Source: an optimization exercise on an open RTL-to-GDS flow (aim: small area and a short achievable clock period). Production flows keep margins and buffers that such runs may drop. Where RTL was checked, it was by simulation tests only, not by an equivalence proof against the original. The series may have gaps, and a smaller design here may also do less where the tests do not look. Only the layout flow was run in runs 2 and 4 to 7; the RTL was not checked for function there.

### flow/run.sh
#!/bin/bash
# synth_recipe.tcl (not shown) runs the flow's synth.tcl, then flattens the netlist and writes it again
# the make line also repeats each setting of config.mk as NAME=value (left out here)
make -C /OpenROAD-flow-scripts/flow DESIGN_CONFIG=/design/flow/config.mk WORK_HOME=/design/flow/orfs CLKGATE_MAP_FILE= SYNTH_SCRIPT=/design/flow/synth_recipe.tcl finish
### flow/config.mk
export PLATFORM = sky130hd
export DESIGN_NAME = voting_machine
export DESIGN_NICKNAME = voting_machine
export VERILOG_FILES = /design/flow/design.v
export SDC_FILE = /design/flow/constraint.sdc
export NUM_CORES = 4
export LEC_CHECK = 0
export CAP_MARGIN = 20
export CORE_MARGIN = 2
export CORE_UTILIZATION = 40
export SLEW_MARGIN = 20
### flow/constraint.sdc
create_clock -name core_clock -period 100.0 [get_ports {clk}]
set_input_delay 20.0000 -clock core_clock [delete_from_list [all_inputs] [get_ports {clk}]]
set_output_delay 20.0000 -clock core_clock [all_outputs]
set_load 0.01 [all_outputs]
### flow/design.v
module sevseg(in, mode, ones, tens, hundreds, thousands);
	input [2:0] mode;
	input[15:0] in;
	output [6:0] ones;
	output[6:0] tens;
	output[6:0] hundreds;
	output [6:0] thousands;
	wire [2:0] mode;  
	reg [6:0] ones;
	reg [6:0] tens;
	reg[6:0] hundreds;
	reg [6:0] thousands;
always @(*)
begin		
	if (mode == 3'b111) begin
		case({in[3], in[2], in[1], in[0]})
			4'h0: ones = 7'b1000000;
			4'h1: ones = 7'b1111001;
			4'h2: ones = 7'b0100100;
			4'h3: ones = 7'b0110000;
			4'h4: ones = 7'b0011001;
			4'h5: ones = 7'b0010010;
			4'h6: ones = 7'b0000010;
			4'h7: ones = 7'b1111000;
			4'h8: ones = 7'b0000000;
			4'h9: ones = 7'b0010000;
			4'ha: ones = 7'b0001000;
			4'hb: ones = 7'b0000011;
			4'hc: ones = 7'b1000110;
			4'hd: ones = 7'b0100001;
			4'he: ones = 7'b0000110;
			4'hf: ones = 7'b0001110;
			default: ones = 7'b1111111;
		endcase
		case({in[7], in[6], in[5], in[4]})
			4'h0: tens = 7'b1000000;
			4'h1: tens = 7'b1111001;
			4'h2: tens = 7'b0100100;
			4'h3: tens = 7'b0110000;
			4'h4: tens = 7'b0011001;
			4'h5: tens = 7'b0010010;
			4'h6: tens = 7'b0000010;
			4'h7: tens = 7'b1111000;
			4'h8: tens = 7'b0000000;
			4'h9: tens = 7'b0010000;
			4'ha: tens = 7'b0001000;
			4'hb: tens = 7'b0000011;
			4'hc: tens = 7'b1000110;
			4'hd: tens = 7'b0100001;
			4'he: tens = 7'b0000110;
			4'hf: tens = 7'b0001110;
			default: tens = 7'b1111111;
	endcase
		case({in[11], in[10], in[9], in[8]})
			4'h0: hundreds = 7'b1000000;
			4'h1: hundreds = 7'b1111001;
			4'h2: hundreds = 7'b0100100;
			4'h3: hundreds = 7'b0110000;
			4'h4: hundreds = 7'b0011001;
			4'h5: hundreds = 7'b0010010;
			4'h6: hundreds = 7'b0000010;
			4'h7: hundreds = 7'b1111000;
			4'h8: hundreds = 7'b0000000;
			4'h9: hundreds = 7'b0010000;
			4'ha: hundreds = 7'b0001000;
			4'hb: hundreds = 7'b0000011;
			4'hc: hundreds = 7'b1000110;
			4'hd: hundreds = 7'b0100001;
			4'he: hundreds = 7'b0000110;
			4'hf: hundreds = 7'b0001110;
			default: hundreds = 7'b1111111;
		endcase
		case({in[15], in[14], in[13], in[12]})
			4'h0: thousands = 7'b1000000;
			4'h1: thousands = 7'b1111001;
			4'h2: thousands = 7'b0100100;
			4'h3: thousands = 7'b0110000;
			4'h4: thousands = 7'b0011001;
			4'h5: thousands = 7'b0010010;
			4'h6: thousands = 7'b0000010;
			4'h7: thousands = 7'b1111000;
			4'h8: thousands = 7'b0000000;
			4'h9: thousands = 7'b0010000;
			4'ha: thousands = 7'b0001000;
			4'hb: thousands = 7'b0000011;
			4'hc: thousands = 7'b1000110;
			4'hd: thousands = 7'b0100001;
			4'he: thousands = 7'b0000110;
			4'hf: thousands= 7'b0001110;
			default: thousands = 7'b1111111;
		endcase
		end
		else if (mode == 3'b101) begin
			thousands = 7'b1000110;
			hundreds = 7'b1000000;
			tens = 7'b0101011;
			ones = 7'b0001110;
		end	
		else begin
			ones = 7'b1111111;
			tens = 7'b1111111;
			hundreds = 7'b1111111;
			thousands = 7'b1111111;
		end
end
endmodule
module vga_out(clk, rst, run, VGA_R, VGA_G, VGA_B,VGA_HS, VGA_VS,VGA_SYNC, VGA_BLANK,in1,in2);
input clk,rst,run;
input [15:0] in1;
input [15:0] in2;
reg [15:0] height1;
reg [15:0] height2;
output [7:0] VGA_R, VGA_G, VGA_B;
output VGA_BLANK, VGA_SYNC, VGA_HS, VGA_VS;
reg [31:0] pc, lc;
reg [7:0] VGA_R, VGA_G, VGA_B;
reg  VGA_HS, VGA_VS, h_blank, v_blank;
wire VGA_BLANK, VGA_SYNC;
assign VGA_SYNC = 0;
assign VGA_BLANK = h_blank || v_blank;
reg [7:0]r,g,b;
always @(posedge clk or negedge rst)
if (rst==1'b0)begin
	height1<=40;
	height2<=40;
	end
else if (!run) begin
	height1<=40;
	height2<=40;
	end
else begin
	if (in1>in2)begin
		height1<=40;
		height2<=600-560*in2/in1;
		end
	if (in2>in1) begin	
		height2<=40;
		height1<=600-560*in1/in2;
		end
	if(in1==in2) begin 
		height2<=40;
		height1<=40;
		end 
	if (in1==0 &&in2==0)begin
		height1<=600;
		height2<=600;
	end
	end
parameter
		sqpclx=250,sqpcrx=1040,sqlctx=600, sqlcbx=610;
parameter
		sqpcly=250,sqpcry=260,sqlcty=40, sqlcby=610;
parameter
		sqpcl1=400,sqpcr1=500, sqlcb1=600;
parameter
		sqpcl2=800,sqpcr2=900, sqlcb2=600;
parameter
		sqpclg1=250,sqpcrg1=1040,sqlctg1=544, sqlcbg1=545;
parameter
		sqpclg2=250,sqpcrg2=1040,sqlctg2=488, sqlcbg2=489;
parameter
		sqpclg3=250,sqpcrg3=1040,sqlctg3=432, sqlcbg3=433;
parameter
		sqpclg4=250,sqpcrg4=1040,sqlctg4=376, sqlcbg4=377;
parameter
		sqpclg5=250,sqpcrg5=1040,sqlctg5=320, sqlcbg5=321;
parameter
		sqpclg6=250,sqpcrg6=1040,sqlctg6=264, sqlcbg6=265;
parameter
		sqpclg7=250,sqpcrg7=1040,sqlctg7=208, sqlcbg7=209;
parameter
		sqpclg8=250,sqpcrg8=1040,sqlctg8=152, sqlcbg8=153;
parameter
		sqpclg9=250,sqpcrg9=1040,sqlctg9=96, sqlcbg9=97;
always@(posedge clk or negedge rst)
begin
	if (rst==1'b0)
		begin
		r<=8'hff;
		g<=8'hff;
		b<=8'hff;
		end
		else if (!run)
		begin
		r<=8'hff;
		g<=8'hff;
		b<=8'hff;
		end
		else
		begin 
			if((pc>=sqpclx && pc<=sqpcrx)&&(lc>=sqlctx && lc <=sqlcbx)) 
			begin
				r<=8'h0;
				g<=8'hff;
				b<=8'h0;
			end
			else if ((pc>=sqpcly && pc<=sqpcry)&&(lc>=sqlcty && lc <=sqlcby)) 
			begin
				r<=8'h0;
				g<=8'hff;
				b<=8'h0;
			end
			else if ((pc>=sqpcl1 && pc<=sqpcr1)&&(lc>=height1 && lc <=sqlcb1)) 
			begin
				r<=8'hff;
				g<=8'h0;
				b<=8'h0;
			end
			else if ((pc>=sqpcl2 && pc<=sqpcr2)&&(lc>=height2 && lc <=sqlcb2)) 
			begin
				r<=8'h0;
				g<=8'h0;
				b<=8'hff;
			end
			else if ((pc>=sqpclg1 && pc<=sqpcrg1)&&(lc>=sqlctg1 && lc <=sqlcbg1))
			begin
				r<=8'h0;
				g<=8'h0;
				b<=8'h0;
			end
			else if ((pc>=sqpclg2 && pc<=sqpcrg2)&&(lc>=sqlctg2 && lc <=sqlcbg2))
			begin
				r<=8'h0;
				g<=8'h0;
				b<=8'h0;
			end
			else if ((pc>=sqpclg3 && pc<=sqpcrg3)&&(lc>=sqlctg3 && lc <=sqlcbg3))
			begin
				r<=8'h0;
				g<=8'h0;
				b<=8'h0;
			end
			else if ((pc>=sqpclg4 && pc<=sqpcrg4)&&(lc>=sqlctg4 && lc <=sqlcbg4))
			begin
				r<=8'h0;
				g<=8'h0;
				b<=8'h0;
			end
			else if ((pc>=sqpclg5 && pc<=sqpcrg5)&&(lc>=sqlctg5 && lc <=sqlcbg5))
			begin
				r<=8'h0;
				g<=8'h0;
				b<=8'h0;
			end
			else if ((pc>=sqpclg6 && pc<=sqpcrg6)&&(lc>=sqlctg6 && lc <=sqlcbg6))
			begin
				r<=8'h0;
				g<=8'h0;
				b<=8'h0;
			end
			else if ((pc>=sqpclg7 && pc<=sqpcrg7)&&(lc>=sqlctg7 && lc <=sqlcbg7))
			begin
				r<=8'h0;
				g<=8'h0;
				b<=8'h0;
			end
			else if ((pc>=sqpclg8 && pc<=sqpcrg8)&&(lc>=sqlctg8 && lc <=sqlcbg8))
			begin
				r<=8'h0;
				g<=8'h0;
				b<=8'h0;
			end
			else if ((pc>=sqpclg9 && pc<=sqpcrg9)&&(lc>=sqlctg9 && lc <=sqlcbg9))
			begin
				r<=8'h0;
				g<=8'h0;
				b<=8'h0;
			end
			else
			begin 
				r<=8'hff;
				g<=8'hff;
				b<=8'hff;
			end
		end
end
parameter hpixeltotal = 1056;
parameter hpixelwith =     800;
parameter hsynctime = 80;
parameter hfpte = 240;
parameter hbpts = 1040;
parameter vpixeltotal = 625;
parameter vpixelwith =  600;
parameter vsynctime = 3;
parameter vfpte = 24;
parameter vbpts =  624;
always@(posedge clk or negedge rst)
begin
	if (rst==1'b0)
		begin
		pc<=32'd0;
		lc<=32'd0;
		end
		else if (!run)
		begin
		pc<=32'd0;
		lc<=32'd0;
		end
		else
		if (pc>hpixeltotal)
			begin
				pc<=32'd0;
				if (lc>vpixeltotal)
					lc<=32'd0;
				else
					lc<= lc+1;
			end
		else
			pc<= pc+1;
end
always@(posedge clk or negedge rst)
begin
	if (rst == 1'b0)
		begin 
		VGA_HS<=1'b0;
		h_blank<=1'b1;
		VGA_R<=8'h00;
		VGA_G<=8'h00;
		VGA_B<=8'h00;
		end
	else if (!run)
		begin
		VGA_HS<=1'b0;
		h_blank<=1'b1;
		VGA_R<=8'h00;
		VGA_G<=8'h00;
		VGA_B<=8'h00;
		end
	else
	begin
	if (pc<hsynctime)
		VGA_HS<=1'b0;
	else
		VGA_HS<=1'b1;
	if ((pc>=hsynctime && pc<hfpte)|| (pc>=hbpts))
		h_blank<=1'b0;
	else
		h_blank<=1'b1;
	if (pc>=hfpte && pc<hbpts)
		begin
		VGA_R<=r;
		VGA_G<=g;
		VGA_B<=b;
		end
	else
		begin
		VGA_R<=8'h00;
		VGA_G<=8'h00;
		VGA_B<=8'h00;
		end
	end 
end 
always@(posedge clk or negedge rst)
begin 
	if (rst ==1'b0)
		begin
		VGA_VS<=1'b0;
		v_blank <= 1'b0;
		end
	else if (!run)
		begin
		VGA_VS<=1'b0;
		v_blank <= 1'b0;
		end
	else
	begin
	if (lc<vsynctime)
		VGA_VS<=1'b0;
	else
		VGA_VS <= 1'b1;
	if ((lc >=vsynctime && lc<vfpte)|| lc>=vbpts)
		v_blank<=1'b1;
	else
		v_blank <= 1'b0;
	end 
end
endmodule
module voting_machine(clk, reset, vote_r, vote_b, confirmY, confirmN, hex_count0, hex_count1, hex_count2, hex_count3,enable_vga,VGA_R,VGA_G,VGA_B,VGA_HS,VGA_VS,VGA_SYNC,VGA_BLANK);
input clk,  
      reset,  
       vote_r, vote_b,  
       confirmY, confirmN,  
		 enable_vga;  
output [6:0] hex_count0,  hex_count1,  hex_count2, hex_count3;
output [7:0] VGA_R, VGA_G, VGA_B;
output VGA_BLANK, VGA_SYNC, VGA_HS, VGA_VS;
reg [15:0] count_r, count_b, count_t;  
reg [3:0] state;
reg [2:0] mode;  
reg [15:0] r_buffer, b_buffer;
reg [15:0] count;
wire [6:0] hex_count0,  hex_count1,  hex_count2, hex_count3;  
wire vga_run = (state == DISPLAY_MODE) && enable_vga;
vga_out u_vga(clk, reset, vga_run, VGA_R, VGA_G, VGA_B,VGA_HS, VGA_VS,VGA_SYNC, VGA_BLANK, count_r,count_b); 
sevseg u_sevseg(count_t, mode, hex_count0, hex_count1, hex_count2,hex_count3);  
parameter WAITING = 4'b0000, RED_VOTE_BUTTON_PRESSED = 4'b0001, RED_VOTE_RECORDED = 4'b0010, confirm_WAITING = 4'b0011, confirmYES_PRESSED = 4'b0100, confirmYES_RECORDED = 4'b0101, display_count = 4'b0111, BLUE_VOTE_BUTTON_PRESSED = 4'b1000, BLUE_VOTE_RECORDED = 4'b1001, confirmNO_PRESSED = 4'b1010, confirmNO_RECORDED = 4'b1011, DISPLAY_MODE = 4'b1111;
always @ (posedge clk or negedge reset)
begin
	if (!reset)
		begin
		state <= WAITING;
		count_r <= 16'd0;
		count_b <= 16'd0;
		count_t <= 16'd0;
		r_buffer <= 0;
		b_buffer <= 0;
		end
	else begin
		case (state)
			WAITING: begin
				count_r <= count_r;
				count_b <= count_b;
				count_t <= count_t; 
				r_buffer <= 0;
				b_buffer <= 0;			
				if (vote_b == 1'b0) state <=BLUE_VOTE_BUTTON_PRESSED;
				else if (vote_r == 1'b0) state <=RED_VOTE_BUTTON_PRESSED;
				else if (enable_vga == 1'b1) state <= DISPLAY_MODE;
				else state <= WAITING;	
				end
			BLUE_VOTE_BUTTON_PRESSED: begin
				count_r <= count_r;
				count_b <= count_b;
				count_t <= count_t;
				r_buffer <= 0;
				b_buffer <= 0;			
				if (vote_b  == 1'b0)	state <=BLUE_VOTE_BUTTON_PRESSED;
				else state <= BLUE_VOTE_RECORDED;
				end
			BLUE_VOTE_RECORDED: begin
				count_r <= count_r;
				count_b <= count_b;
				count_t <= count_t; 
				r_buffer <= 0;
				b_buffer <= 1;			
				state <= confirm_WAITING;
				end
			RED_VOTE_BUTTON_PRESSED: begin
				count_r <= count_r;
				count_b <= count_b;
				count_t <= count_t; 
				r_buffer <= 0;
				b_buffer <= 0;			
				if (vote_r == 1'b0) state <= RED_VOTE_BUTTON_PRESSED;
				else state <= RED_VOTE_RECORDED;
			   end
			RED_VOTE_RECORDED: begin
				count_r <= count_r;
				count_b <= count_b;
				count_t <= count_t;
				r_buffer <= 1;
				b_buffer <= 0;			
				state <= confirm_WAITING;
				end
			confirm_WAITING: begin
				count_r <= count_r;
				count_b <= count_b;
				count_t <= count_t; 
				r_buffer <= r_buffer;
				b_buffer <= b_buffer;
				if (confirmY == 1'b0) state <=confirmYES_PRESSED;
				else if (confirmN == 1'b0) state <=confirmNO_PRESSED;
				else state <=confirm_WAITING;
				end
			confirmYES_PRESSED: begin
				count_r <= count_r;
				count_b <= count_b;
				count_t <= count_t; 
				r_buffer <= r_buffer;
				b_buffer <= b_buffer;
				if (confirmY == 1'b0) state <= confirmYES_PRESSED;
				else state<= confirmYES_RECORDED;	
				end
			confirmYES_RECORDED: begin
				count_r <= count_r + r_buffer;
				count_b <= count_b + b_buffer;
				count_t <= count_t + 1; 			
				r_buffer <= r_buffer;
				b_buffer <= b_buffer;
				state <= WAITING;
				end
			confirmNO_PRESSED: begin
				count_r <= count_r;
				count_b <= count_b;
				count_t <= count_t; 
				r_buffer <= r_buffer;
				b_buffer <= b_buffer;
				if (confirmN == 1'b0) state <= confirmNO_PRESSED;
				else state<= confirmNO_RECORDED;
				end
			confirmNO_RECORDED: begin
				count_r <= count_r;
				count_b <= count_b;
				count_t <= count_t; 
				r_buffer <= r_buffer;
				b_buffer <= b_buffer;
				state <= WAITING;
				end
			DISPLAY_MODE: begin
				count_r <= count_r;
				count_b <= count_b;
				count_t <= count_t; 
				r_buffer <= 0;
				b_buffer <= 0;			
				if (enable_vga == 0) state <= WAITING;
				else state <= DISPLAY_MODE;
			end
		endcase
	end
end
always @ (*)
begin
	case(state)
		WAITING: mode = 3'b000;
		RED_VOTE_BUTTON_PRESSED: mode = 3'b000;
		RED_VOTE_RECORDED: mode = 3'b000;
		BLUE_VOTE_BUTTON_PRESSED: mode = 3'b000;
		BLUE_VOTE_RECORDED: mode = 3'b000;
		confirm_WAITING: mode = 3'b101;
		confirmYES_PRESSED: mode = 3'b101;
		confirmYES_RECORDED: mode = 3'b101;
		DISPLAY_MODE: mode = 3'b111;
		confirmNO_PRESSED: mode = 3'b101;
		confirmNO_RECORDED: mode = 3'b101;
		default: mode = 3'b000;
	endcase	
end
endmodule
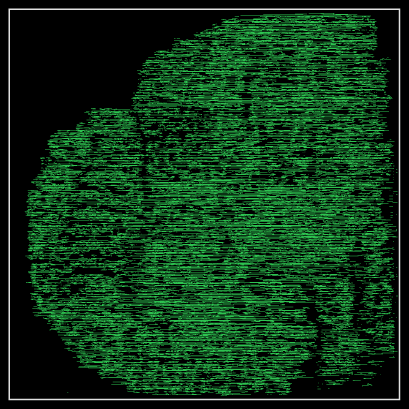
(run_1/met1.png)
(1 px per µm)
longest straight run: 155 µm
share of all routed wire: 46%
wire length on this layer: 98.4 mm
main direction: horizontal
nets with wire on the layer: 9,470

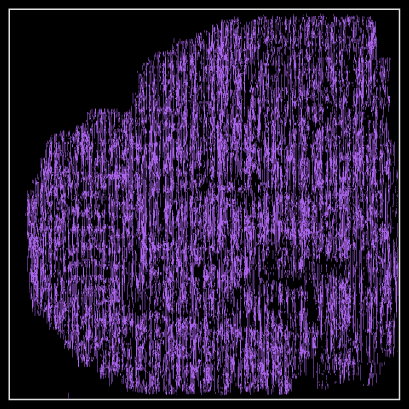
(run_1/met2.png)
(1 px per µm)
main direction: vertical
longest straight run: 102 µm
wire length on this layer: 95.8 mm

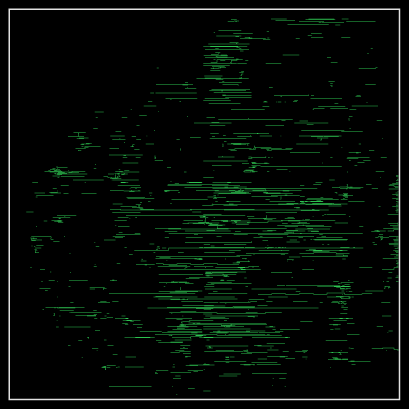
(run_1/met3.png)
(1 px per µm)
longest straight run: 194 µm
nets with wire on the layer: 756

==> out/summary.log, run 1 <==
qor: outcome.run_status complete, no violations
qor: route.num_vias 65,100
qor: die.dieArea 0.151 mm²
qor: logic_synthesis.synth_flop_cell sky130_fd_sc_hd__dfrtp_1
qor: route.final_antenna_net_count 0
qor: die.top_level_ports 63
qor: critical_path.crit_top_cell sky130_fd_sc_hd__o21a_1
qor: layout.finish.net_count 9,895
qor: cts.clk_transition_reported_paths 80 ps
qor: layout.post_layout_nonfiller_instances 10,800
qor: logic_synthesis.seq_area_frac_synth 6.78%
qor: route.drt_iter0_drc 5,162
qor: die.fp.coreArea 0.147 mm²
qor: logic_synthesis.number_of_enable_type_register_cells_in_the_synthesized_netlist 0
qor: cts.clockRootBuffer sky130_fd_sc_hd__clkbuf_16
qor: route.drtPass1Iterations 6
qor: sta.worst-slew-pin-transition 1130 ps
qor: layout.multi_input_area 0.0533 mm²
qor: worst_hold_path.worst_hold_path_type reg2reg
qor: sta.setup-tns-final 0 ps
qor: grt.global_route.overflow_total 0
qor: die.floorplan.initialDensity 40.2%
qor: grt.gr-usage-all-layers 27.3%
qor: critical_path.worstSetupStartpointType flop
qor: sta.period_needed 93,390 ps
qor: die.floorplan.die.width 389 µm
qor: route.wire_per_inst 19.8 µm
qor: placement.placement.setup.worst_slack 1110 ps
qor: sta.achievable-frequency 10.7 MHz
qor: logic_synthesis.synth.avg_cell_area 7.19 µm²
qor: layout.post_route_cells_drive_above_1_share 14.8%
qor: logic_synthesis.post_synth_inst_count 8,233
qor: route.routed_via_density 6.02
qor: critical_path.required 100,340 ps
qor: placement.dp_hpwl 173,000 µm
qor: cts.clock_sinks 160
qor: sta.report.final.setup_viol 0
qor: placement.port_buffers 61
qor: cts.cts.htree.levels 4
qor: logic_synthesis.syn-cell-area 0.0592 mm²
qor: grt.maximum_number_of_pins_on_one_net_before_global_route_repair 101
qor: cts.worstSkewPairLatency 470 ps
qor: placement.dp_cells 10,800
qor: sta.post-route-worst-setup-slack 6610 ps
qor: critical_path.slowest_delay 770 ps
qor: logic_synthesis.yosysWarningCount 3
qor: placement.post_dp_cell_area 0.0671 mm²
qor: logic_synthesis.synthDistinctLibCells 133
qor: critical_path.crit_family compound AO/OA/AOI/OAI gates
qor: layout.layout.cell_area.non_filler 0.0685 mm²
qor: logic_synthesis.synth-async-reset-ratio 100%
qor: sta.min_period_over_period 93.4%
qor: cts.cts_buffers 17
qor: sta.skew 12.3 ps
qor: cts.cts_buffer_depth 2
qor: route.routed_wl 214,000 µm
qor: grt.grt_pass1_vias 61,200
qor: logic_synthesis.flop_and_latch_count_out_of_synthesis 160
qor: grt.antenna_violations_before_repair 1
qor: die.die_h 389 µm
qor: critical_path.timing.critical_path.to_type flop
qor: layout.regArea 0.00402 mm²
qor: sta.slew-limit-headroom 24.3%
qor: critical_path.worst_ep_arrival_time 93,730 ps
qor: run.maxCapViolCount 0
qor: critical_path.setup.worst_path.class reg2reg
qor: critical_path.worst_path_cell_with_the_longest_stage_delay sky130_fd_sc_hd__or4b_2
qor: sta.final-max-slew-violation-count 0
qor: layout.final.fill_count 14,700
qor: grt.global_route_wire_length_before_repair 336,000 µm
qor: cts.cts_tree done
qor: die.placement_rows 141
qor: placement.gp_routability_congestion 0.997
qor: critical_path.path_max_fanout 26
qor: critical_path.worstPathBufferInverterCount 35
qor: layout.num_antenna_cells 0
qor: layout.layout-area-overhead-vs-synth 15.6%
qor: route.remaining_drc_errors 0
qor: sta.final-hold-violation-count 0
==> run 1: synthesized netlist by cell type (all sizes together) (74+ instances only) <==
library cell	count	area, µm²
buf	83	484
and2	121	757
ha	987	12300
nor2	793	2980
clkbuf	182	683
and3	83	524
xnor2	317	2790
dfrtp	152	3800
inv	383	1440
o31ai	220	1680
xor2	163	1440
mux2	159	1790
nor2b	96	601
nand4	112	701
nor3	450	2290
a21oi	597	3020
nor4	80	598
nand2	709	2670
or2	91	569
nand2b	128	801
nand3	212	1080
o21a	376	2820
o211ai	74	566
a21o	222	1670
o21ai	468	2360
a211oi	92	743
or3	76	475
a31oi	82	513
==> run 1: worst reg2reg max path, delay by kind of cell (launching register included) <==
| kind | cells | cell delay [ps] |
|---|---|---|
| simple gates | 101 | 18980 |
| fa+ha+maj | 35 | 10700 |
| xor+xnor | 2 | 480 |
| mux | 11 | 3630 |
| buf+inv | 35 | 5820 |
| compound gates | 264 | 53220 |
| flops | 1 | 480 |
==> run 1: registers in the layout (all words and copies together), names as in the netlist, 4 cells and up <==
name,cells
count_b,16
u_vga.pc,32
u_vga.height2,16
u_vga.height1,16
count_r,16
u_vga.lc,32
count_t,16
state,4
==> run 1: logic make-up after synthesis <==
family                     Yosys count  synth area share [%]
DFF                                160                  6.78
buffers and inverters              650                  4.41
AOI/OAI and AO/OA                 2612                  29.9
adders and majority gates         1016                  21.8
muxes                              224                  4.19
and+or+nand+nor                   3090                  25.8
xor gates and xnor gates           480                  7.14
other                                1               0.00633
==> run 1: area by class of cell <==
class	count	share of cell area, %
sequential	160	5.87
clock buffer	17	0.621
inverter	385	2.12
clock inverter	15	0.314
timing repair buffer	856	9.68
multi-input combinational	7455	77.9
tap	1930	3.53
==> run 1: per-layer routing <==
layer  GRT usage, %  share of wire [%]  vias to the layer above
met5              0                  0                        -
met4           7.53                3.1                        0
met3           2.97                6.3                      310
met2           45.1                 45                     1987
met1           37.4                 46                    30800
li1               -                  -                    32100
==> run 1: metrics by stage <==
stage	utilization, %	hold slack, ps
6_report	46.5	489
2_1_floorplan	-	454
5_1_grt	46.5	520
3_3_place_gp	45.5	470
3_5_place_dp	45.5	475
4_1_cts	46.0	499
==> run 1: worst paths after layout <==
path | start | endpoint | slack [ps] | cells after the start
min | u_vga.lc[24]$_DFFE_PN0P_ | u_vga.lc[24]$_DFFE_PN0P_ | 490 | 1
max | count_r[8]$_DFFE_PN0P_ | u_vga.height1[14]$_DFFE_PN0P_ | 6610 | 448
min in group asynchronous | reset | count_t[6]$_DFFE_PN0P_ | 19620 | 1
max reg2reg | count_r[8]$_DFFE_PN0P_ | u_vga.height1[14]$_DFFE_PN0P_ | 6610 | 448
max in group asynchronous | reset | count_b[9]$_DFFE_PN0P_ | 78810 | 2
min reg2reg | u_vga.lc[24]$_DFFE_PN0P_ | u_vga.lc[24]$_DFFE_PN0P_ | 490 | 1
==> run 1: cells in the final DEF (no fill, tap or decap), types with 96 or more instances in the layout <==
| master | instances |
|---|---|
| sky130_fd_sc_hd__nand3_1 | 205 |
| sky130_fd_sc_hd__inv_1 | 378 |
| sky130_fd_sc_hd__dfrtp_1 | 150 |
| sky130_fd_sc_hd__nand4_1 | 112 |
| sky130_fd_sc_hd__and2_1 | 118 |
| sky130_fd_sc_hd__nand2b_1 | 127 |
| sky130_fd_sc_hd__nand2_1 | 700 |
| sky130_fd_sc_hd__mux2_2 | 157 |
| sky130_fd_sc_hd__buf_4 | 787 |
| sky130_fd_sc_hd__o21a_1 | 375 |
| sky130_fd_sc_hd__xor2_1 | 160 |
| sky130_fd_sc_hd__o21ai_0 | 406 |
| sky130_fd_sc_hd__a21o_1 | 220 |
| sky130_fd_sc_hd__xnor2_1 | 315 |
| sky130_fd_sc_hd__a21oi_1 | 575 |
| sky130_fd_sc_hd__nor2_1 | 779 |
| sky130_fd_sc_hd__nor3_1 | 440 |
| sky130_fd_sc_hd__ha_1 | 987 |
| sky130_fd_sc_hd__nor2b_1 | 96 |
| sky130_fd_sc_hd__o31ai_1 | 212 |
==> run 1: what timing repair did <==
action	CTS	global route
setup buffers	0	20
hold buffers	0	0
endpoints found under the hold margin	0	0
resized for setup	0	147
setup endpoints to repair	0	32
==> run_1/met4.png <==
(1.5 px per µm)
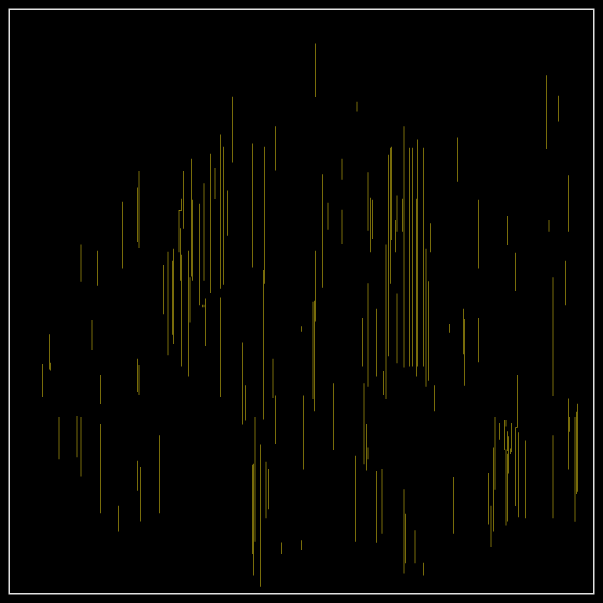

==> run 2: a larger rewrite; changed files in full <==
removed: flow/run.sh
==> flow/design.v <==
module sevseg(in, disp, msg, ones, tens, hundreds, thousands);
	input [15:0] in;
	input disp, msg;
	output [6:0] ones, tens, hundreds, thousands;
	function [6:0] seg;
		input [3:0] d;
		case (d)
			4'h0: seg = 7'b1000000;
			4'h1: seg = 7'b1111001;
			4'h2: seg = 7'b0100100;
			4'h3: seg = 7'b0110000;
			4'h4: seg = 7'b0011001;
			4'h5: seg = 7'b0010010;
			4'h6: seg = 7'b0000010;
			4'h7: seg = 7'b1111000;
			4'h8: seg = 7'b0000000;
			4'h9: seg = 7'b0010000;
			4'ha: seg = 7'b0001000;
			4'hb: seg = 7'b0000011;
			4'hc: seg = 7'b1000110;
			4'hd: seg = 7'b0100001;
			4'he: seg = 7'b0000110;
			default: seg = 7'b0001110;
		endcase
	endfunction
	assign ones      = disp ? seg(in[3:0])   : msg ? 7'b0001110 : 7'b1111111;
	assign tens      = disp ? seg(in[7:4])   : msg ? 7'b0101011 : 7'b1111111;
	assign hundreds  = disp ? seg(in[11:8])  : msg ? 7'b1000000 : 7'b1111111;
	assign thousands = disp ? seg(in[15:12]) : msg ? 7'b1000110 : 7'b1111111;
endmodule
module vga_out(clk, rst, run, VGA_R, VGA_G, VGA_B, VGA_HS, VGA_VS, VGA_SYNC, VGA_BLANK, cnt_t, cnt_b);
input clk, rst, run;
input [15:0] cnt_t, cnt_b;
output [7:0] VGA_R, VGA_G, VGA_B;
output VGA_BLANK, VGA_SYNC, VGA_HS, VGA_VS;
reg vr, vg, vb, hs, vs, blank;
assign VGA_R = {8{vr}};
assign VGA_G = {8{vg}};
assign VGA_B = {8{vb}};
assign VGA_HS = hs;
assign VGA_VS = vs;
assign VGA_BLANK = blank;
assign VGA_SYNC = 1'b0;
reg [4:0] pl;
reg [5:0] ph;
reg [9:0] lc;
wire pl_wrap = (pl == 5'd26);
wire pc_wrap = (ph == 6'd39) && (pl == 5'd4);
wire lc_wrap = (lc == 10'd626);
always @(posedge clk)
	if (!run) begin
		pl <= 5'd0;
		ph <= 6'd0;
		lc <= 10'd0;
	end else if (pc_wrap) begin
		pl <= 5'd0;
		ph <= 6'd0;
		lc <= lc_wrap ? 10'd0 : lc + 10'd1;
	end else if (pl_wrap) begin
		pl <= 5'd0;
		ph <= ph + 6'd1;
	end else
		pl <= pl + 5'd1;
function ge;
	input [5:0] h;
	input [4:0] l;
	ge = (ph > h) || (ph == h && pl >= l);
endfunction
wire [4:0] cyc = pl;
wire [3:0] j = ph[3:0];
wire redp = ph[4];
wire c0 = (cyc == 5'd0);
reg [26:0] e;
reg prev, c1, c2, brw, nz, f_red, f_blue;
wire t_c = cnt_t[cyc[3:0]];
wire b_c = cnt_b[cyc[3:0]];
wire brw_in = c0 ? 1'b0 : brw;
wire r_c = t_c ^ b_c ^ brw_in;
wire hi = cyc[4];
wire xv = !hi & (redp ? r_c : b_c);
wire yv = !hi & (redp ? b_c : r_c);
reg aj, cj;
always @(*) begin
	aj = (j == 4'd0) || (j == 4'd4) || (j == 4'd5);
	if (redp)
		cj = (j == 4'd0) || (j == 4'd3) || (j == 4'd5) || (j == 4'd7) || (j == 4'd8) || (j == 4'd9);
	else
		cj = (j == 4'd0) || (j == 4'd3) || (j == 4'd5) || (j == 4'd6);
end
reg lk;
always @(*)
	case (j)
		4'd0: lk = lc[9];
		4'd1: lk = lc[8];
		4'd2: lk = lc[7];
		4'd3: lk = lc[6];
		4'd4: lk = lc[5];
		4'd5: lk = lc[4];
		4'd6: lk = lc[3];
		4'd7: lk = lc[2];
		4'd8: lk = lc[1];
		4'd9: lk = lc[0];
		default: lk = 1'b0;
	endcase
wire ypos = lk & !cj;
wire yneg = !lk & cj;
wire fb = (c0 || j == 4'd0) ? 1'b0 : prev;
wire opa = aj & xv;
wire opb = ypos ? yv : yneg ? !yv : 1'b0;
wire c1_in = c0 ? 1'b0 : c1;
wire c2_in = c0 ? yneg : c2;
wire s1 = fb ^ opa ^ c1_in;
wire e_new = s1 ^ opb ^ c2_in;
always @(posedge clk) begin
	e <= {e_new, e[26:1]};
	prev <= e[0];
	c1 <= (fb & opa) | (fb & c1_in) | (opa & c1_in);
	c2 <= (s1 & opb) | (s1 & c2_in) | (opb & c2_in);
	brw <= (!t_c & b_c) | (!(t_c ^ b_c) & brw_in);
	nz <= (c0 ? 1'b0 : nz) | (!hi & (t_c | b_c));
	if (pl_wrap && j == 4'd9 && !ph[5]) begin
		if (redp) f_red <= !e_new & nz;
		else f_blue <= !e_new & nz;
	end
end
wire px  = ge(6'd9, 5'd8) && !ge(6'd38, 5'd16);
wire py  = ge(6'd9, 5'd8) && !ge(6'd9, 5'd19);
wire pb1 = ge(6'd14, 5'd23) && !ge(6'd18, 5'd16);
wire pb2 = ge(6'd29, 5'd18) && !ge(6'd33, 5'd11);
wire lx  = (lc >= 10'd600) && (lc <= 10'd610);
wire ly  = (lc >= 10'd40) && (lc <= 10'd610);
wire lg  = (lc == 10'd96) || (lc == 10'd97) || (lc == 10'd152) || (lc == 10'd153) ||
           (lc == 10'd208) || (lc == 10'd209) || (lc == 10'd264) || (lc == 10'd265) ||
           (lc == 10'd320) || (lc == 10'd321) || (lc == 10'd376) || (lc == 10'd377) ||
           (lc == 10'd432) || (lc == 10'd433) || (lc == 10'd488) || (lc == 10'd489) ||
           (lc == 10'd544) || (lc == 10'd545);
wire axis = (px && lx) || (py && ly);
wire bar1 = pb1 && ly && f_red;
wire bar2 = pb2 && ly && f_blue;
wire grid = px && lg;
wire col_r = !axis && (bar1 || !(bar2 || grid));
wire col_g = axis || !(bar1 || bar2 || grid);
wire col_b = !axis && !bar1 && (bar2 || !grid);
wire vis = ge(6'd8, 5'd24) && !ge(6'd38, 5'd14);
always @(posedge clk or negedge rst)
	if (!rst) begin
		vr <= 1'b0; vg <= 1'b0; vb <= 1'b0;
		hs <= 1'b0; vs <= 1'b0; blank <= 1'b1;
	end else begin
		vr <= run && vis && col_r;
		vg <= run && vis && col_g;
		vb <= run && vis && col_b;
		hs <= run && ge(6'd2, 5'd26);
		vs <= run && (lc >= 10'd3);
		blank <= !run || !((ge(6'd2, 5'd26) && !ge(6'd8, 5'd24)) || ge(6'd38, 5'd14)) ||
		         ((lc >= 10'd3) && (lc < 10'd24)) || (lc >= 10'd624);
	end
endmodule
module voting_machine(clk, reset, vote_r, vote_b, confirmY, confirmN, hex_count0, hex_count1, hex_count2, hex_count3,enable_vga,VGA_R,VGA_G,VGA_B,VGA_HS,VGA_VS,VGA_SYNC,VGA_BLANK);
input clk, reset, vote_r, vote_b, confirmY, confirmN, enable_vga;
output [6:0] hex_count0, hex_count1, hex_count2, hex_count3;
output [7:0] VGA_R, VGA_G, VGA_B;
output VGA_BLANK, VGA_SYNC, VGA_HS, VGA_VS;
localparam [3:0]
	S_WAIT   = 4'b0000,
	S_RP     = 4'b0001,
	S_RR     = 4'b0010,
	S_BP     = 4'b0100,
	S_BR     = 4'b0101,
	S_DISP   = 4'b0111,
	S_CW_R   = 4'b1000,
	S_CW_B   = 4'b1001,
	S_YP_R   = 4'b1010,
	S_YP_B   = 4'b1011,
	S_YR_R   = 4'b1100,
	S_YR_B   = 4'b1101,
	S_NP     = 4'b1110,
	S_NR     = 4'b1111;
reg [3:0] state;
reg [15:0] count_t, count_b;
always @(posedge clk or negedge reset)
	if (!reset) begin
		state <= S_WAIT;
		count_t <= 16'd0;
		count_b <= 16'd0;
	end else begin
		case (state)
			S_WAIT:  state <= !vote_b ? S_BP : !vote_r ? S_RP : enable_vga ? S_DISP : S_WAIT;
			S_BP:    state <= !vote_b ? S_BP : S_BR;
			S_BR:    state <= S_CW_B;
			S_RP:    state <= !vote_r ? S_RP : S_RR;
			S_RR:    state <= S_CW_R;
			S_CW_R:  state <= !confirmY ? S_YP_R : !confirmN ? S_NP : S_CW_R;
			S_CW_B:  state <= !confirmY ? S_YP_B : !confirmN ? S_NP : S_CW_B;
			S_YP_R:  state <= !confirmY ? S_YP_R : S_YR_R;
			S_YP_B:  state <= !confirmY ? S_YP_B : S_YR_B;
			S_YR_R:  state <= S_WAIT;
			S_YR_B:  state <= S_WAIT;
			S_NP:    state <= !confirmN ? S_NP : S_NR;
			S_NR:    state <= S_WAIT;
			S_DISP:  state <= enable_vga ? S_DISP : S_WAIT;
			default: state <= state;
		endcase
		if (state == S_YR_R || state == S_YR_B)
			count_t <= count_t + 16'd1;
		if (state == S_YR_B)
			count_b <= count_b + 16'd1;
	end
wire disp = (state == S_DISP);
wire msg = state[3];
sevseg u_sevseg(count_t, disp, msg, hex_count0, hex_count1, hex_count2, hex_count3);
wire vga_run = disp && enable_vga;
vga_out u_vga(clk, reset, vga_run, VGA_R, VGA_G, VGA_B, VGA_HS, VGA_VS, VGA_SYNC, VGA_BLANK, count_t, count_b);
endmodule
==> flow/flow/run.sh <==
#!/bin/bash
# Standard ORFS layout (standard.sh, standard synthesis unchanged) with
# two changes: ports are buffered with the smallest buffer instead of the
# delay buffer buffer_ports picks by default, and clock tree synthesis uses
# smaller clock buffers and no dummy loads.
set -euo pipefail
KNOBS=(
  "BUFFER_PORTS_ARGS=-buffer_cell sky130_fd_sc_hd__buf_1"
  "CTS_ARGS=-sink_clustering_enable -repair_clock_nets -dont_use_dummy_load -buf_list {sky130_fd_sc_hd__clkbuf_4 sky130_fd_sc_hd__clkbuf_8}"
)
bash standard.sh "${KNOBS[@]}" synth > synth.log 2>&1
bash standard.sh "${KNOBS[@]}" finish > layout.log 2>&1
==> flow/standard.sh <==
#!/bin/bash
# synth_recipe.tcl (not shown) runs the flow's synth.tcl, then flattens the netlist and writes it again
# the make line also repeats each setting of config.mk as NAME=value (left out here)
make -C /OpenROAD-flow-scripts/flow DESIGN_CONFIG=/design/flow/config.mk WORK_HOME=/design/flow/orfs CLKGATE_MAP_FILE= SYNTH_SCRIPT=/design/flow/synth_recipe.tcl "${@:-finish}"
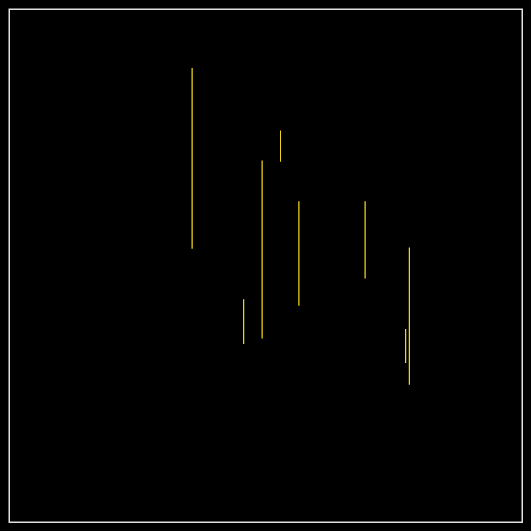
(run_2/met4.png)
(4 px per µm)
wire length on this layer: 195 µm
share of all routed wire: 1.5%

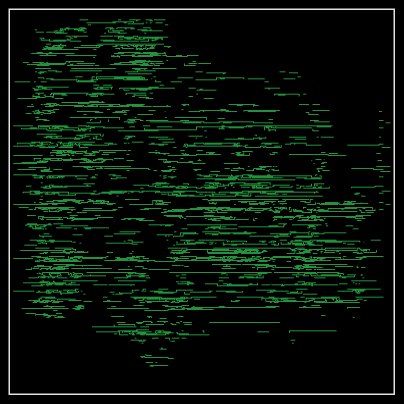
(run_2/met1.png)
(3 px per µm)
nets with wire on the layer: 632
main direction: horizontal
share of all routed wire: 47%
wire length on this layer: 6,090 µm

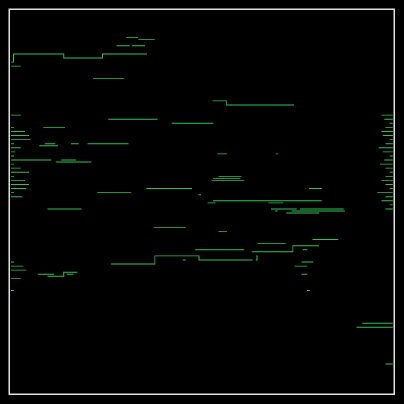
(run_2/met3.png)
(3 px per µm)
share of all routed wire: 5.1%
nets with wire on the layer: 87
wire length on this layer: 665 µm
main direction: horizontal

==> run 2 against run 1 <==
Effect of this change: maximum frequency grew to 4.2 times the previous value; still clean; global-route usage shrank 11 points; largest cell class unchanged; critical endpoint is now hex_count3[0]; final area shrank 91%.
==> out/summary.log, run 2 <==
qor: critical_path.setup.worst_path.class reg2out
qor: die.floorplan.die.width 128 µm [-67%]
qor: logic_synthesis.synthDistinctLibCells 80 [-40%]
qor: die.floorplan.initialDensity 40.7% [+0.48 points]
qor: die.die_h 128 µm [-67%]
qor: layout.finish.net_count 731 [-93%]
qor: cts.clk_transition_reported_paths 100 ps [+20 ps]
qor: logic_synthesis.number_of_enable_type_register_cells_in_the_synthesized_netlist 2 [+2]
qor: critical_path.required 80,000 ps [-20,340 ps]
qor: sta.worst-slew-pin-transition 846 ps [-279 ps]
qor: sta.slew-limit-headroom 43.1% [+19 points]
qor: placement.dp_hpwl 9370 µm [-95%]
qor: route.wire_per_inst 15.0 µm [-24%]
qor: layout.post_layout_nonfiller_instances 869 [-92%]
qor: route.remaining_drc_errors 0 [unchanged]
qor: grt.antenna_violations_before_repair 0 [-1]
qor: die.fp.coreArea 0.0151 mm² [-90%]
qor: outcome.run_status complete, no violations
qor: layout.post_route_cells_drive_above_1_share 6.17% [-8.6 points]
qor: critical_path.crit_family flip-flops
qor: cts.post_cts_setup_inserts 0 [unchanged]
qor: critical_path.slowest_delay 620 ps [-150 ps]
qor: sta.period_needed 22,140 ps [-71,250 ps]
qor: cts.clock_sinks 97 [-39%]
qor: cts.worstSkewPairLatency 380 ps [-90 ps]
qor: logic_synthesis.synth_largest_area_cell sky130_fd_sc_hd__dfxtp_1
qor: grt.gr-usage-all-layers 16.6% [-11 points]
qor: critical_path.worstSetupStartpointType flop
qor: die.placement_rows 45 [-68%]
qor: worst_hold_path.worst_hold_path_type reg2reg
qor: logic_synthesis.synth_top_area_share 17.3% [-3.6 points]
qor: logic_synthesis.yosys-top-cells-count sky130_fd_sc_hd__nand2_1 (63), sky130_fd_sc_hd__dfxtp_1 (53), sky130_fd_sc_hd__nor2_1 (43)
qor: route.drtPass1Iterations 5 [-1]
qor: layout.largest_register_ff_count 27
qor: sta.post-route-worst-setup-slack 77,860 ps [+71,250 ps]
qor: cts.clockRootBuffer sky130_fd_sc_hd__clkbuf_8
qor: route.final_antenna_net_count 0 [unchanged]
qor: cts.cts.htree.levels 3 [-1]
qor: cts.post_cts_hold_buffer_count 0 [unchanged]
qor: grt.grt_pass1_vias 4,638 [-92%]
qor: placement.gp_routability_congestion 0.890 [-11%]
qor: sta.final-max-slew-violation-count 0 [unchanged]
qor: sta.achievable-frequency 45.2 MHz [+320%]
qor: layout.num_antenna_cells 0 [unchanged]
qor: critical_path.timing.critical_path.to_type output pin
qor: die.dieArea 0.0163 mm² [-89%]
qor: logic_synthesis.synthMostInstantiatedCell sky130_fd_sc_hd__nand2_1
qor: grt.global_route_wire_length_before_repair 22,200 µm [-93%]
qor: layout.most_common_cell_after_layout_fill_and_taps_aside sky130_fd_sc_hd__nand2_1
qor: logic_synthesis.syn-cell-area 0.00614 mm² [-90%]
-- run 2: cell types whose count changed after synthesis, sizes merged, moves of 287 or more --
cell and change:
ha -949, nor2 -750, nand2 -646, a21oi -564, nor3 -442, o21ai -435
o21a -375, inv -351, xnor2 -287
-- run 2: worst register-to-register path: stages, from the launching register on --
cell	delay, ps
sky130_fd_sc_hd__dfxtp_1	850
sky130_fd_sc_hd__mux4_2	610
sky130_fd_sc_hd__mux4_2	540
sky130_fd_sc_hd__fa_1	550
sky130_fd_sc_hd__nand2_1	60
sky130_fd_sc_hd__o21ai_0	70
sky130_fd_sc_hd__nor4b_1	350
sky130_fd_sc_hd__fa_1	510
sky130_fd_sc_hd__fa_1	600
sky130_fd_sc_hd__nor2b_1	70
-- run 2: area by class of cell --
| class | count | area (µm²) |
|---|---|---|
| Tap cell | 188 | 235 |
| Clock buffer | 9 | 124 |
| Fill cell | 1487 | 8720 |
| Timing Repair Buffer | 65 | 260 |
| Multi-Input combinational cell | 478 | 3460 |
| Inverter | 32 | 120 |
| Sequential cell | 97 | 2170 |
-- run 2: final timing paths --
kind	end	cells after the start	slack, ps	start
max in group asynchronous	state[3]$_DFFE_PN0P_	2	79880	reset
min in group asynchronous	count_t[15]$_DFFE_PN0P_	2	19690	reset
hold / removal	u_vga.e[23]$_DFF_P_	0	310	u_vga.e[24]$_DFF_P_
setup / recovery	hex_count3[0]	6	77860	state[1]$_DFFE_PN0P_
setup reg to reg	u_vga.f_blue$_DFFE_PP_	9	95600	u_vga.pl[0]$_SDFF_PP0_
hold reg to reg	u_vga.e[23]$_DFF_P_	0	310	u_vga.e[24]$_DFF_P_
-- run 2: kinds of logic (layout without fill, tap and decap cells) --
group	count (synthesis)	in the layout	share of synthesized area, %
other	1	1	0.0611
buffers and inverters	104	106	8.36
DFF	97	97	35.4
and+or+nand+nor	225	225	19.6
xor gates and xnor gates	47	47	6.83
AOI/OAI and AO/OA	135	135	14.1
adders and majority gates	42	42	8.89
muxes	28	28	6.71
-- run 2: routing by layer --
layer	vias to the layer above	part of all wire [%]	global-route usage [%]
li1	2351	-	-
met1	2344	47	22.2
met2	145	47	26.8
met3	18	5.1	3.88
met4	0	1.5	5.24
met5	-	0	0
==> run_2/met2.png <==
(4 px per µm)
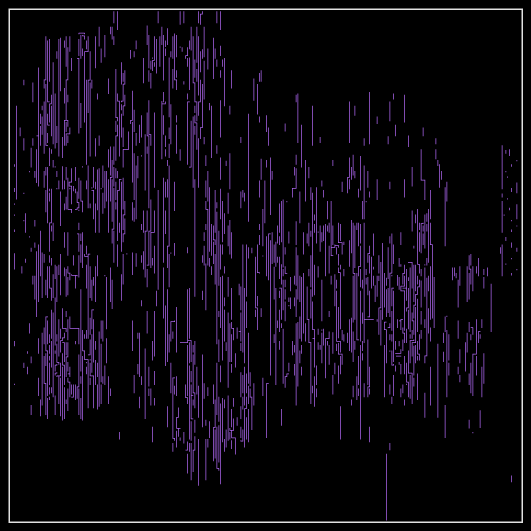

## Run 3: what changed since run 2
--- a/flow/design.v
+++ b/flow/design.v
@@ -41,36 +41,24 @@
 assign VGA_VS = vs;
 assign VGA_BLANK = blank;
 assign VGA_SYNC = 1'b0;
-reg [4:0] pl;
-reg [5:0] ph;
+reg [10:0] pc;
 reg [9:0] lc;
-wire pl_wrap = (pl == 5'd26);
-wire pc_wrap = (ph == 6'd39) && (pl == 5'd4);
+wire pc_wrap = (pc == 11'd1057);
 wire lc_wrap = (lc == 10'd626);
 always @(posedge clk)
 	if (!run) begin
-		pl <= 5'd0;
-		ph <= 6'd0;
+		pc <= 11'd0;
 		lc <= 10'd0;
 	end else if (pc_wrap) begin
-		pl <= 5'd0;
-		ph <= 6'd0;
+		pc <= 11'd0;
 		lc <= lc_wrap ? 10'd0 : lc + 10'd1;
-	end else if (pl_wrap) begin
-		pl <= 5'd0;
-		ph <= ph + 6'd1;
 	end else
-		pl <= pl + 5'd1;
-function ge;
-	input [5:0] h;
-	input [4:0] l;
-	ge = (ph > h) || (ph == h && pl >= l);
-endfunction
-wire [4:0] cyc = pl;
-wire [3:0] j = ph[3:0];
-wire redp = ph[4];
+		pc <= pc + 11'd1;
+wire [4:0] cyc = pc[4:0];
+wire [3:0] j = pc[8:5];
+wire redp = pc[9];
 wire c0 = (cyc == 5'd0);
-reg [26:0] e;
+reg [31:0] e;
 reg prev, c1, c2, brw, nz, f_red, f_blue;
 wire t_c = cnt_t[cyc[3:0]];
 wire b_c = cnt_b[cyc[3:0]];
@@ -112,21 +100,21 @@
 wire s1 = fb ^ opa ^ c1_in;
 wire e_new = s1 ^ opb ^ c2_in;
 always @(posedge clk) begin
-	e <= {e_new, e[26:1]};
+	e <= {e_new, e[31:1]};
 	prev <= e[0];
 	c1 <= (fb & opa) | (fb & c1_in) | (opa & c1_in);
 	c2 <= (s1 & opb) | (s1 & c2_in) | (opb & c2_in);
 	brw <= (!t_c & b_c) | (!(t_c ^ b_c) & brw_in);
 	nz <= (c0 ? 1'b0 : nz) | (!hi & (t_c | b_c));
-	if (pl_wrap && j == 4'd9 && !ph[5]) begin
+	if (cyc == 5'd31 && j == 4'd9 && !pc[10]) begin
 		if (redp) f_red <= !e_new & nz;
 		else f_blue <= !e_new & nz;
 	end
 end
-wire px  = ge(6'd9, 5'd8) && !ge(6'd38, 5'd16);
-wire py  = ge(6'd9, 5'd8) && !ge(6'd9, 5'd19);
-wire pb1 = ge(6'd14, 5'd23) && !ge(6'd18, 5'd16);
-wire pb2 = ge(6'd29, 5'd18) && !ge(6'd33, 5'd11);
+wire px  = (pc >= 11'd251) && (pc <= 11'd1041);
+wire py  = (pc >= 11'd251) && (pc <= 11'd261);
+wire pb1 = (pc >= 11'd401) && (pc <= 11'd501);
+wire pb2 = (pc >= 11'd801) && (pc <= 11'd901);
 wire lx  = (lc >= 10'd600) && (lc <= 10'd610);
 wire ly  = (lc >= 10'd40) && (lc <= 10'd610);
 wire lg  = (lc == 10'd96) || (lc == 10'd97) || (lc == 10'd152) || (lc == 10'd153) ||
@@ -141,7 +129,7 @@
 wire col_r = !axis && (bar1 || !(bar2 || grid));
 wire col_g = axis || !(bar1 || bar2 || grid);
 wire col_b = !axis && !bar1 && (bar2 || !grid);
-wire vis = ge(6'd8, 5'd24) && !ge(6'd38, 5'd14);
+wire vis = (pc >= 11'd240) && (pc < 11'd1040);
 always @(posedge clk or negedge rst)
 	if (!rst) begin
 		vr <= 1'b0; vg <= 1'b0; vb <= 1'b0;
@@ -150,9 +138,9 @@
 		vr <= run && vis && col_r;
 		vg <= run && vis && col_g;
 		vb <= run && vis && col_b;
-		hs <= run && ge(6'd2, 5'd26);
+		hs <= run && (pc >= 11'd80);
 		vs <= run && (lc >= 10'd3);
-		blank <= !run || !((ge(6'd2, 5'd26) && !ge(6'd8, 5'd24)) || ge(6'd38, 5'd14)) ||
+		blank <= !run || !(((pc >= 11'd80) && (pc < 11'd240)) || (pc >= 11'd1040)) ||
 		         ((lc >= 10'd3) && (lc < 10'd24)) || (lc >= 10'd624);
 	end
 endmodule
==> flow/run.sh (new file) <==
#!/bin/bash
# synth_recipe.tcl (not shown) runs the flow's synth.tcl, then flattens the netlist and writes it again
# the make line also repeats each setting of config.mk as NAME=value (left out here)
make -C /OpenROAD-flow-scripts/flow DESIGN_CONFIG=/design/flow/config.mk WORK_HOME=/design/flow/orfs CLKGATE_MAP_FILE= SYNTH_SCRIPT=/design/flow/synth_recipe.tcl finish
removed: flow/flow/run.sh
removed: flow/standard.sh
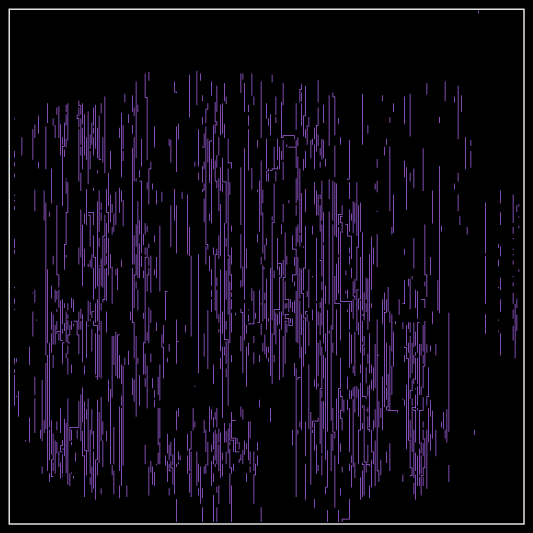
(run_3/met2.png)
(4 px per µm)
longest straight run: 38.1 µm
nets with wire on the layer: 610
main direction: vertical
share of all routed wire: 47%

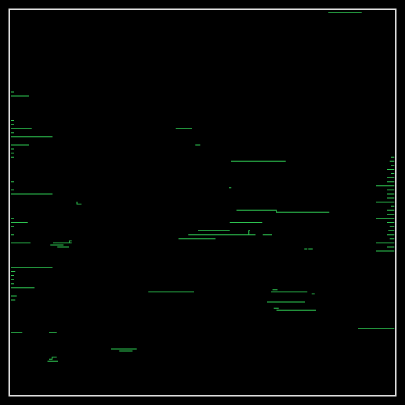
(run_3/met3.png)
(3 px per µm)
longest straight run: 22.1 µm
nets with wire on the layer: 75

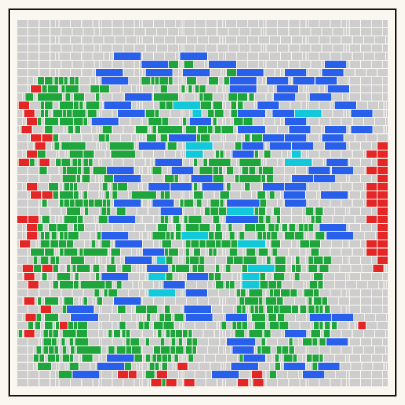
(run_3/cell_classes.png)
(3 px per µm) Fill, decap, tap and diode cells in grey.
legend:
  blue:
    class: flip-flops
    cells: 102
  red:
    class: other buffers and delay cells
    cells: 63
  green:
    class: all other logic
    cells: 525
  cyan:
    class: clock drivers and dummy loads
    cells: 16

==> run 3 against run 2 <==
Effect of this change: clock skew fell by 19 ps; maximum frequency fell by 2.7%; synthesized cell count rose by 2.5%; die area rose by 0.67%; still clean; sequential share of layout area fell by 1.6 points; first-iteration DRC count fell by 2.2%; register-to-register slack improved by 260 ps; critical endpoint is now hex_count2[3]; count of clock-buffer cells in the layout did not move; utilization rose by 4.0 points.
==> out/summary.log, run 3 <==
qor: cts.clk_transition_reported_paths 70 ps [-30 ps]
qor: grt.maximum_number_of_pins_on_one_net_before_global_route_repair 43
qor: layout.finish.net_count 745 [+1.9%]
qor: logic_synthesis.yosys.area_share.adder 7.86% [-1.0 points]
qor: logic_synthesis.fraction_of_synthesized_cell_area_in_xor_and_xnor_cells 6.09% [-0.74 points]
qor: die.fp.coreArea 0.0151 mm² [+0.37%]
qor: placement.placement.setup.worst_slack 77,640 ps
qor: sta.rsz0062_at_grt no
qor: sta.setup-tns-final 0 ps
qor: grt.antenna_violations_before_repair 0 [unchanged]
qor: layout.top_library_cells_by_usage_in_the_layout_fill_and_taps_aside sky130_fd_sc_hd__clkdlybuf4s50_1 (60), sky130_fd_sc_hd__dfxtp_1 (58), sky130_fd_sc_hd__nand2_1 (57)
qor: logic_synthesis.post_synth_inst_count 696
qor: logic_synthesis.seq_area_frac_synth 36.8%
qor: layout.regArea 0.00227 mm² [+4.6%]
qor: layout.multi_input_area 0.00339 mm² [-1.9%]
qor: critical_path.required 80,000 ps [about the same]
qor: logic_synthesis.yosys-mux-area-fraction 6.60% [-0.11 points]
qor: cts.clockRootBuffer sky130_fd_sc_hd__clkbuf_16
qor: logic_synthesis.yosys-top-cells-count sky130_fd_sc_hd__dfxtp_1 (58), sky130_fd_sc_hd__nand2_1 (57), sky130_fd_sc_hd__a21oi_1 (44), sky130_fd_sc_hd__nor2_1 (44), sky130_fd_sc_hd__o21ai_0 (44)
qor: route.num_vias 4,888
qor: sta.worst-slew-pin-transition 806 ps [-40.6 ps]
qor: placement.gp_routability_congestion 0.859 [-3.5%]
qor: logic_synthesis.flop_and_latch_count_out_of_synthesis 102
qor: die.floorplan.die.width 128 µm [+0.34%]
qor: critical_path.slowest_delay 590 ps [-30 ps]
qor: cts.cts_tree done
qor: route.routed_via_density 5.47
qor: cts.clock_sinks 102 [+5.2%]
qor: critical_path.crit_top_cell sky130_fd_sc_hd__nor2_1
qor: logic_synthesis.synth_flop_cell sky130_fd_sc_hd__dfxtp_1
qor: cts.worstSkewPairLatency 340 ps [-40 ps]
qor: critical_path.worstSetupStartpointType flop
qor: critical_path.timing.critical_path.to_type output pin
qor: logic_synthesis.synth-compound-area-share 15.5% [+1.3 points]
qor: outcome.run_status complete, no violations
qor: route.remaining_drc_errors 0 [unchanged]
qor: cts.cts_buffer_depth 2
qor: logic_synthesis.synthMostInstantiatedCell sky130_fd_sc_hd__dfxtp_1
qor: route.drtPass1Iterations 4 [-1]
qor: logic_synthesis.yosysWarningCount 3
qor: die.placement_rows 45 [unchanged]
qor: critical_path.worst_path_cell_with_the_longest_stage_delay sky130_fd_sc_hd__dfrtp_1
qor: cts.cts_buffers 9
qor: layout.layout-area-overhead-vs-synth 13.2%
qor: logic_synthesis.number_of_enable_type_register_cells_in_the_synthesized_netlist 2 [unchanged]
qor: route.final_antenna_net_count 0 [unchanged]
qor: logic_synthesis.syn-cell-area 0.00618 mm² [+0.69%]
qor: layout.num_antenna_cells 0 [unchanged]
qor: layout.final.fill_count 1,441 [-3.1%]
qor: sta.achievable-frequency 44.0 MHz [-2.7%]
qor: placement.dp_hpwl 9380 µm [+0.11%]
qor: layout.largest_register_ff_count 32 [+19%]
qor: grt.global_route_wire_length_before_repair 23,100 µm [+3.9%]
qor: worst_hold_path.worst_hold_path_type reg2reg
qor: layout.most_common_cell_after_layout_fill_and_taps_aside sky130_fd_sc_hd__clkdlybuf4s50_1
qor: logic_synthesis.synth_largest_area_cell sky130_fd_sc_hd__dfxtp_1
qor: grt.gr-usage-all-layers 17.1% [+0.44 points]
qor: route.wire_per_inst 14.9 µm [-0.70%]
qor: logic_synthesis.synth_top_area_share 18.8% [+1.5 points]
qor: layout.post_route_cells_drive_above_1_share 5.67% [-0.50 points]
qor: sta.report.final.setup_viol 0
qor: logic_synthesis.synthDistinctLibCells 70 [-13%]
qor: route.drt_iter0_drc 352
qor: critical_path.path_max_fanout 28
qor: cts.post_cts_resized 0
qor: sta.final-max-slew-violation-count 0 [unchanged]
qor: layout.largest_register u_vga.e
qor: critical_path.critical_path.cell_chain nor2b_1 -> nand2_1 -> nor2_1 -> buf_4 -> nor2_1 -> a21o_1 -> clkdlybuf4s50_1
qor: sta.skew 7.48 ps
qor: sta.post-route-worst-setup-slack 77,250 ps [-610 ps]
qor: run.maxCapViolCount 0
qor: cts.post_cts_hold_buffer_count 0 [unchanged]
qor: die.top_level_ports 63
qor: cts.cts.htree.levels 3 [unchanged]
qor: logic_synthesis.synth-simple-area-share 18.7% [-0.84 points]
qor: sta.final-hold-violation-count 0
qor: critical_path.setup.worst_path.class reg2out
qor: sta.slew-limit-headroom 46.2% [+3.1 points]
qor: die.floorplan.initialDensity 40.8% [+0.13 points]
qor: die.dieArea 0.0165 mm² [+0.67%]
qor: placement.port_buffers 61
qor: cts.post_cts_setup_inserts 0 [unchanged]
qor: die.die_h 128 µm [+0.34%]
qor: logic_synthesis.synth.avg_cell_area 8.88 µm²
qor: route.routed_wl 13,300 µm
qor: logic_synthesis.combinational_family_with_the_most_area_after_synthesis simple AND/OR/NAND/NOR gates
qor: sta.period_needed 22,750 ps [+610 ps]
qor: grt.grt_pass1_vias 4,750 [+2.4%]
[run 3: path summary, 6_finish.rpt]
| kind | start | end | slack, ps | cells past startpoint |
|---|---|---|---|---|
| worst min-delay path | u_vga.e[1]$_DFF_P_ | u_vga.e[0]$_DFF_P_ | 330 | 0 |
| worst max-delay path | state[2]$_DFFE_PN0P_ | hex_count2[3] | 77250 | 7 |
| worst max register to register | u_vga.pc[2]$_SDFF_PP0_ | u_vga.f_blue$_DFFE_PP_ | 95860 | 8 |
| max in group asynchronous | reset | count_b[0]$_DFFE_PN0P_ | 79960 | 1 |
| min in group asynchronous | reset | u_vga.vr$_DFF_PN0_ | 19650 | 1 |
| worst min register to register | u_vga.e[1]$_DFF_P_ | u_vga.e[0]$_DFF_P_ | 330 | 0 |
[run 3: stage by stage]
stage / util, % / hold WS [ps] / cells / area, µm²
after floorplan: - / 310 / 696 / 6180
after global placement: 44.1 / 313 / 878 / 6680
after detailed placement: 44.1 / 312 / 878 / 6680
after CTS: 46.2 / 330 / 894 / 6990
after global routing: 46.2 / 335 / 894 / 7000
final: 46.2 / 329 / 894 / 7000
[run 3: cells by family (layout without fill, tap and decap cells)]
family / count (synthesis) / after routing
AND/OR/NAND/NOR: 222 / 222
AO/OA/AOI/OAI: 152 / 152
buffers and inverters: 111 / 121
flip-flops: 102 / 102
XOR/XNOR: 43 / 43
adder cells (fa/ha/maj): 37 / 37
multiplexers: 28 / 28
other: 1 / 1
[run 3: critical path: cells and delay by family, from the launching register on]
kind            cells  cell delay (ps)
buf+inv             2              750
compound gates      1              180
simple gates        4              870
flops               1              590
[run 3: layout make-up]
| type | count | share of cell area, % |
|---|---|---|
| Timing Repair Buffer | 63 | 8.91 |
| Sequential cell | 102 | 32.5 |
| Multi-Input combinational cell | 483 | 48.5 |
| Clock buffer | 9 | 3.22 |
| Inverter | 42 | 2.25 |
| Tap cell | 188 | 3.36 |
| Clock inverter | 7 | 1.31 |
[run 3: routing by layer]
| metal | vias up | global-route usage, % | part of all wire [%] |
|---|---|---|---|
| li1 | 2412 | - | - |
| met1 | 2355 | 23.0 | 49 |
| met2 | 111 | 28.2 | 47 |
| met3 | 10 | 2.71 | 2.9 |
| met4 | 0 | 5.17 | 0.97 |
| met5 | - | 0 | 0 |
==> run_3/met1.png <==
(3 px per µm)
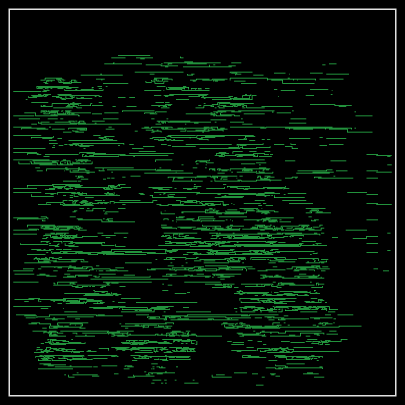

==> run 4: a larger rewrite; changed files in full <==
removed: flow/run.sh
==> flow/design.v <==
module sevseg(in, disp, msg, ones, tens, hundreds, thousands);
	input [15:0] in;
	input disp, msg;
	output [6:0] ones, tens, hundreds, thousands;
	function [6:0] seg;
		input [3:0] n;
		begin
		seg[0] = !n[3]&!n[2]&!n[1]&n[0] | !n[3]&n[2]&!n[1]&!n[0] | n[3]&!n[2]&n[1]&n[0] | n[3]&n[2]&!n[1]&n[0];
		seg[1] = n[2]&n[1]&!n[0] | n[3]&n[2]&!n[0] | n[3]&n[1]&n[0] | !n[3]&n[2]&!n[1]&n[0];
		seg[2] = !n[3]&!n[2]&n[1]&!n[0] | n[3]&n[2]&!n[0] | n[3]&n[2]&n[1];
		seg[3] = !n[3]&!n[2]&!n[1]&n[0] | !n[3]&n[2]&!n[1]&!n[0] | n[2]&n[1]&n[0] | n[3]&!n[2]&n[1]&!n[0];
		seg[4] = !n[3]&n[0] | !n[3]&n[2]&!n[1] | !n[2]&!n[1]&n[0];
		seg[5] = !n[3]&!n[2]&n[0] | !n[3]&!n[2]&n[1] | !n[3]&n[1]&n[0] | n[3]&n[2]&!n[1]&n[0];
		seg[6] = !n[3]&!n[2]&!n[1] | !n[3]&n[2]&n[1]&n[0] | n[3]&n[2]&!n[1]&!n[0];
		end
	endfunction
	wire off = !disp & !msg;
	assign ones      = {7{disp}} & seg(in[3:0])   | {7{off}} | {7{msg}} & 7'b0001110;
	assign tens      = {7{disp}} & seg(in[7:4])   | {7{off}} | {7{msg}} & 7'b0101011;
	assign hundreds  = {7{disp}} & seg(in[11:8])  | {7{off}} | {7{msg}} & 7'b1000000;
	assign thousands = {7{disp}} & seg(in[15:12]) | {7{off}} | {7{msg}} & 7'b1000110;
endmodule
module vga_out(clk, rst, run, VGA_R, VGA_G, VGA_B, VGA_HS, VGA_VS, VGA_SYNC, VGA_BLANK, cnt_t, cnt_b);
input clk, rst, run;
input [15:0] cnt_t, cnt_b;
output [7:0] VGA_R, VGA_G, VGA_B;
output VGA_BLANK, VGA_SYNC, VGA_HS, VGA_VS;
reg vr, vg, vb, hs, vs, blank;
assign VGA_R = {8{vr}};
assign VGA_G = {8{vg}};
assign VGA_B = {8{vb}};
assign VGA_HS = hs;
assign VGA_VS = vs;
assign VGA_BLANK = blank;
assign VGA_SYNC = 1'b0;
reg [4:0] pl;
reg [5:0] ph;
reg [9:0] lc;
wire pl_wrap = (pl == 5'd26);
wire pc_wrap = (ph == 6'd39) && (pl == 5'd4);
wire lc_wrap = (lc == 10'd626);
wire [5:0] cpl;
wire [6:0] cph;
wire [10:0] clc;
assign cpl[0] = 1'b1;
assign cph[0] = pl_wrap;
assign clc[0] = pc_wrap;
genvar gi;
generate
	for (gi = 0; gi < 5; gi = gi + 1) begin : g_pl
		assign cpl[gi+1] = cpl[gi] & pl[gi];
	end
	for (gi = 0; gi < 6; gi = gi + 1) begin : g_ph
		assign cph[gi+1] = cph[gi] & ph[gi];
	end
	for (gi = 0; gi < 10; gi = gi + 1) begin : g_lc
		assign clc[gi+1] = clc[gi] & lc[gi];
	end
endgenerate
wire clr_pl = !run || pl_wrap || pc_wrap;
wire clr_ph = !run || pc_wrap;
wire clr_lc = !run || (pc_wrap && lc_wrap);
always @(posedge clk) begin
	pl <= (pl ^ cpl[4:0]) & {5{!clr_pl}};
	ph <= (ph ^ cph[5:0]) & {6{!clr_ph}};
	lc <= (lc ^ clc[9:0]) & {10{!clr_lc}};
end
function ge;
	input [5:0] h;
	input [4:0] l;
	ge = (ph > h) || (ph == h && pl >= l);
endfunction
wire [4:0] cyc = pl;
wire [3:0] j = ph[3:0];
wire redp = ph[4];
wire c0 = (cyc == 5'd0);
reg [26:0] e;
reg prev, c1, c2, brw, nz, f_red, f_blue;
wire t_c = cnt_t[cyc[3:0]];
wire b_c = cnt_b[cyc[3:0]];
wire brw_in = c0 ? 1'b0 : brw;
wire r_c = t_c ^ b_c ^ brw_in;
wire hi = cyc[4];
wire xv = !hi & (redp ? r_c : b_c);
wire yv = !hi & (redp ? b_c : r_c);
reg aj, cj;
always @(*) begin
	aj = (j == 4'd0) || (j == 4'd4) || (j == 4'd5);
	if (redp)
		cj = (j == 4'd0) || (j == 4'd3) || (j == 4'd5) || (j == 4'd7) || (j == 4'd8) || (j == 4'd9);
	else
		cj = (j == 4'd0) || (j == 4'd3) || (j == 4'd5) || (j == 4'd6);
end
reg lk;
always @(*)
	case (j)
		4'd0: lk = lc[9];
		4'd1: lk = lc[8];
		4'd2: lk = lc[7];
		4'd3: lk = lc[6];
		4'd4: lk = lc[5];
		4'd5: lk = lc[4];
		4'd6: lk = lc[3];
		4'd7: lk = lc[2];
		4'd8: lk = lc[1];
		4'd9: lk = lc[0];
		default: lk = 1'b0;
	endcase
wire ypos = lk & !cj;
wire yneg = !lk & cj;
wire fb = (c0 || j == 4'd0) ? 1'b0 : prev;
wire opa = aj & xv;
wire opb = ypos ? yv : yneg ? !yv : 1'b0;
wire c1_in = c0 ? 1'b0 : c1;
wire c2_in = c0 ? yneg : c2;
wire s1 = fb ^ opa ^ c1_in;
wire e_new = s1 ^ opb ^ c2_in;
always @(posedge clk) begin
	e <= {e_new, e[26:1]};
	prev <= e[0];
	c1 <= (fb & opa) | (fb & c1_in) | (opa & c1_in);
	c2 <= (s1 & opb) | (s1 & c2_in) | (opb & c2_in);
	brw <= (!t_c & b_c) | (!(t_c ^ b_c) & brw_in);
	nz <= (c0 ? 1'b0 : nz) | (!hi & (t_c | b_c));
	if (pl_wrap && j == 4'd9 && !ph[5]) begin
		if (redp) f_red <= !e_new & nz;
		else f_blue <= !e_new & nz;
	end
end
wire px  = ge(6'd9, 5'd8) && !ge(6'd38, 5'd16);
wire py  = ge(6'd9, 5'd8) && !ge(6'd9, 5'd19);
wire pb1 = ge(6'd14, 5'd23) && !ge(6'd18, 5'd16);
wire pb2 = ge(6'd29, 5'd18) && !ge(6'd33, 5'd11);
wire lx  = (lc >= 10'd600) && (lc <= 10'd610);
wire ly  = (lc >= 10'd40) && (lc <= 10'd610);
wire lg  = (lc == 10'd96) || (lc == 10'd97) || (lc == 10'd152) || (lc == 10'd153) ||
           (lc == 10'd208) || (lc == 10'd209) || (lc == 10'd264) || (lc == 10'd265) ||
           (lc == 10'd320) || (lc == 10'd321) || (lc == 10'd376) || (lc == 10'd377) ||
           (lc == 10'd432) || (lc == 10'd433) || (lc == 10'd488) || (lc == 10'd489) ||
           (lc == 10'd544) || (lc == 10'd545);
wire axis = (px && lx) || (py && ly);
wire bar1 = pb1 && ly && f_red;
wire bar2 = pb2 && ly && f_blue;
wire grid = px && lg;
wire col_r = !axis && (bar1 || !(bar2 || grid));
wire col_g = axis || !(bar1 || bar2 || grid);
wire col_b = !axis && !bar1 && (bar2 || !grid);
wire vis = ge(6'd8, 5'd24) && !ge(6'd38, 5'd14);
always @(posedge clk or negedge rst)
	if (!rst) begin
		vr <= 1'b0; vg <= 1'b0; vb <= 1'b0;
		hs <= 1'b0; vs <= 1'b0; blank <= 1'b1;
	end else begin
		vr <= run && vis && col_r;
		vg <= run && vis && col_g;
		vb <= run && vis && col_b;
		hs <= run && ge(6'd2, 5'd26);
		vs <= run && (lc >= 10'd3);
		blank <= !run || !((ge(6'd2, 5'd26) && !ge(6'd8, 5'd24)) || ge(6'd38, 5'd14)) ||
		         ((lc >= 10'd3) && (lc < 10'd24)) || (lc >= 10'd624);
	end
endmodule
module voting_machine(clk, reset, vote_r, vote_b, confirmY, confirmN, hex_count0, hex_count1, hex_count2, hex_count3,enable_vga,VGA_R,VGA_G,VGA_B,VGA_HS,VGA_VS,VGA_SYNC,VGA_BLANK);
input clk, reset, vote_r, vote_b, confirmY, confirmN, enable_vga;
output [6:0] hex_count0, hex_count1, hex_count2, hex_count3;
output [7:0] VGA_R, VGA_G, VGA_B;
output VGA_BLANK, VGA_SYNC, VGA_HS, VGA_VS;
localparam [3:0]
	S_WAIT   = 4'b0000,
	S_RP     = 4'b0001,
	S_RR     = 4'b0010,
	S_BP     = 4'b0100,
	S_BR     = 4'b0101,
	S_DISP   = 4'b0111,
	S_CW_R   = 4'b1000,
	S_CW_B   = 4'b1001,
	S_YP_R   = 4'b1010,
	S_YP_B   = 4'b1011,
	S_YR_R   = 4'b1100,
	S_YR_B   = 4'b1101,
	S_NP     = 4'b1110,
	S_NR     = 4'b1111;
reg [3:0] state;
reg [15:0] count_t, count_b;
wire [16:0] ct, cb;
assign ct[0] = (state == S_YR_R) || (state == S_YR_B);
assign cb[0] = (state == S_YR_B);
genvar gi;
generate for (gi = 0; gi < 16; gi = gi + 1) begin : g_inc
	assign ct[gi+1] = ct[gi] & count_t[gi];
	assign cb[gi+1] = cb[gi] & count_b[gi];
end endgenerate
wire [15:0] inc_t = ct[15:0];
wire [15:0] inc_b = cb[15:0];
always @(posedge clk or negedge reset)
	if (!reset) begin
		state <= S_WAIT;
		count_t <= 16'd0;
		count_b <= 16'd0;
	end else begin
		case (state)
			S_WAIT:  state <= !vote_b ? S_BP : !vote_r ? S_RP : enable_vga ? S_DISP : S_WAIT;
			S_BP:    state <= !vote_b ? S_BP : S_BR;
			S_BR:    state <= S_CW_B;
			S_RP:    state <= !vote_r ? S_RP : S_RR;
			S_RR:    state <= S_CW_R;
			S_CW_R:  state <= !confirmY ? S_YP_R : !confirmN ? S_NP : S_CW_R;
			S_CW_B:  state <= !confirmY ? S_YP_B : !confirmN ? S_NP : S_CW_B;
			S_YP_R:  state <= !confirmY ? S_YP_R : S_YR_R;
			S_YP_B:  state <= !confirmY ? S_YP_B : S_YR_B;
			S_YR_R:  state <= S_WAIT;
			S_YR_B:  state <= S_WAIT;
			S_NP:    state <= !confirmN ? S_NP : S_NR;
			S_NR:    state <= S_WAIT;
			S_DISP:  state <= enable_vga ? S_DISP : S_WAIT;
			default: state <= state;
		endcase
		count_t <= count_t ^ inc_t;
		count_b <= count_b ^ inc_b;
	end
wire disp = (state == S_DISP);
wire msg = state[3];
sevseg u_sevseg(count_t, disp, msg, hex_count0, hex_count1, hex_count2, hex_count3);
wire vga_run = disp && enable_vga;
vga_out u_vga(clk, reset, vga_run, VGA_R, VGA_G, VGA_B, VGA_HS, VGA_VS, VGA_SYNC, VGA_BLANK, count_t, count_b);
endmodule
==> flow/flow/run.sh <==
#!/bin/bash
# Standard ORFS layout (standard.sh, standard synthesis unchanged) with
# two changes: ports are buffered with the smallest buffer instead of the
# delay buffer buffer_ports picks by default, and clock tree synthesis uses
# smaller clock buffers and no dummy loads.
set -euo pipefail
KNOBS=(
  "BUFFER_PORTS_ARGS=-buffer_cell sky130_fd_sc_hd__buf_1"
  "CTS_ARGS=-sink_clustering_enable -repair_clock_nets -dont_use_dummy_load -buf_list {sky130_fd_sc_hd__clkbuf_4 sky130_fd_sc_hd__clkbuf_8}"
)
bash standard.sh "${KNOBS[@]}" synth > synth.log 2>&1
bash standard.sh "${KNOBS[@]}" finish > layout.log 2>&1
==> flow/standard.sh <==
#!/bin/bash
# synth_recipe.tcl (not shown) runs the flow's synth.tcl, then flattens the netlist and writes it again
# the make line also repeats each setting of config.mk as NAME=value (left out here)
make -C /OpenROAD-flow-scripts/flow DESIGN_CONFIG=/design/flow/config.mk WORK_HOME=/design/flow/orfs CLKGATE_MAP_FILE= SYNTH_SCRIPT=/design/flow/synth_recipe.tcl "${@:-finish}"
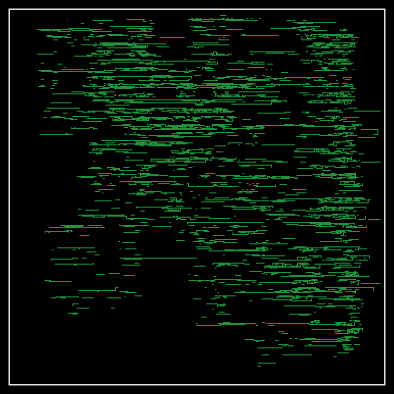
(run_4/met1.png)
(3 px per µm)
nets with wire on the layer: 628
longest straight run: 30.8 µm
main direction: horizontal

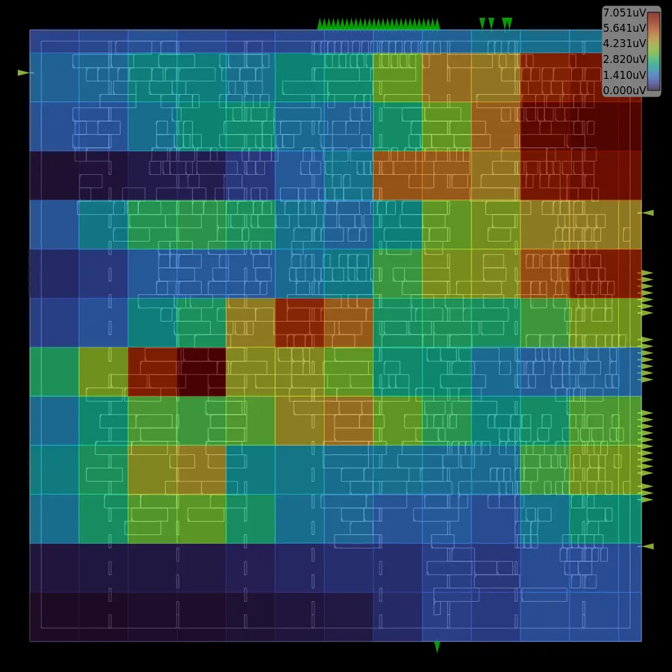
(run_4/final_ir_drop.png)

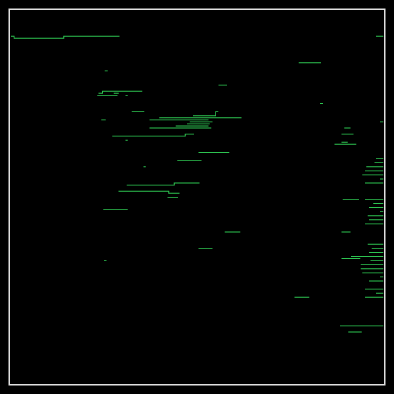
(run_4/met3.png)
(3 px per µm)
wire length on this layer: 469 µm
share of all routed wire: 4.1%

==> run 4 against run 3 <==
Effect of this change: final area fell by 14%; synthesized cell count fell by 9.3%; register-to-register slack lost 170 ps; critical endpoint is now hex_count1[0]; area after synthesis shrank 5.8%; non-clock buffer count down 2; maximum frequency about the same; largest cell class unchanged; global-route usage fell by 1.8 points; clock skew grew 15 ps; worst setup slack gained 7.0 ps.
==> out/summary.log, run 4 <==
qor: worst_hold_path.timing.hold.worst_path_depth 0 [unchanged]
qor: route.met2RoutedLength 5320 µm [-15%]
qor: critical_path.r2r_setup_slack 95,690 ps [-170 ps]
qor: critical_path.launch_instance_of_the_worst_register_to_register_path u_vga.pl[0]$_DFF_P_
qor: sta.final-hold-violation-count 0 [unchanged]
qor: die.die_h 125 µm [-2.8%]
qor: layout.finish.net_count 693 [-7.0%]
qor: logic_synthesis.number_of_enable_type_register_cells_in_the_synthesized_netlist 2 [unchanged]
qor: die.floorplan.die.width 125 µm [-2.8%]
qor: sta.skew 22.3 ps [+14.8 ps]
qor: layout.largest_register_ff_count 27 [-16%]
qor: logic_synthesis.synth.avg_cell_area 9.23 µm² [+4.0%]
qor: grt.antenna_violations_before_repair 0 [unchanged]
qor: critical_path.timing.critical_path.to_type output pin
qor: critical_path.setup.worst_path.class reg2out
qor: layout.layout-area-overhead-vs-synth 2.96%
qor: critical_path.crit-reg2reg-capture u_vga.f_red$_DFFE_PP_
qor: cts.worstSkewPairLatency 350 ps [about the same]
qor: sta.worst-slew-pin-transition 931 ps [+126 ps]
qor: route.highest_layer met4
qor: route.wl_met3 468 µm [+21%]
qor: logic_synthesis.yosys-top-cells-count sky130_fd_sc_hd__dfxtp_1 (53), sky130_fd_sc_hd__nor2_1 (53), sky130_fd_sc_hd__nand2_1 (52)
qor: worst_hold_path.hp_start u_vga.e[2]$_DFF_P_
qor: route.num_vias 4,482 [-8.3%]
qor: logic_synthesis.synth_largest_area_cell sky130_fd_sc_hd__dfxtp_1
qor: critical_path.path_max_fanout 32 [+14%]
qor: grt.gr-usage-all-layers 15.3% [-1.8 points]
qor: placement.placement.setup.worst_slack 77,660 ps [+21.0 ps]
qor: worst_hold_path.worst_hold_path.endpoint u_vga.e[1]$_DFF_P_
qor: sta.achievable-frequency 44.0 MHz [about the same]
qor: cts.post_cts_resized 0 [unchanged]
qor: outcome.run_status complete, no violations
qor: logic_synthesis.yosysWarningCount 3 [unchanged]
qor: sta.report.final.setup_viol 0 [unchanged]
qor: grt.grt_pass1_vias 4,300 [-9.5%]
qor: placement.dp_hpwl 8350 µm [-11%]
qor: cts.post_cts_setup_inserts 0 [unchanged]
qor: cts.cts_buffers 9 [unchanged]
qor: sta.setup-tns-final 0 ps [unchanged]
qor: sta.final-max-slew-violation-count 0 [unchanged]
qor: logic_synthesis.flop_and_latch_count_out_of_synthesis 97 [-4.9%]
qor: route.remaining_drc_errors 0 [unchanged]
qor: route.wire_per_inst 14.1 µm [-5.2%]
qor: layout.most_common_cell_after_layout_fill_and_taps_aside sky130_fd_sc_hd__buf_1
qor: logic_synthesis.post_synth_inst_count 631 [-9.3%]
qor: logic_synthesis.seq_area_frac_synth 37.3% [+0.53 points]
qor: layout.post_route_cells_drive_above_1_share 5.54% [-0.13 points]
qor: layout.largest_register u_vga.e
qor: die.top_level_ports 63 [unchanged]
qor: route.final_antenna_net_count 0 [unchanged]
qor: sta.slew-limit-headroom 37.7% [-8.5 points]
qor: logic_synthesis.synthDistinctLibCells 85 [+21%]
qor: run.maxCapViolCount 0 [unchanged]
qor: route.drtPass1Iterations 4 [unchanged]
qor: die.floorplan.initialDensity 40.5% [-0.27 points]
qor: logic_synthesis.synth_top_area_share 18.2% [-0.57 points]
qor: worst_hold_path.worst_hold_path_type reg2reg
qor: critical_path.worstSetupStartpointType flop
==> run 4: changes by cell type in the layout (fill, tap and decap cells not counted), sizes merged, moves of 7 or more <==
cell	before	now
inv	44	15
buf	3	61
nor2b	8	15
a31oi	5	14
and3	12	0
nor2	44	54
mux2i	16	9
clkdlybuf4s50	60	0
ha	34	49
and2	4	21
o21ai	45	31
a21oi	44	31
nand3	24	12
xnor2	35	9
==> run 4: final cells by class <==
cell class / count / area, µm²
inverters: 15 / 56.3
well taps: 184 / 230
multi-input cells: 450 / 3180
fillers: 1395 / 8370
clock buffers: 9 / 124
repair buffers: 61 / 230
flip-flops and latches: 97 / 2170
==> run 4: kinds of logic after synthesis <==
family	Yosys count	synth area share, %
flip-flops	97	37.3
AND/OR/NAND/NOR	229	20.6
other	1	0.0644
XOR/XNOR	12	1.80
multiplexers	17	4.06
buffers and inverters	84	8.03
adder cells (fa/ha/maj)	52	11.6
AO/OA/AOI/OAI	139	16.6
==> run 4: how the worst max path moves through the flow <==
| stage | from | end | slack (ps) | cells past startpoint |
|---|---|---|---|---|
| floorplan | state[2]$_DFFE_PN0P_ | hex_count1[5] | 78570 | 5 |
| global placement | state[3]$_DFFE_PN0P_ | hex_count1[3] | 77830 | 5 |
| detailed placement | state[3]$_DFFE_PN0P_ | hex_count1[0] | 77660 | 5 |
| CTS | state[3]$_DFFE_PN0P_ | hex_count1[0] | 77250 | 5 |
| global route | state[3]$_DFFE_PN0P_ | hex_count1[3] | 77020 | 5 |
| finish | state[3]$_DFFE_PN0P_ | hex_count1[0] | 77260 | 5 |
==> run 4: worst max-delay path, stage by stage (launching register included) <==
cell and delay, ps:
sky130_fd_sc_hd__dfrtp_1 710, sky130_fd_sc_hd__nor2b_1 320, sky130_fd_sc_hd__nand2_1 110, sky130_fd_sc_hd__nor2_1 730
sky130_fd_sc_hd__o311ai_0 320, sky130_fd_sc_hd__buf_1 200
==> run 4: stage by stage <==
stage,instance area (µm²),std cells,hold WS [ps]
floorplan,5820,631,310
global placement,5870,807,313
detailed placement,5870,807,312
CTS,6000,816,331
global route,6000,816,341
finish,6000,816,325
==> run 4: routing by layer <==
layer | global-route usage (%) | up-vias
met3 | 3.26 | 21
li1 | - | 2237
met2 | 24.3 | 94
met1 | 20.3 | 2130
met5 | 0 | -
met4 | 6.15 | 0
==> run_4/met2.png <==
(4 px per µm)
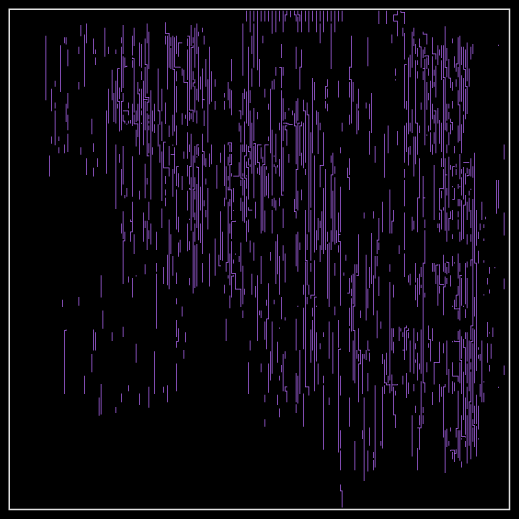

## Run 5: what changed since run 4
--- a/flow/config.mk
+++ b/flow/config.mk
@@ -8,4 +8,4 @@
 export CAP_MARGIN = 20
 export CORE_MARGIN = 2
 export CORE_UTILIZATION = 40
-export SLEW_MARGIN = 20
+export SLEW_MARGIN = 75
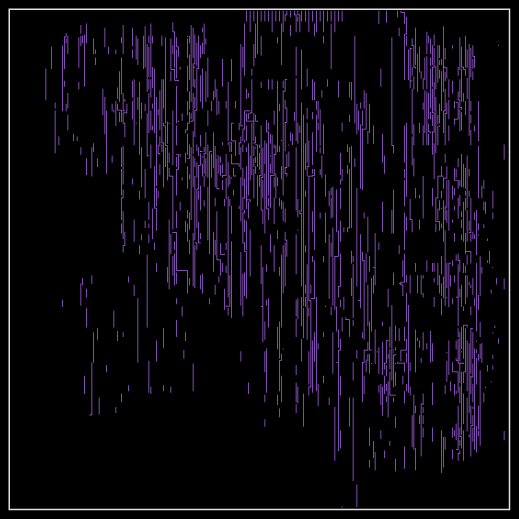
(run_5/met2.png)
(4 px per µm)
main direction: vertical
wire length on this layer: 5,390 µm
longest straight run: 47.8 µm
nets with wire on the layer: 583

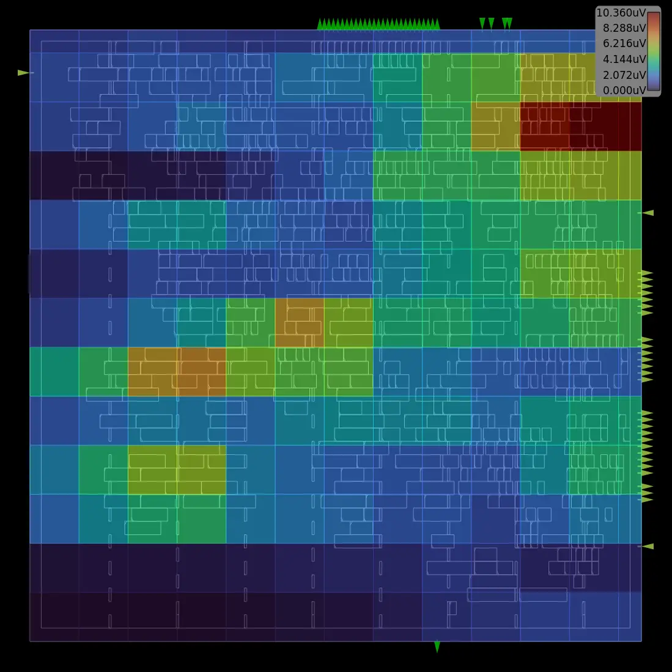
(run_5/final_ir_drop.png)

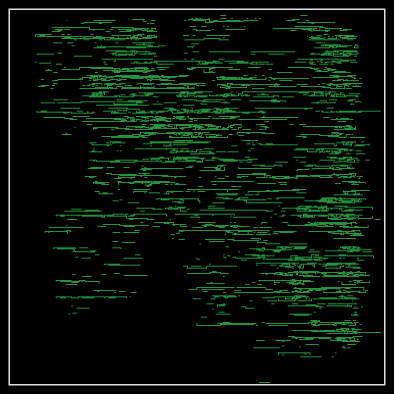
(run_5/met1.png)
(3 px per µm)
share of all routed wire: 48%
longest straight run: 29.9 µm
wire length on this layer: 5,650 µm
nets with wire on the layer: 637

==> run 5 against run 4 <==
Effect of this change: cell count rose by 0.61%; sequential share of layout area down 0.16 points; final area up 2.9%; area after synthesis unchanged; clock skew up 3.9 ps; count of clock-buffer cells in the layout stayed put; critical path type unchanged; critical endpoint is now hex_count1[5]; largest cell class unchanged.
==> out/summary.log, run 5 <==
qor: grt.global_route_wire_length_before_repair 19,800 µm
qor: placement.post_dp_cell_area 0.00600 mm² [+2.1%]
qor: grt.grt_pass1_vias 4,111 [-4.4%]
qor: sta.skew 26.2 ps [+3.89 ps]
qor: critical_path.slowest_delay 620 ps [-110 ps]
qor: sta.post-route-worst-setup-slack 77,960 ps
qor: sta.period_needed 22,040 ps
qor: cts.cts_buffer_depth 2
qor: sta.final-hold-violation-count 0 [unchanged]
qor: cts.cts_tree done
qor: die.floorplan.initialDensity 40.5% [unchanged]
qor: placement.dp_cells 811 [+0.50%]
qor: logic_synthesis.synth-async-reset-ratio 43.3%
qor: die.dieArea 0.0155 mm²
qor: logic_synthesis.synth.avg_cell_area 9.23 µm² [unchanged]
qor: logic_synthesis.flop_and_latch_count_out_of_synthesis 97 [unchanged]
qor: logic_synthesis.synth_top_area_share 18.2% [unchanged]
qor: critical_path.worstPathBufferInverterCount 1 [unchanged]
qor: layout.largest_register u_vga.e
qor: cts.post_cts_resized 0 [unchanged]
qor: route.num_vias 4,504 [+0.49%]
qor: layout.most_common_cell_after_layout_fill_and_taps_aside sky130_fd_sc_hd__buf_1
qor: grt.gr-usage-all-layers 15.0% [-0.29 points]
qor: cts.worstSkewPairLatency 360 ps [about the same]
qor: die.floorplan.die.width 125 µm [unchanged]
qor: layout.largest_register_ff_count 27 [unchanged]
qor: layout.layout.cell_area.non_filler 0.00617 mm² [+2.9%]
qor: critical_path.worstSetupStartpointType flop
qor: run.maxCapViolCount 0 [unchanged]
qor: sta.achievable-frequency 45.4 MHz [+3.2%]
qor: logic_synthesis.seq_area_frac_synth 37.3% [unchanged]
qor: cts.cts.htree.levels 3
qor: critical_path.required 80,000 ps
qor: route.wire_per_inst 14.2 µm [+0.34%]
qor: route.remaining_drc_errors 0 [unchanged]
qor: layout.post_layout_nonfiller_instances 821 [+0.61%]
qor: logic_synthesis.synth_largest_area_cell sky130_fd_sc_hd__dfxtp_1
qor: placement.gp_routability_congestion 0.876
qor: grt.maximum_number_of_pins_on_one_net_before_global_route_repair 43
qor: critical_path.crit_family simple AND/OR/NAND/NOR gates
qor: layout.finish.net_count 698 [+0.72%]
qor: cts.post_cts_setup_inserts 0 [unchanged]
qor: critical_path.timing.critical_path.to_type output pin
qor: route.routed_wl 11,600 µm
qor: sta.report.final.setup_viol 0 [unchanged]
qor: die.placement_rows 44
qor: layout.layout-area-overhead-vs-synth 5.91%
qor: sta.final-max-slew-violation-count 0 [unchanged]
qor: grt.antenna_violations_before_repair 0 [unchanged]
qor: logic_synthesis.synth.area.top_cells sky130_fd_sc_hd__dfxtp_1 (18%), sky130_fd_sc_hd__dfrtp_1 (18%), sky130_fd_sc_hd__ha_1 (11%)
qor: layout.post_route_cells_drive_above_1_share 13.2% [+7.6 points]
qor: sta.setup-tns-final 0 ps [unchanged]
qor: critical_path.critical_path.cell_chain nor2b_1 -> nand2_1 -> nor2_4 -> o221ai_1 -> buf_1
qor: logic_synthesis.synthDistinctLibCells 85 [unchanged]
qor: worst_hold_path.worst_hold_path_type reg2reg
qor: cts.cts_buffers 9 [unchanged]
qor: critical_path.worst_path_cell_with_the_longest_stage_delay sky130_fd_sc_hd__dfrtp_4
qor: route.drt_iter0_drc 385
qor: layout.largestRegisters u_vga.e: 27 flops, count_b: 16 flops, count_t: 16 flops
qor: route.final_antenna_net_count 0 [unchanged]
qor: outcome.run_status complete, no violations
qor: cts.clk_transition_reported_paths 100 ps
qor: logic_synthesis.number_of_enable_type_register_cells_in_the_synthesized_netlist 2 [unchanged]
qor: critical_path.path_max_fanout 32 [unchanged]
qor: logic_synthesis.post_synth_inst_count 631 [unchanged]
qor: placement.placement.setup.worst_slack 78,310 ps [+652 ps]
qor: layout.top_library_cells_by_usage_in_the_layout_fill_and_taps_aside sky130_fd_sc_hd__buf_1 (60), sky130_fd_sc_hd__nand2_1 (52), sky130_fd_sc_hd__nor2_1 (51), sky130_fd_sc_hd__ha_1 (49), sky130_fd_sc_hd__dfxtp_1 (36)
qor: critical_path.r2r_setup_slack 96,170 ps [+480 ps]
qor: die.die_h 125 µm [unchanged]
qor: placement.dp_hpwl 8350 µm [about the same]
qor: sta.whs 315 ps [-9.82 ps]
qor: critical_path.setup.worst_path.class reg2out
qor: route.drtPass1Iterations 4 [unchanged]
qor: logic_synthesis.yosysWarningCount 3 [unchanged]
qor: logic_synthesis.yosys-top-cells-count sky130_fd_sc_hd__dfxtp_1 (53), sky130_fd_sc_hd__nor2_1 (53), sky130_fd_sc_hd__nand2_1 (52)
qor: cts.clock_sinks 97
qor: die.top_level_ports 63 [unchanged]
qor: layout.share_of_the_core_filled_with_cells 42.9%
run 5: changes by cell type in the layout (fill, tap and decap cells not counted), sizes merged:
cell,previous run,this run
buf,61,65
clkdlybuf4s18,0,1
run 5: metal layers:
layer	part of all wire, %	up-vias	wire [µm]	GRT usage (%)
met5	0	-	0	0
met4	1.0	0	116	4.23
met3	4.3	12	495	2.96
met2	46	109	5390	23.5
met1	48	2142	5650	21.1
li1	-	2241	-	-
run 5: area by class of cell:
| type | count | area, µm² |
|---|---|---|
| multi-input combinational | 450 | 3250 |
| timing repair buffer | 66 | 285 |
| fill | 1389 | 8200 |
| inverter | 15 | 56.3 |
| sequential | 97 | 2230 |
| clock buffer | 9 | 124 |
| tap | 184 | 230 |
run 5: cell families after synthesis:
group	synth area share, %
flops	37.3
xor+xnor	1.80
compound gates	16.6
mux	4.06
other cells	0.0644
fa+ha+maj	11.6
simple gates	20.6
buf+inv	8.03
run 5: worst register-to-register path, stage by stage, from the launching register on:
cell and delay [ps]:
sky130_fd_sc_hd__dfrtp_4 620, sky130_fd_sc_hd__nand2_1 130, sky130_fd_sc_hd__nor2_1 60, sky130_fd_sc_hd__ha_1 180, sky130_fd_sc_hd__ha_1 180, sky130_fd_sc_hd__ha_1 180, sky130_fd_sc_hd__ha_1 180, sky130_fd_sc_hd__ha_1 190
sky130_fd_sc_hd__ha_1 190, sky130_fd_sc_hd__ha_1 180, sky130_fd_sc_hd__ha_1 190, sky130_fd_sc_hd__ha_1 180, sky130_fd_sc_hd__ha_1 180, sky130_fd_sc_hd__ha_1 180, sky130_fd_sc_hd__ha_1 180, sky130_fd_sc_hd__ha_1 180
sky130_fd_sc_hd__ha_1 180, sky130_fd_sc_hd__ha_1 190, sky130_fd_sc_hd__xor2_1 140
run 5: path summary, 6_finish.rpt:
path | cells after the start | from | end
hold / removal | 0 | u_vga.e[4]$_DFF_P_ | u_vga.e[3]$_DFF_P_
max in group asynchronous | 2 | reset | u_vga.blank$_DFF_PN1_
setup reg to reg | 18 | state[3]$_DFFE_PN0P_ | count_b[15]$_DFF_PN0_
hold reg to reg | 0 | u_vga.e[4]$_DFF_P_ | u_vga.e[3]$_DFF_P_
setup / recovery | 5 | state[3]$_DFFE_PN0P_ | hex_count1[5]
min in group asynchronous | 1 | reset | count_t[15]$_DFF_PN0_
==> run_5/met3.png <==
(3 px per µm)
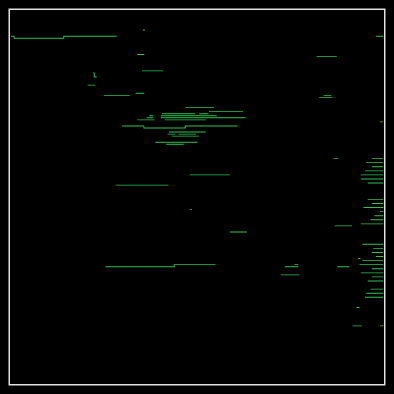

## Run 6: what changed since run 5
--- a/flow/config.mk
+++ b/flow/config.mk
@@ -5,7 +5,7 @@
 export SDC_FILE = /design/flow/constraint.sdc
 export NUM_CORES = 4
 export LEC_CHECK = 0
-export CAP_MARGIN = 20
+export CAP_MARGIN = 60
 export CORE_MARGIN = 2
 export CORE_UTILIZATION = 40
-export SLEW_MARGIN = 75
+export SLEW_MARGIN = 60
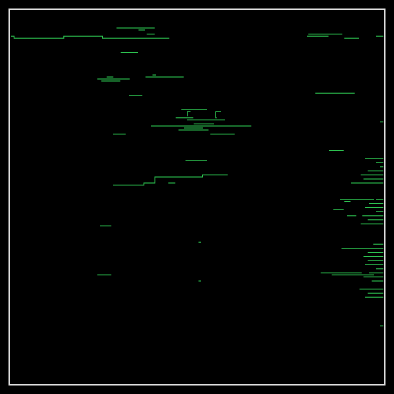
(run_6/met3.png)
(3 px per µm)
nets with wire on the layer: 61
longest straight run: 33.1 µm

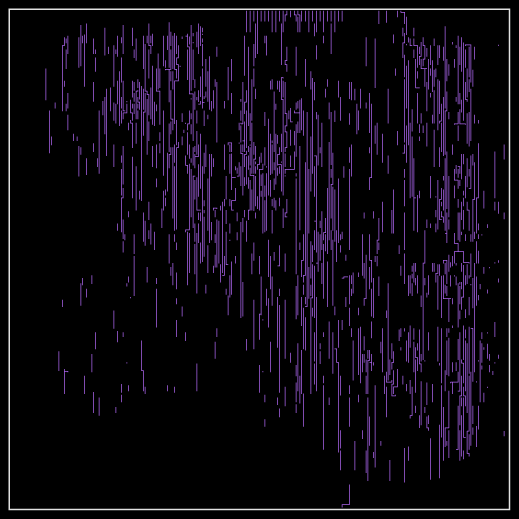
(run_6/met2.png)
(4 px per µm)
main direction: vertical
share of all routed wire: 47%

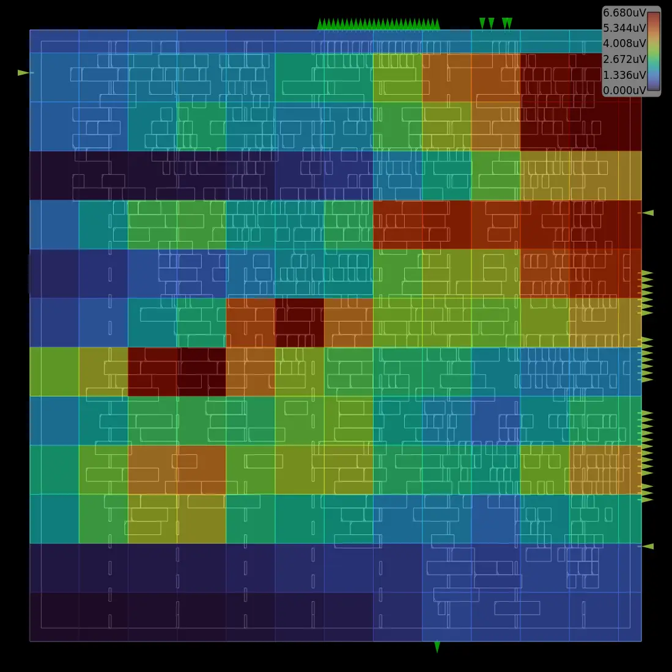
(run_6/final_ir_drop.png)

==> run 6 against run 5 <==
Effect of this change: non-clock buffer count shrank 4; highest routed layer unchanged; first-iteration DRC count decreased by 25%; area after synthesis unchanged; sequential share of layout area up 0.057 points; critical path type unchanged; utilization down 0.86 points; die area unchanged; count of clock-buffer cells in the layout did not move.
==> out/summary.log, run 6 <==
qor: sta.report.final.setup_viol 0 [unchanged]
qor: route.routed_wl 11,600 µm [-0.13%]
qor: logic_synthesis.flop_and_latch_count_out_of_synthesis 97 [unchanged]
qor: die.floorplan.initialDensity 40.5% [unchanged]
qor: route.drtPass1Iterations 6 [+2]
qor: layout.layout-area-overhead-vs-synth 3.78%
qor: logic_synthesis.yosysWarningCount 3 [unchanged]
qor: logic_synthesis.yosys.area_share.adder 11.6% [unchanged]
qor: critical_path.worstSetupStartpointType flop
qor: route.remaining_drc_errors 0 [unchanged]
qor: critical_path.required 80,000 ps [about the same]
qor: placement.post_dp_cell_area 0.00590 mm² [-1.7%]
qor: critical_path.worst_path_cell_with_the_longest_stage_delay sky130_fd_sc_hd__dfrtp_1
qor: placement.placement.setup.worst_slack 78,090 ps [-214 ps]
qor: worst_hold_path.worst_hold_path_type reg2reg
qor: critical_path.path_max_fanout 16 [-50%]
qor: critical_path.crit_family simple AND/OR/NAND/NOR gates
qor: die.floorplan.die.width 125 µm [unchanged]
qor: critical_path.setup.worst_path.class reg2out
qor: sta.achievable-frequency 44.9 MHz [-1.0%]
qor: logic_synthesis.number_of_enable_type_register_cells_in_the_synthesized_netlist 2 [unchanged]
qor: logic_synthesis.synth.area.top_cells sky130_fd_sc_hd__dfxtp_1 (18%), sky130_fd_sc_hd__dfrtp_1 (18%), sky130_fd_sc_hd__ha_1 (11%)
qor: layout.top_library_cells_by_usage_in_the_layout_fill_and_taps_aside sky130_fd_sc_hd__buf_1 (60), sky130_fd_sc_hd__nand2_1 (52), sky130_fd_sc_hd__nor2_1 (52), sky130_fd_sc_hd__ha_1 (49), sky130_fd_sc_hd__dfxtp_1 (46)
qor: route.final_antenna_net_count 0 [unchanged]
qor: run.maxCapViolCount 0 [unchanged]
qor: logic_synthesis.synth_top_area_share 18.2% [unchanged]
qor: sta.period_needed 22,270 ps [+227 ps]
qor: critical_path.critical_path.cell_chain nor2b_1 -> nand3_1 -> a221oi_1 -> nor2_1 -> buf_1
qor: cts.clock_sinks 97 [unchanged]
qor: layout.finish.net_count 694 [-0.57%]
qor: logic_synthesis.fraction_of_synthesized_cell_area_in_xor_and_xnor_cells 1.80% [unchanged]
qor: sta.final-hold-violation-count 0 [unchanged]
qor: cts.worstSkewPairLatency 360 ps [about the same]
qor: sta.skew 28.2 ps [+2.04 ps]
qor: placement.gp_routability_congestion 0.876 [unchanged]
qor: die.dieArea 0.0155 mm² [unchanged]
qor: layout.post_route_cells_drive_above_1_share 7.58% [-5.6 points]
qor: die.die_h 125 µm [unchanged]
qor: logic_synthesis.synth_largest_area_cell sky130_fd_sc_hd__dfxtp_1
qor: cts.post_cts_resized 0 [unchanged]
qor: die.placement_rows 44 [unchanged]
qor: grt.global_route_wire_length_before_repair 20,000 µm [+1.4%]
qor: cts.post_cts_setup_inserts 0 [unchanged]
qor: layout.largestRegisters u_vga.e: 27 flops, count_b: 16 flops, count_t: 16 flops
qor: cts.clk_transition_reported_paths 100 ps [about the same]
qor: logic_synthesis.seq_area_frac_synth 37.3% [unchanged]
qor: sta.final-max-slew-violation-count 0 [unchanged]
qor: route.drt_iter0_drc 290 [-25%]
qor: outcome.run_status complete, no violations
qor: placement.dp_hpwl 8330 µm [-0.16%]
qor: cts.cts_tree done
qor: layout.largest_register u_vga.e
qor: logic_synthesis.synth-compound-area-share 16.6% [unchanged]
qor: route.num_vias 4,499 [-0.11%]
qor: layout.most_common_cell_after_layout_fill_and_taps_aside sky130_fd_sc_hd__buf_1
qor: grt.gr-usage-all-layers 15.2% [+0.20 points]
qor: logic_synthesis.yosys-top-cells-count sky130_fd_sc_hd__dfxtp_1 (53), sky130_fd_sc_hd__nor2_1 (53), sky130_fd_sc_hd__nand2_1 (52)
qor: grt.antenna_violations_before_repair 0 [unchanged]
qor: critical_path.worstPathBufferInverterCount 1 [unchanged]
qor: layout.layout.cell_area.non_filler 0.00604 mm² [-2.0%]
qor: logic_synthesis.yosys-mux-area-fraction 4.06% [unchanged]
qor: logic_synthesis.post_synth_inst_count 631 [unchanged]
qor: logic_synthesis.combinational_family_with_the_most_area_after_synthesis simple AND/OR/NAND/NOR gates
qor: grt.maximum_number_of_pins_on_one_net_before_global_route_repair 43 [unchanged]
qor: die.top_level_ports 63 [unchanged]
qor: sta.whs 314 ps [-0.610 ps]
qor: logic_synthesis.synth-simple-area-share 20.6% [unchanged]
qor: critical_path.slowest_delay 630 ps [about the same]
qor: logic_synthesis.synthDistinctLibCells 85 [unchanged]
qor: logic_synthesis.synth.avg_cell_area 9.23 µm² [unchanged]
[run 6: changes by cell type in the layout (fill, tap and decap cells not counted), sizes merged]
cell,delta
buf,-4
clkbuf,+1
clkdlybuf4s18,-1
[run 6: stage by stage]
stage / instances / utilization [%]
after floorplan: 631 / -
after global placement: 807 / 40.9
after detailed placement: 807 / 41.0
after CTS: 816 / 41.9
after global routing: 817 / 42.1
final: 817 / 42.1
[run 6: path summary, 6_finish.rpt]
| check | slack (ps) | end | cells after the start | from |
|---|---|---|---|---|
| worst min register to register | 310 | u_vga.e[3]$_DFF_P_ | 0 | u_vga.e[4]$_DFF_P_ |
| worst min-delay path | 310 | u_vga.e[3]$_DFF_P_ | 0 | u_vga.e[4]$_DFF_P_ |
| max in group asynchronous | 80120 | u_vga.blank$_DFF_PN1_ | 1 | reset |
| min in group asynchronous | 19550 | count_t[15]$_DFF_PN0_ | 1 | reset |
| worst max-delay path | 77730 | hex_count2[1] | 5 | state[2]$_DFFE_PN0P_ |
| worst max register to register | 95890 | u_vga.f_red$_DFFE_PP_ | 8 | u_vga.pl[0]$_DFF_P_ |
[run 6: area by class of cell]
type / instances / area, µm² / area share [%]
clock buffer: 9 / 124 / 2.05
inverter: 15 / 56.3 / 0.931
multi-input combinational: 450 / 3210 / 53.0
sequential: 97 / 2180 / 36.1
tap: 184 / 230 / 3.81
timing repair buffer: 62 / 244 / 4.04
[run 6: cells by family (layout without fill, tap and decap cells)]
| family | count (synthesis) | after routing |
|---|---|---|
| xor gates and xnor gates | 12 | 12 |
| muxes | 17 | 17 |
| and+or+nand+nor | 229 | 229 |
| adders and majority gates | 52 | 52 |
| buffers and inverters | 84 | 86 |
| DFF | 97 | 97 |
| AOI/OAI and AO/OA | 139 | 139 |
| other | 1 | 1 |
[run 6: layer usage]
metal	part of all wire (%)	up-vias	wire [µm]	GRT usage, %
met4	1.1	0	130	5.35
met3	4.3	9	504	2.41
met5	0	-	0	0
met1	47	2156	5480	20.4
li1	-	2226	-	-
met2	47	108	5510	25.0
==> run_6/met1.png <==
(3 px per µm)
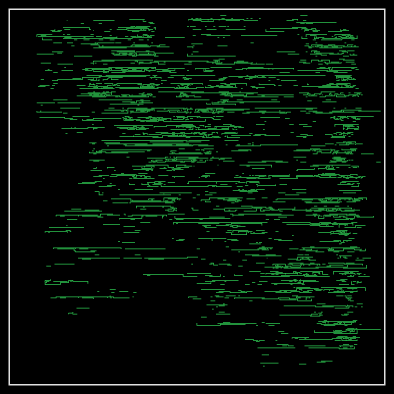

## Run 7: what changed since run 6
==> flow/flow/run.sh (replaced) <==
#!/bin/bash
# The standard layout (standard.sh) with three changes:
#  - after the standard synthesis, the combinational logic between the
#    registers is mapped again with an area-oriented ABC script; every
#    register keeps its instance name and cell type (flow/resynth.sh);
#  - ports are buffered with the smallest buffer instead of the delay buffer
#    buffer_ports picks by default;
#  - clock tree synthesis uses smaller clock buffers and no dummy loads.
# Each tool's output goes to a log file of its own in this folder.
set -euo pipefail
KNOBS=(
  "BUFFER_PORTS_ARGS=-buffer_cell sky130_fd_sc_hd__buf_1"
  "CTS_ARGS=-sink_clustering_enable -repair_clock_nets -dont_use_dummy_load -buf_list {sky130_fd_sc_hd__clkbuf_4 sky130_fd_sc_hd__clkbuf_8}"
)
RES=orfs/results/${FLOW_PLATFORM}/voting_machine/base
bash standard.sh "${KNOBS[@]}" "$PWD/$RES/1_2_yosys.v" > synth.log 2>&1
bash flow/resynth.sh "$RES/1_2_yosys.v" > resynth.log 2>&1
bash standard.sh "${KNOBS[@]}" finish > layout.log 2>&1
==> flow/flow/resynth.sh (new file) <==
#!/bin/bash
# Re-map the combinational cells of a synthesized netlist (in place).
# Sequential cells are kept as they are (same instances, names and types);
# everything else is flattened to gates and mapped again by ABC.
set -euo pipefail
NET=$1
YOSYS=${YOSYS_EXE:-$FLOW_HOME/../tools/install/yosys/bin/yosys}
LIB=$FLOW_HOME/platforms/$FLOW_PLATFORM/lib/sky130_fd_sc_hd__tt_025C_1v80.lib
# cells ABC may not use: clock, delay, low-power, probe, tie and large cells
DU=$(grep -o 'cell ("sky130_fd_sc_hd__[a-z0-9_]*")' "$LIB" | sed 's/cell ("//;s/")//' \
  | grep -E 'lpflow|probe|clk|dly|_12$|_16$|_8$|_6$|einv|ebuf|conb|tap|fill|decap|diode' \
  | sed 's/^/-dont_use /' | tr '\n' ' ')
cp "$NET" resynth_in.v
cat > resynth.abc <<'EOS'
strash; &get -n; &fraig -x; &put; scorr; dc2; strash; &get -n; &dch -f; &nf -R 1000; &put; topo; dnsize
EOS
"$YOSYS" -p "
read_liberty -ignore_miss_func $LIB
blackbox sky130_fd_sc_hd__df* sky130_fd_sc_hd__edf* sky130_fd_sc_hd__sdf* sky130_fd_sc_hd__sedf* sky130_fd_sc_hd__dl*
read_verilog resynth_in.v
hierarchy -top $FLOW_TOP
flatten
opt_clean -purge
abc -liberty $LIB $DU -script resynth.abc
opt_clean -purge
hilomap -singleton -hicell sky130_fd_sc_hd__conb_1 HI -locell sky130_fd_sc_hd__conb_1 LO
insbuf -buf sky130_fd_sc_hd__buf_1 A X
tee -o resynth_stat.txt stat -liberty $LIB
write_verilog -noattr -nohex -nodec resynth_out.v
"
cp resynth_out.v "$NET"
--- a/flow/config.mk
+++ b/flow/config.mk
@@ -5,7 +5,7 @@
 export SDC_FILE = /design/flow/constraint.sdc
 export NUM_CORES = 4
 export LEC_CHECK = 0
-export CAP_MARGIN = 60
+export CAP_MARGIN = 20
 export CORE_MARGIN = 2
 export CORE_UTILIZATION = 40
-export SLEW_MARGIN = 60
+export SLEW_MARGIN = 20
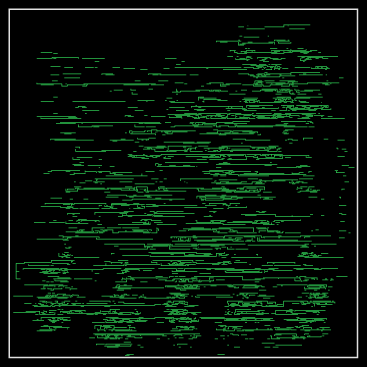
(run_7/met1.png)
(3 px per µm)
wire length on this layer: 5,770 µm
main direction: horizontal
longest straight run: 35.4 µm
nets with wire on the layer: 600
share of all routed wire: 49%

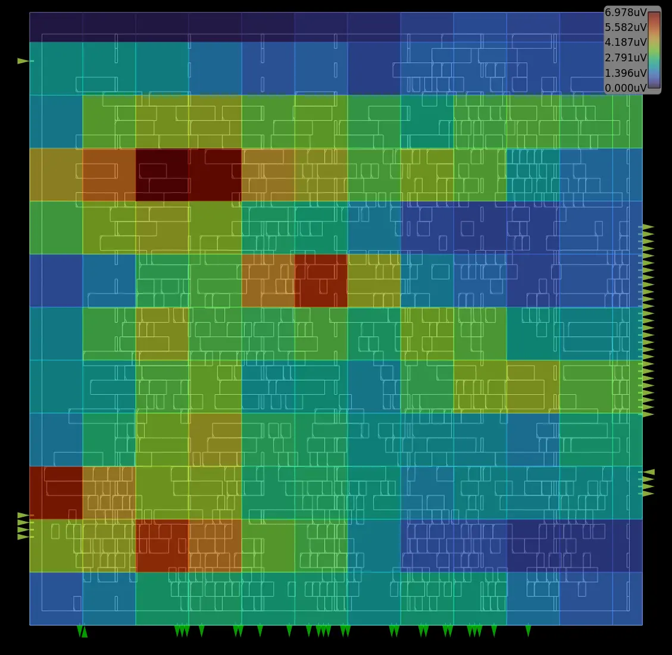
(run_7/final_ir_drop.png)

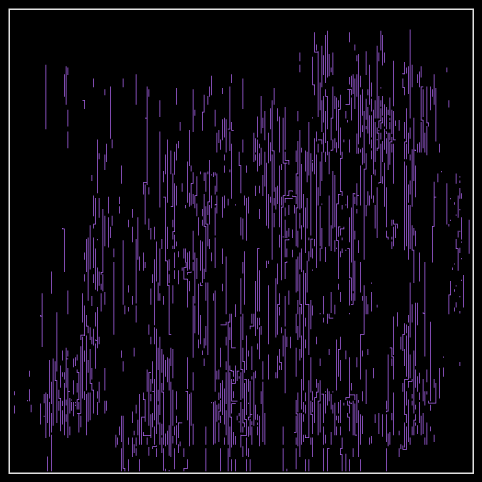
(run_7/met2.png)
(4 px per µm)
share of all routed wire: 46%
longest straight run: 30.6 µm
wire length on this layer: 5,390 µm
nets with wire on the layer: 578

==> run 7 against run 6 <==
Effect of this change: worst setup slack got worse by 110 ps; maximum frequency shrank 0.51%; sequential share of layout area is 3.7 points higher; largest cell class unchanged; count of clock-buffer cells in the layout is the same; clock skew fell by 4.4 ps; sequential cell count unchanged; register-to-register slack gained 410 ps; final area down 9.7%; still clean on timing, DRC and antenna.
==> out/summary.log, run 7 <==
qor: outcome.run_status complete, no violations
qor: placement.gp_routability_congestion 0.886 [+1.2%]
qor: die.floorplan.die.width 116 µm [-7.3%]
qor: placement.placement.setup.worst_slack 77,610 ps [-489 ps]
qor: logic_synthesis.yosysWarningCount 3 [unchanged]
qor: grt.maximum_number_of_pins_on_one_net_before_global_route_repair 43 [unchanged]
qor: layout.num_antenna_cells 0
qor: layout.layout.cell_area.non_filler 0.00546 mm² [-9.7%]
qor: worst_hold_path.worst_hold_path.endpoint u_vga.e[0]$_DFF_P_
qor: route.wire_per_inst 14.3 µm
qor: sta.period_needed 22,380 ps [+113 ps]
qor: route.num_vias 4,658 [+3.5%]
qor: sta.final-max-slew-violation-count 0 [unchanged]
qor: route.routed_via_density 5.64
qor: grt.gr-usage-all-layers 18.3% [+3.1 points]
qor: cts.post_cts_hold_buffer_count 0
qor: critical_path.launch_instance_of_the_worst_register_to_register_path u_vga.pl[0]$_DFF_P_
qor: sta.achievable-frequency 44.7 MHz [-0.51%]
qor: sta.whs 306 ps [-7.97 ps]
qor: grt.global_route.overflow_total 0
qor: placement.dp_hpwl 8260 µm [-0.83%]
qor: layout.post_route_cells_drive_above_1_share 1.82% [-5.8 points]
qor: grt.grt_pass1_vias 4,136
qor: critical_path.r2r_setup_slack 96,300 ps [+410 ps]
qor: layout.largest_register_ff_count 27
qor: sta.rsz0062_at_grt no
qor: sta.setup-tns-final 0 ps
qor: layout.top_library_cells_by_usage_in_the_layout_fill_and_taps_aside sky130_fd_sc_hd__nor2_1 (79), sky130_fd_sc_hd__nand2_1 (67), sky130_fd_sc_hd__a21oi_1 (60), sky130_fd_sc_hd__buf_1 (60), sky130_fd_sc_hd__dfxtp_1 (53)
qor: layout.final.fill_count 1,226
qor: logic_synthesis.syn-cell-area 0.00498 mm²
qor: die.floorplan.initialDensity 41.3% [+0.77 points]
qor: critical_path.crit-reg2reg-capture u_vga.f_blue$_DFFE_PP_
qor: cts.post_cts_setup_inserts 0 [unchanged]
qor: critical_path.timing.critical_path.to_type output pin
qor: sta.final-hold-violation-count 0 [unchanged]
qor: cts.cts.htree.levels 3
qor: sta.report.final.setup_viol 0 [unchanged]
qor: sta.skew 23.8 ps [-4.44 ps]
qor: die.die_h 116 µm [-7.3%]
qor: cts.clk_transition_reported_paths 90 ps [about the same]
qor: critical_path.path_max_fanout 27 [+11]
qor: die.placement_rows 40 [-9.1%]
qor: grt.antenna_violations_before_repair 0 [unchanged]
qor: layout.largest_register u_vga.e
qor: layout.largestRegisters u_vga.e: 27 flops, count_b: 16 flops, count_t: 16 flops
qor: route.remaining_drc_errors 0 [unchanged]
qor: cts.cts_buffer_depth 2
qor: layout.layout-area-overhead-vs-synth 9.54%
qor: grt.global_route_wire_length_before_repair 19,800 µm [-1.1%]
qor: critical_path.critical_path.cell_chain nor3_2 -> o21ai_0 -> a31oi_1 -> nor2_1 -> buf_1
qor: route.routed_wl 11,800 µm [+1.5%]
qor: layout.most_common_cell_after_layout_fill_and_taps_aside sky130_fd_sc_hd__nor2_1
qor: logic_synthesis.post_synth_inst_count 613 [-2.9%]
qor: sta.slew-limit-headroom 38.8%
qor: die.fp.coreArea 0.0121 mm²
qor: cts.clock_sinks 97 [unchanged]
qor: worst_hold_path.worst_hold_path_type reg2reg
qor: critical_path.worstSetupStartpointType flop
qor: placement.port_buffers 61
qor: logic_synthesis.synth.avg_cell_area 8.13 µm² [-12%]
qor: critical_path.slowest_delay 760 ps [+130 ps]
qor: die.top_level_ports 63 [unchanged]
qor: critical_path.worst_ep_arrival_time 2380 ps
qor: cts.post_cts_resized 0 [unchanged]
qor: cts.worstSkewPairLatency 360 ps [about the same]
qor: critical_path.setup.worst_path.class reg2out
qor: worst_hold_path.hp_start u_vga.e[1]$_DFF_P_
qor: critical_path.worst_path_cell_with_the_longest_stage_delay sky130_fd_sc_hd__nor3_2
qor: route.final_antenna_net_count 0 [unchanged]
qor: route.drt_iter0_drc 348 [+20%]
qor: sta.post-route-worst-setup-slack 77,620 ps
qor: layout.finish.net_count 667 [-3.9%]
qor: die.dieArea 0.0134 mm² [-14%]
qor: sta.worst-slew-pin-transition 917 ps
qor: placement.post_dp_cell_area 0.00533 mm² [-9.7%]
qor: cts.cts_buffers 9
qor: worst_hold_path.timing.hold.worst_path_depth 0 [unchanged]
qor: route.drtPass1Iterations 5 [-1]
qor: critical_path.r2r_cells 12 [+4]
qor: cts.clockRootBuffer sky130_fd_sc_hd__clkbuf_8
qor: run.maxCapViolCount 0 [unchanged]
qor: sta.min_period_over_period 22.4%
qor: critical_path.required 80,000 ps [about the same]
qor: cts.cts_tree done
run 7: through the flow:
step,std cells,utilization [%]
after floorplan,613,-
after global placement,817,44.2
after detailed placement,817,44.2
after CTS,826,45.2
after global routing,826,45.2
final,826,45.2
run 7: layer usage:
metal / vias up / part of all wire, % / GRT usage (%)
li1: 2284 / - / -
met1: 2238 / 49 / 25.9
met2: 120 / 46 / 28.6
met3: 16 / 4.3 / 3.50
met4: 0 / 1.1 / 5.06
met5: - / 0 / 0
run 7: layout make-up:
cell class	count	area, µm²	share of cell area [%]
Multi-Input combinational cell	471	2650	48.5
Sequential cell	97	2170	39.8
Timing Repair Buffer	61	230	4.22
Tap cell	168	210	3.85
Clock buffer	9	124	2.27
Inverter	20	75.1	1.38
run 7: worst max-delay path, delay by kind of cell (launching register included):
kind	cells	cell delay [ps]
flip-flops	1	690
AND/OR/NAND/NOR	2	810
buffers and inverters	1	160
AO/OA/AOI/OAI	2	360
run 7: how the worst max path moves through the flow:
| stage | end | from | slack [ps] | depth (start not counted) |
|---|---|---|---|---|
| after floorplan | hex_count3[5] | state[3]$_DFFE_PN0P_ | 78320 | 4 |
| after global placement | hex_count3[5] | state[3]$_DFFE_PN0P_ | 77780 | 5 |
| after detailed placement | hex_count3[5] | state[3]$_DFFE_PN0P_ | 77610 | 5 |
| after CTS | hex_count3[5] | state[3]$_DFFE_PN0P_ | 77190 | 5 |
| after global routing | hex_count3[5] | state[3]$_DFFE_PN0P_ | 77330 | 5 |
| final | hex_count3[5] | state[3]$_DFFE_PN0P_ | 77620 | 5 |

==> notes/layouts.md <==
Pictures saved along the way, in no particular order.

M4 wires.
(4 px per µm)
Plate I
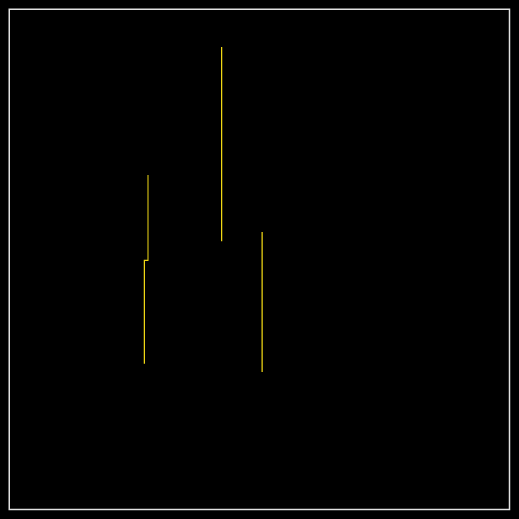
Plate II
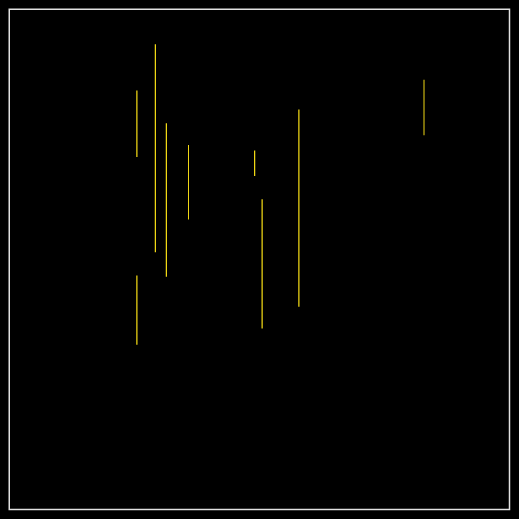
Plate III
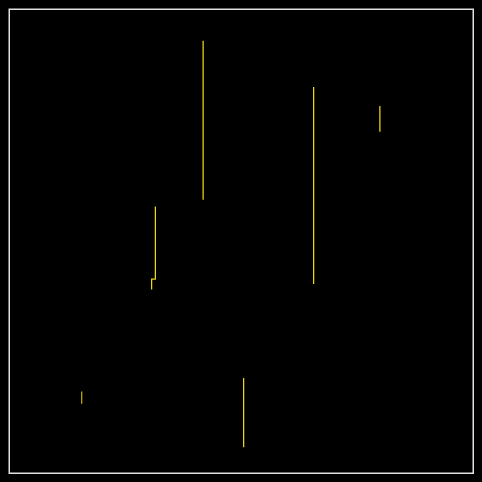
run 6 -> Plate I
run 7 -> Plate III
run 4 -> Plate II

-- re-timing with driven ports --
No port has a modelled driver above. Below, the same layouts with a new extraction and two added sets of constraints.
Step 1 sets driving cells, clkbuf_16 on the clock port and buf_2 on the other inputs (assumed; they add their load-dependent delay and slew).
Step 2 times the ports against the registers' clock, not the clock port: input delays grow and output delays shrink by t, the midpoint of the rising clock arrivals with the driver on.
a / b / c = ideal ports / drivers / drivers and shift; a / b = the first two.
| run | shift t [ns] | setup WS [ns] | worst setup path at the end | latest minus earliest clock arrival (ns) | cell pins on the clock port's net |
|---|---|---|---|---|---|
| run 1 | 0.524 | 6.611 / 6.611 / 6.611 | register to register | 0.016 / 0.015 | 1 |
| run 2 | 0.404 | 77.862 / 77.823 / 78.228 | register to output | 0.027 / 0.027 | 1 |
| run 3 | 0.381 | 77.252 / 77.213 / 77.593 | register to output | 0.010 / 0.011 | 1 |
| run 4 | 0.378 | 77.259 / 77.223 / 77.601 | register to output | 0.022 / 0.022 | 1 |
| run 5 | 0.385 | 77.957 / 77.919 / 78.303 | register to output | 0.027 / 0.027 | 1 |
| run 6 | 0.380 | 77.730 / 77.694 / 78.074 | register to output | 0.029 / 0.029 | 1 |
| run 7 | 0.385 | 77.616 / 77.585 / 77.970 | register to output | 0.024 / 0.024 | 1 |
After both steps setup and hold are still met in every run listed.
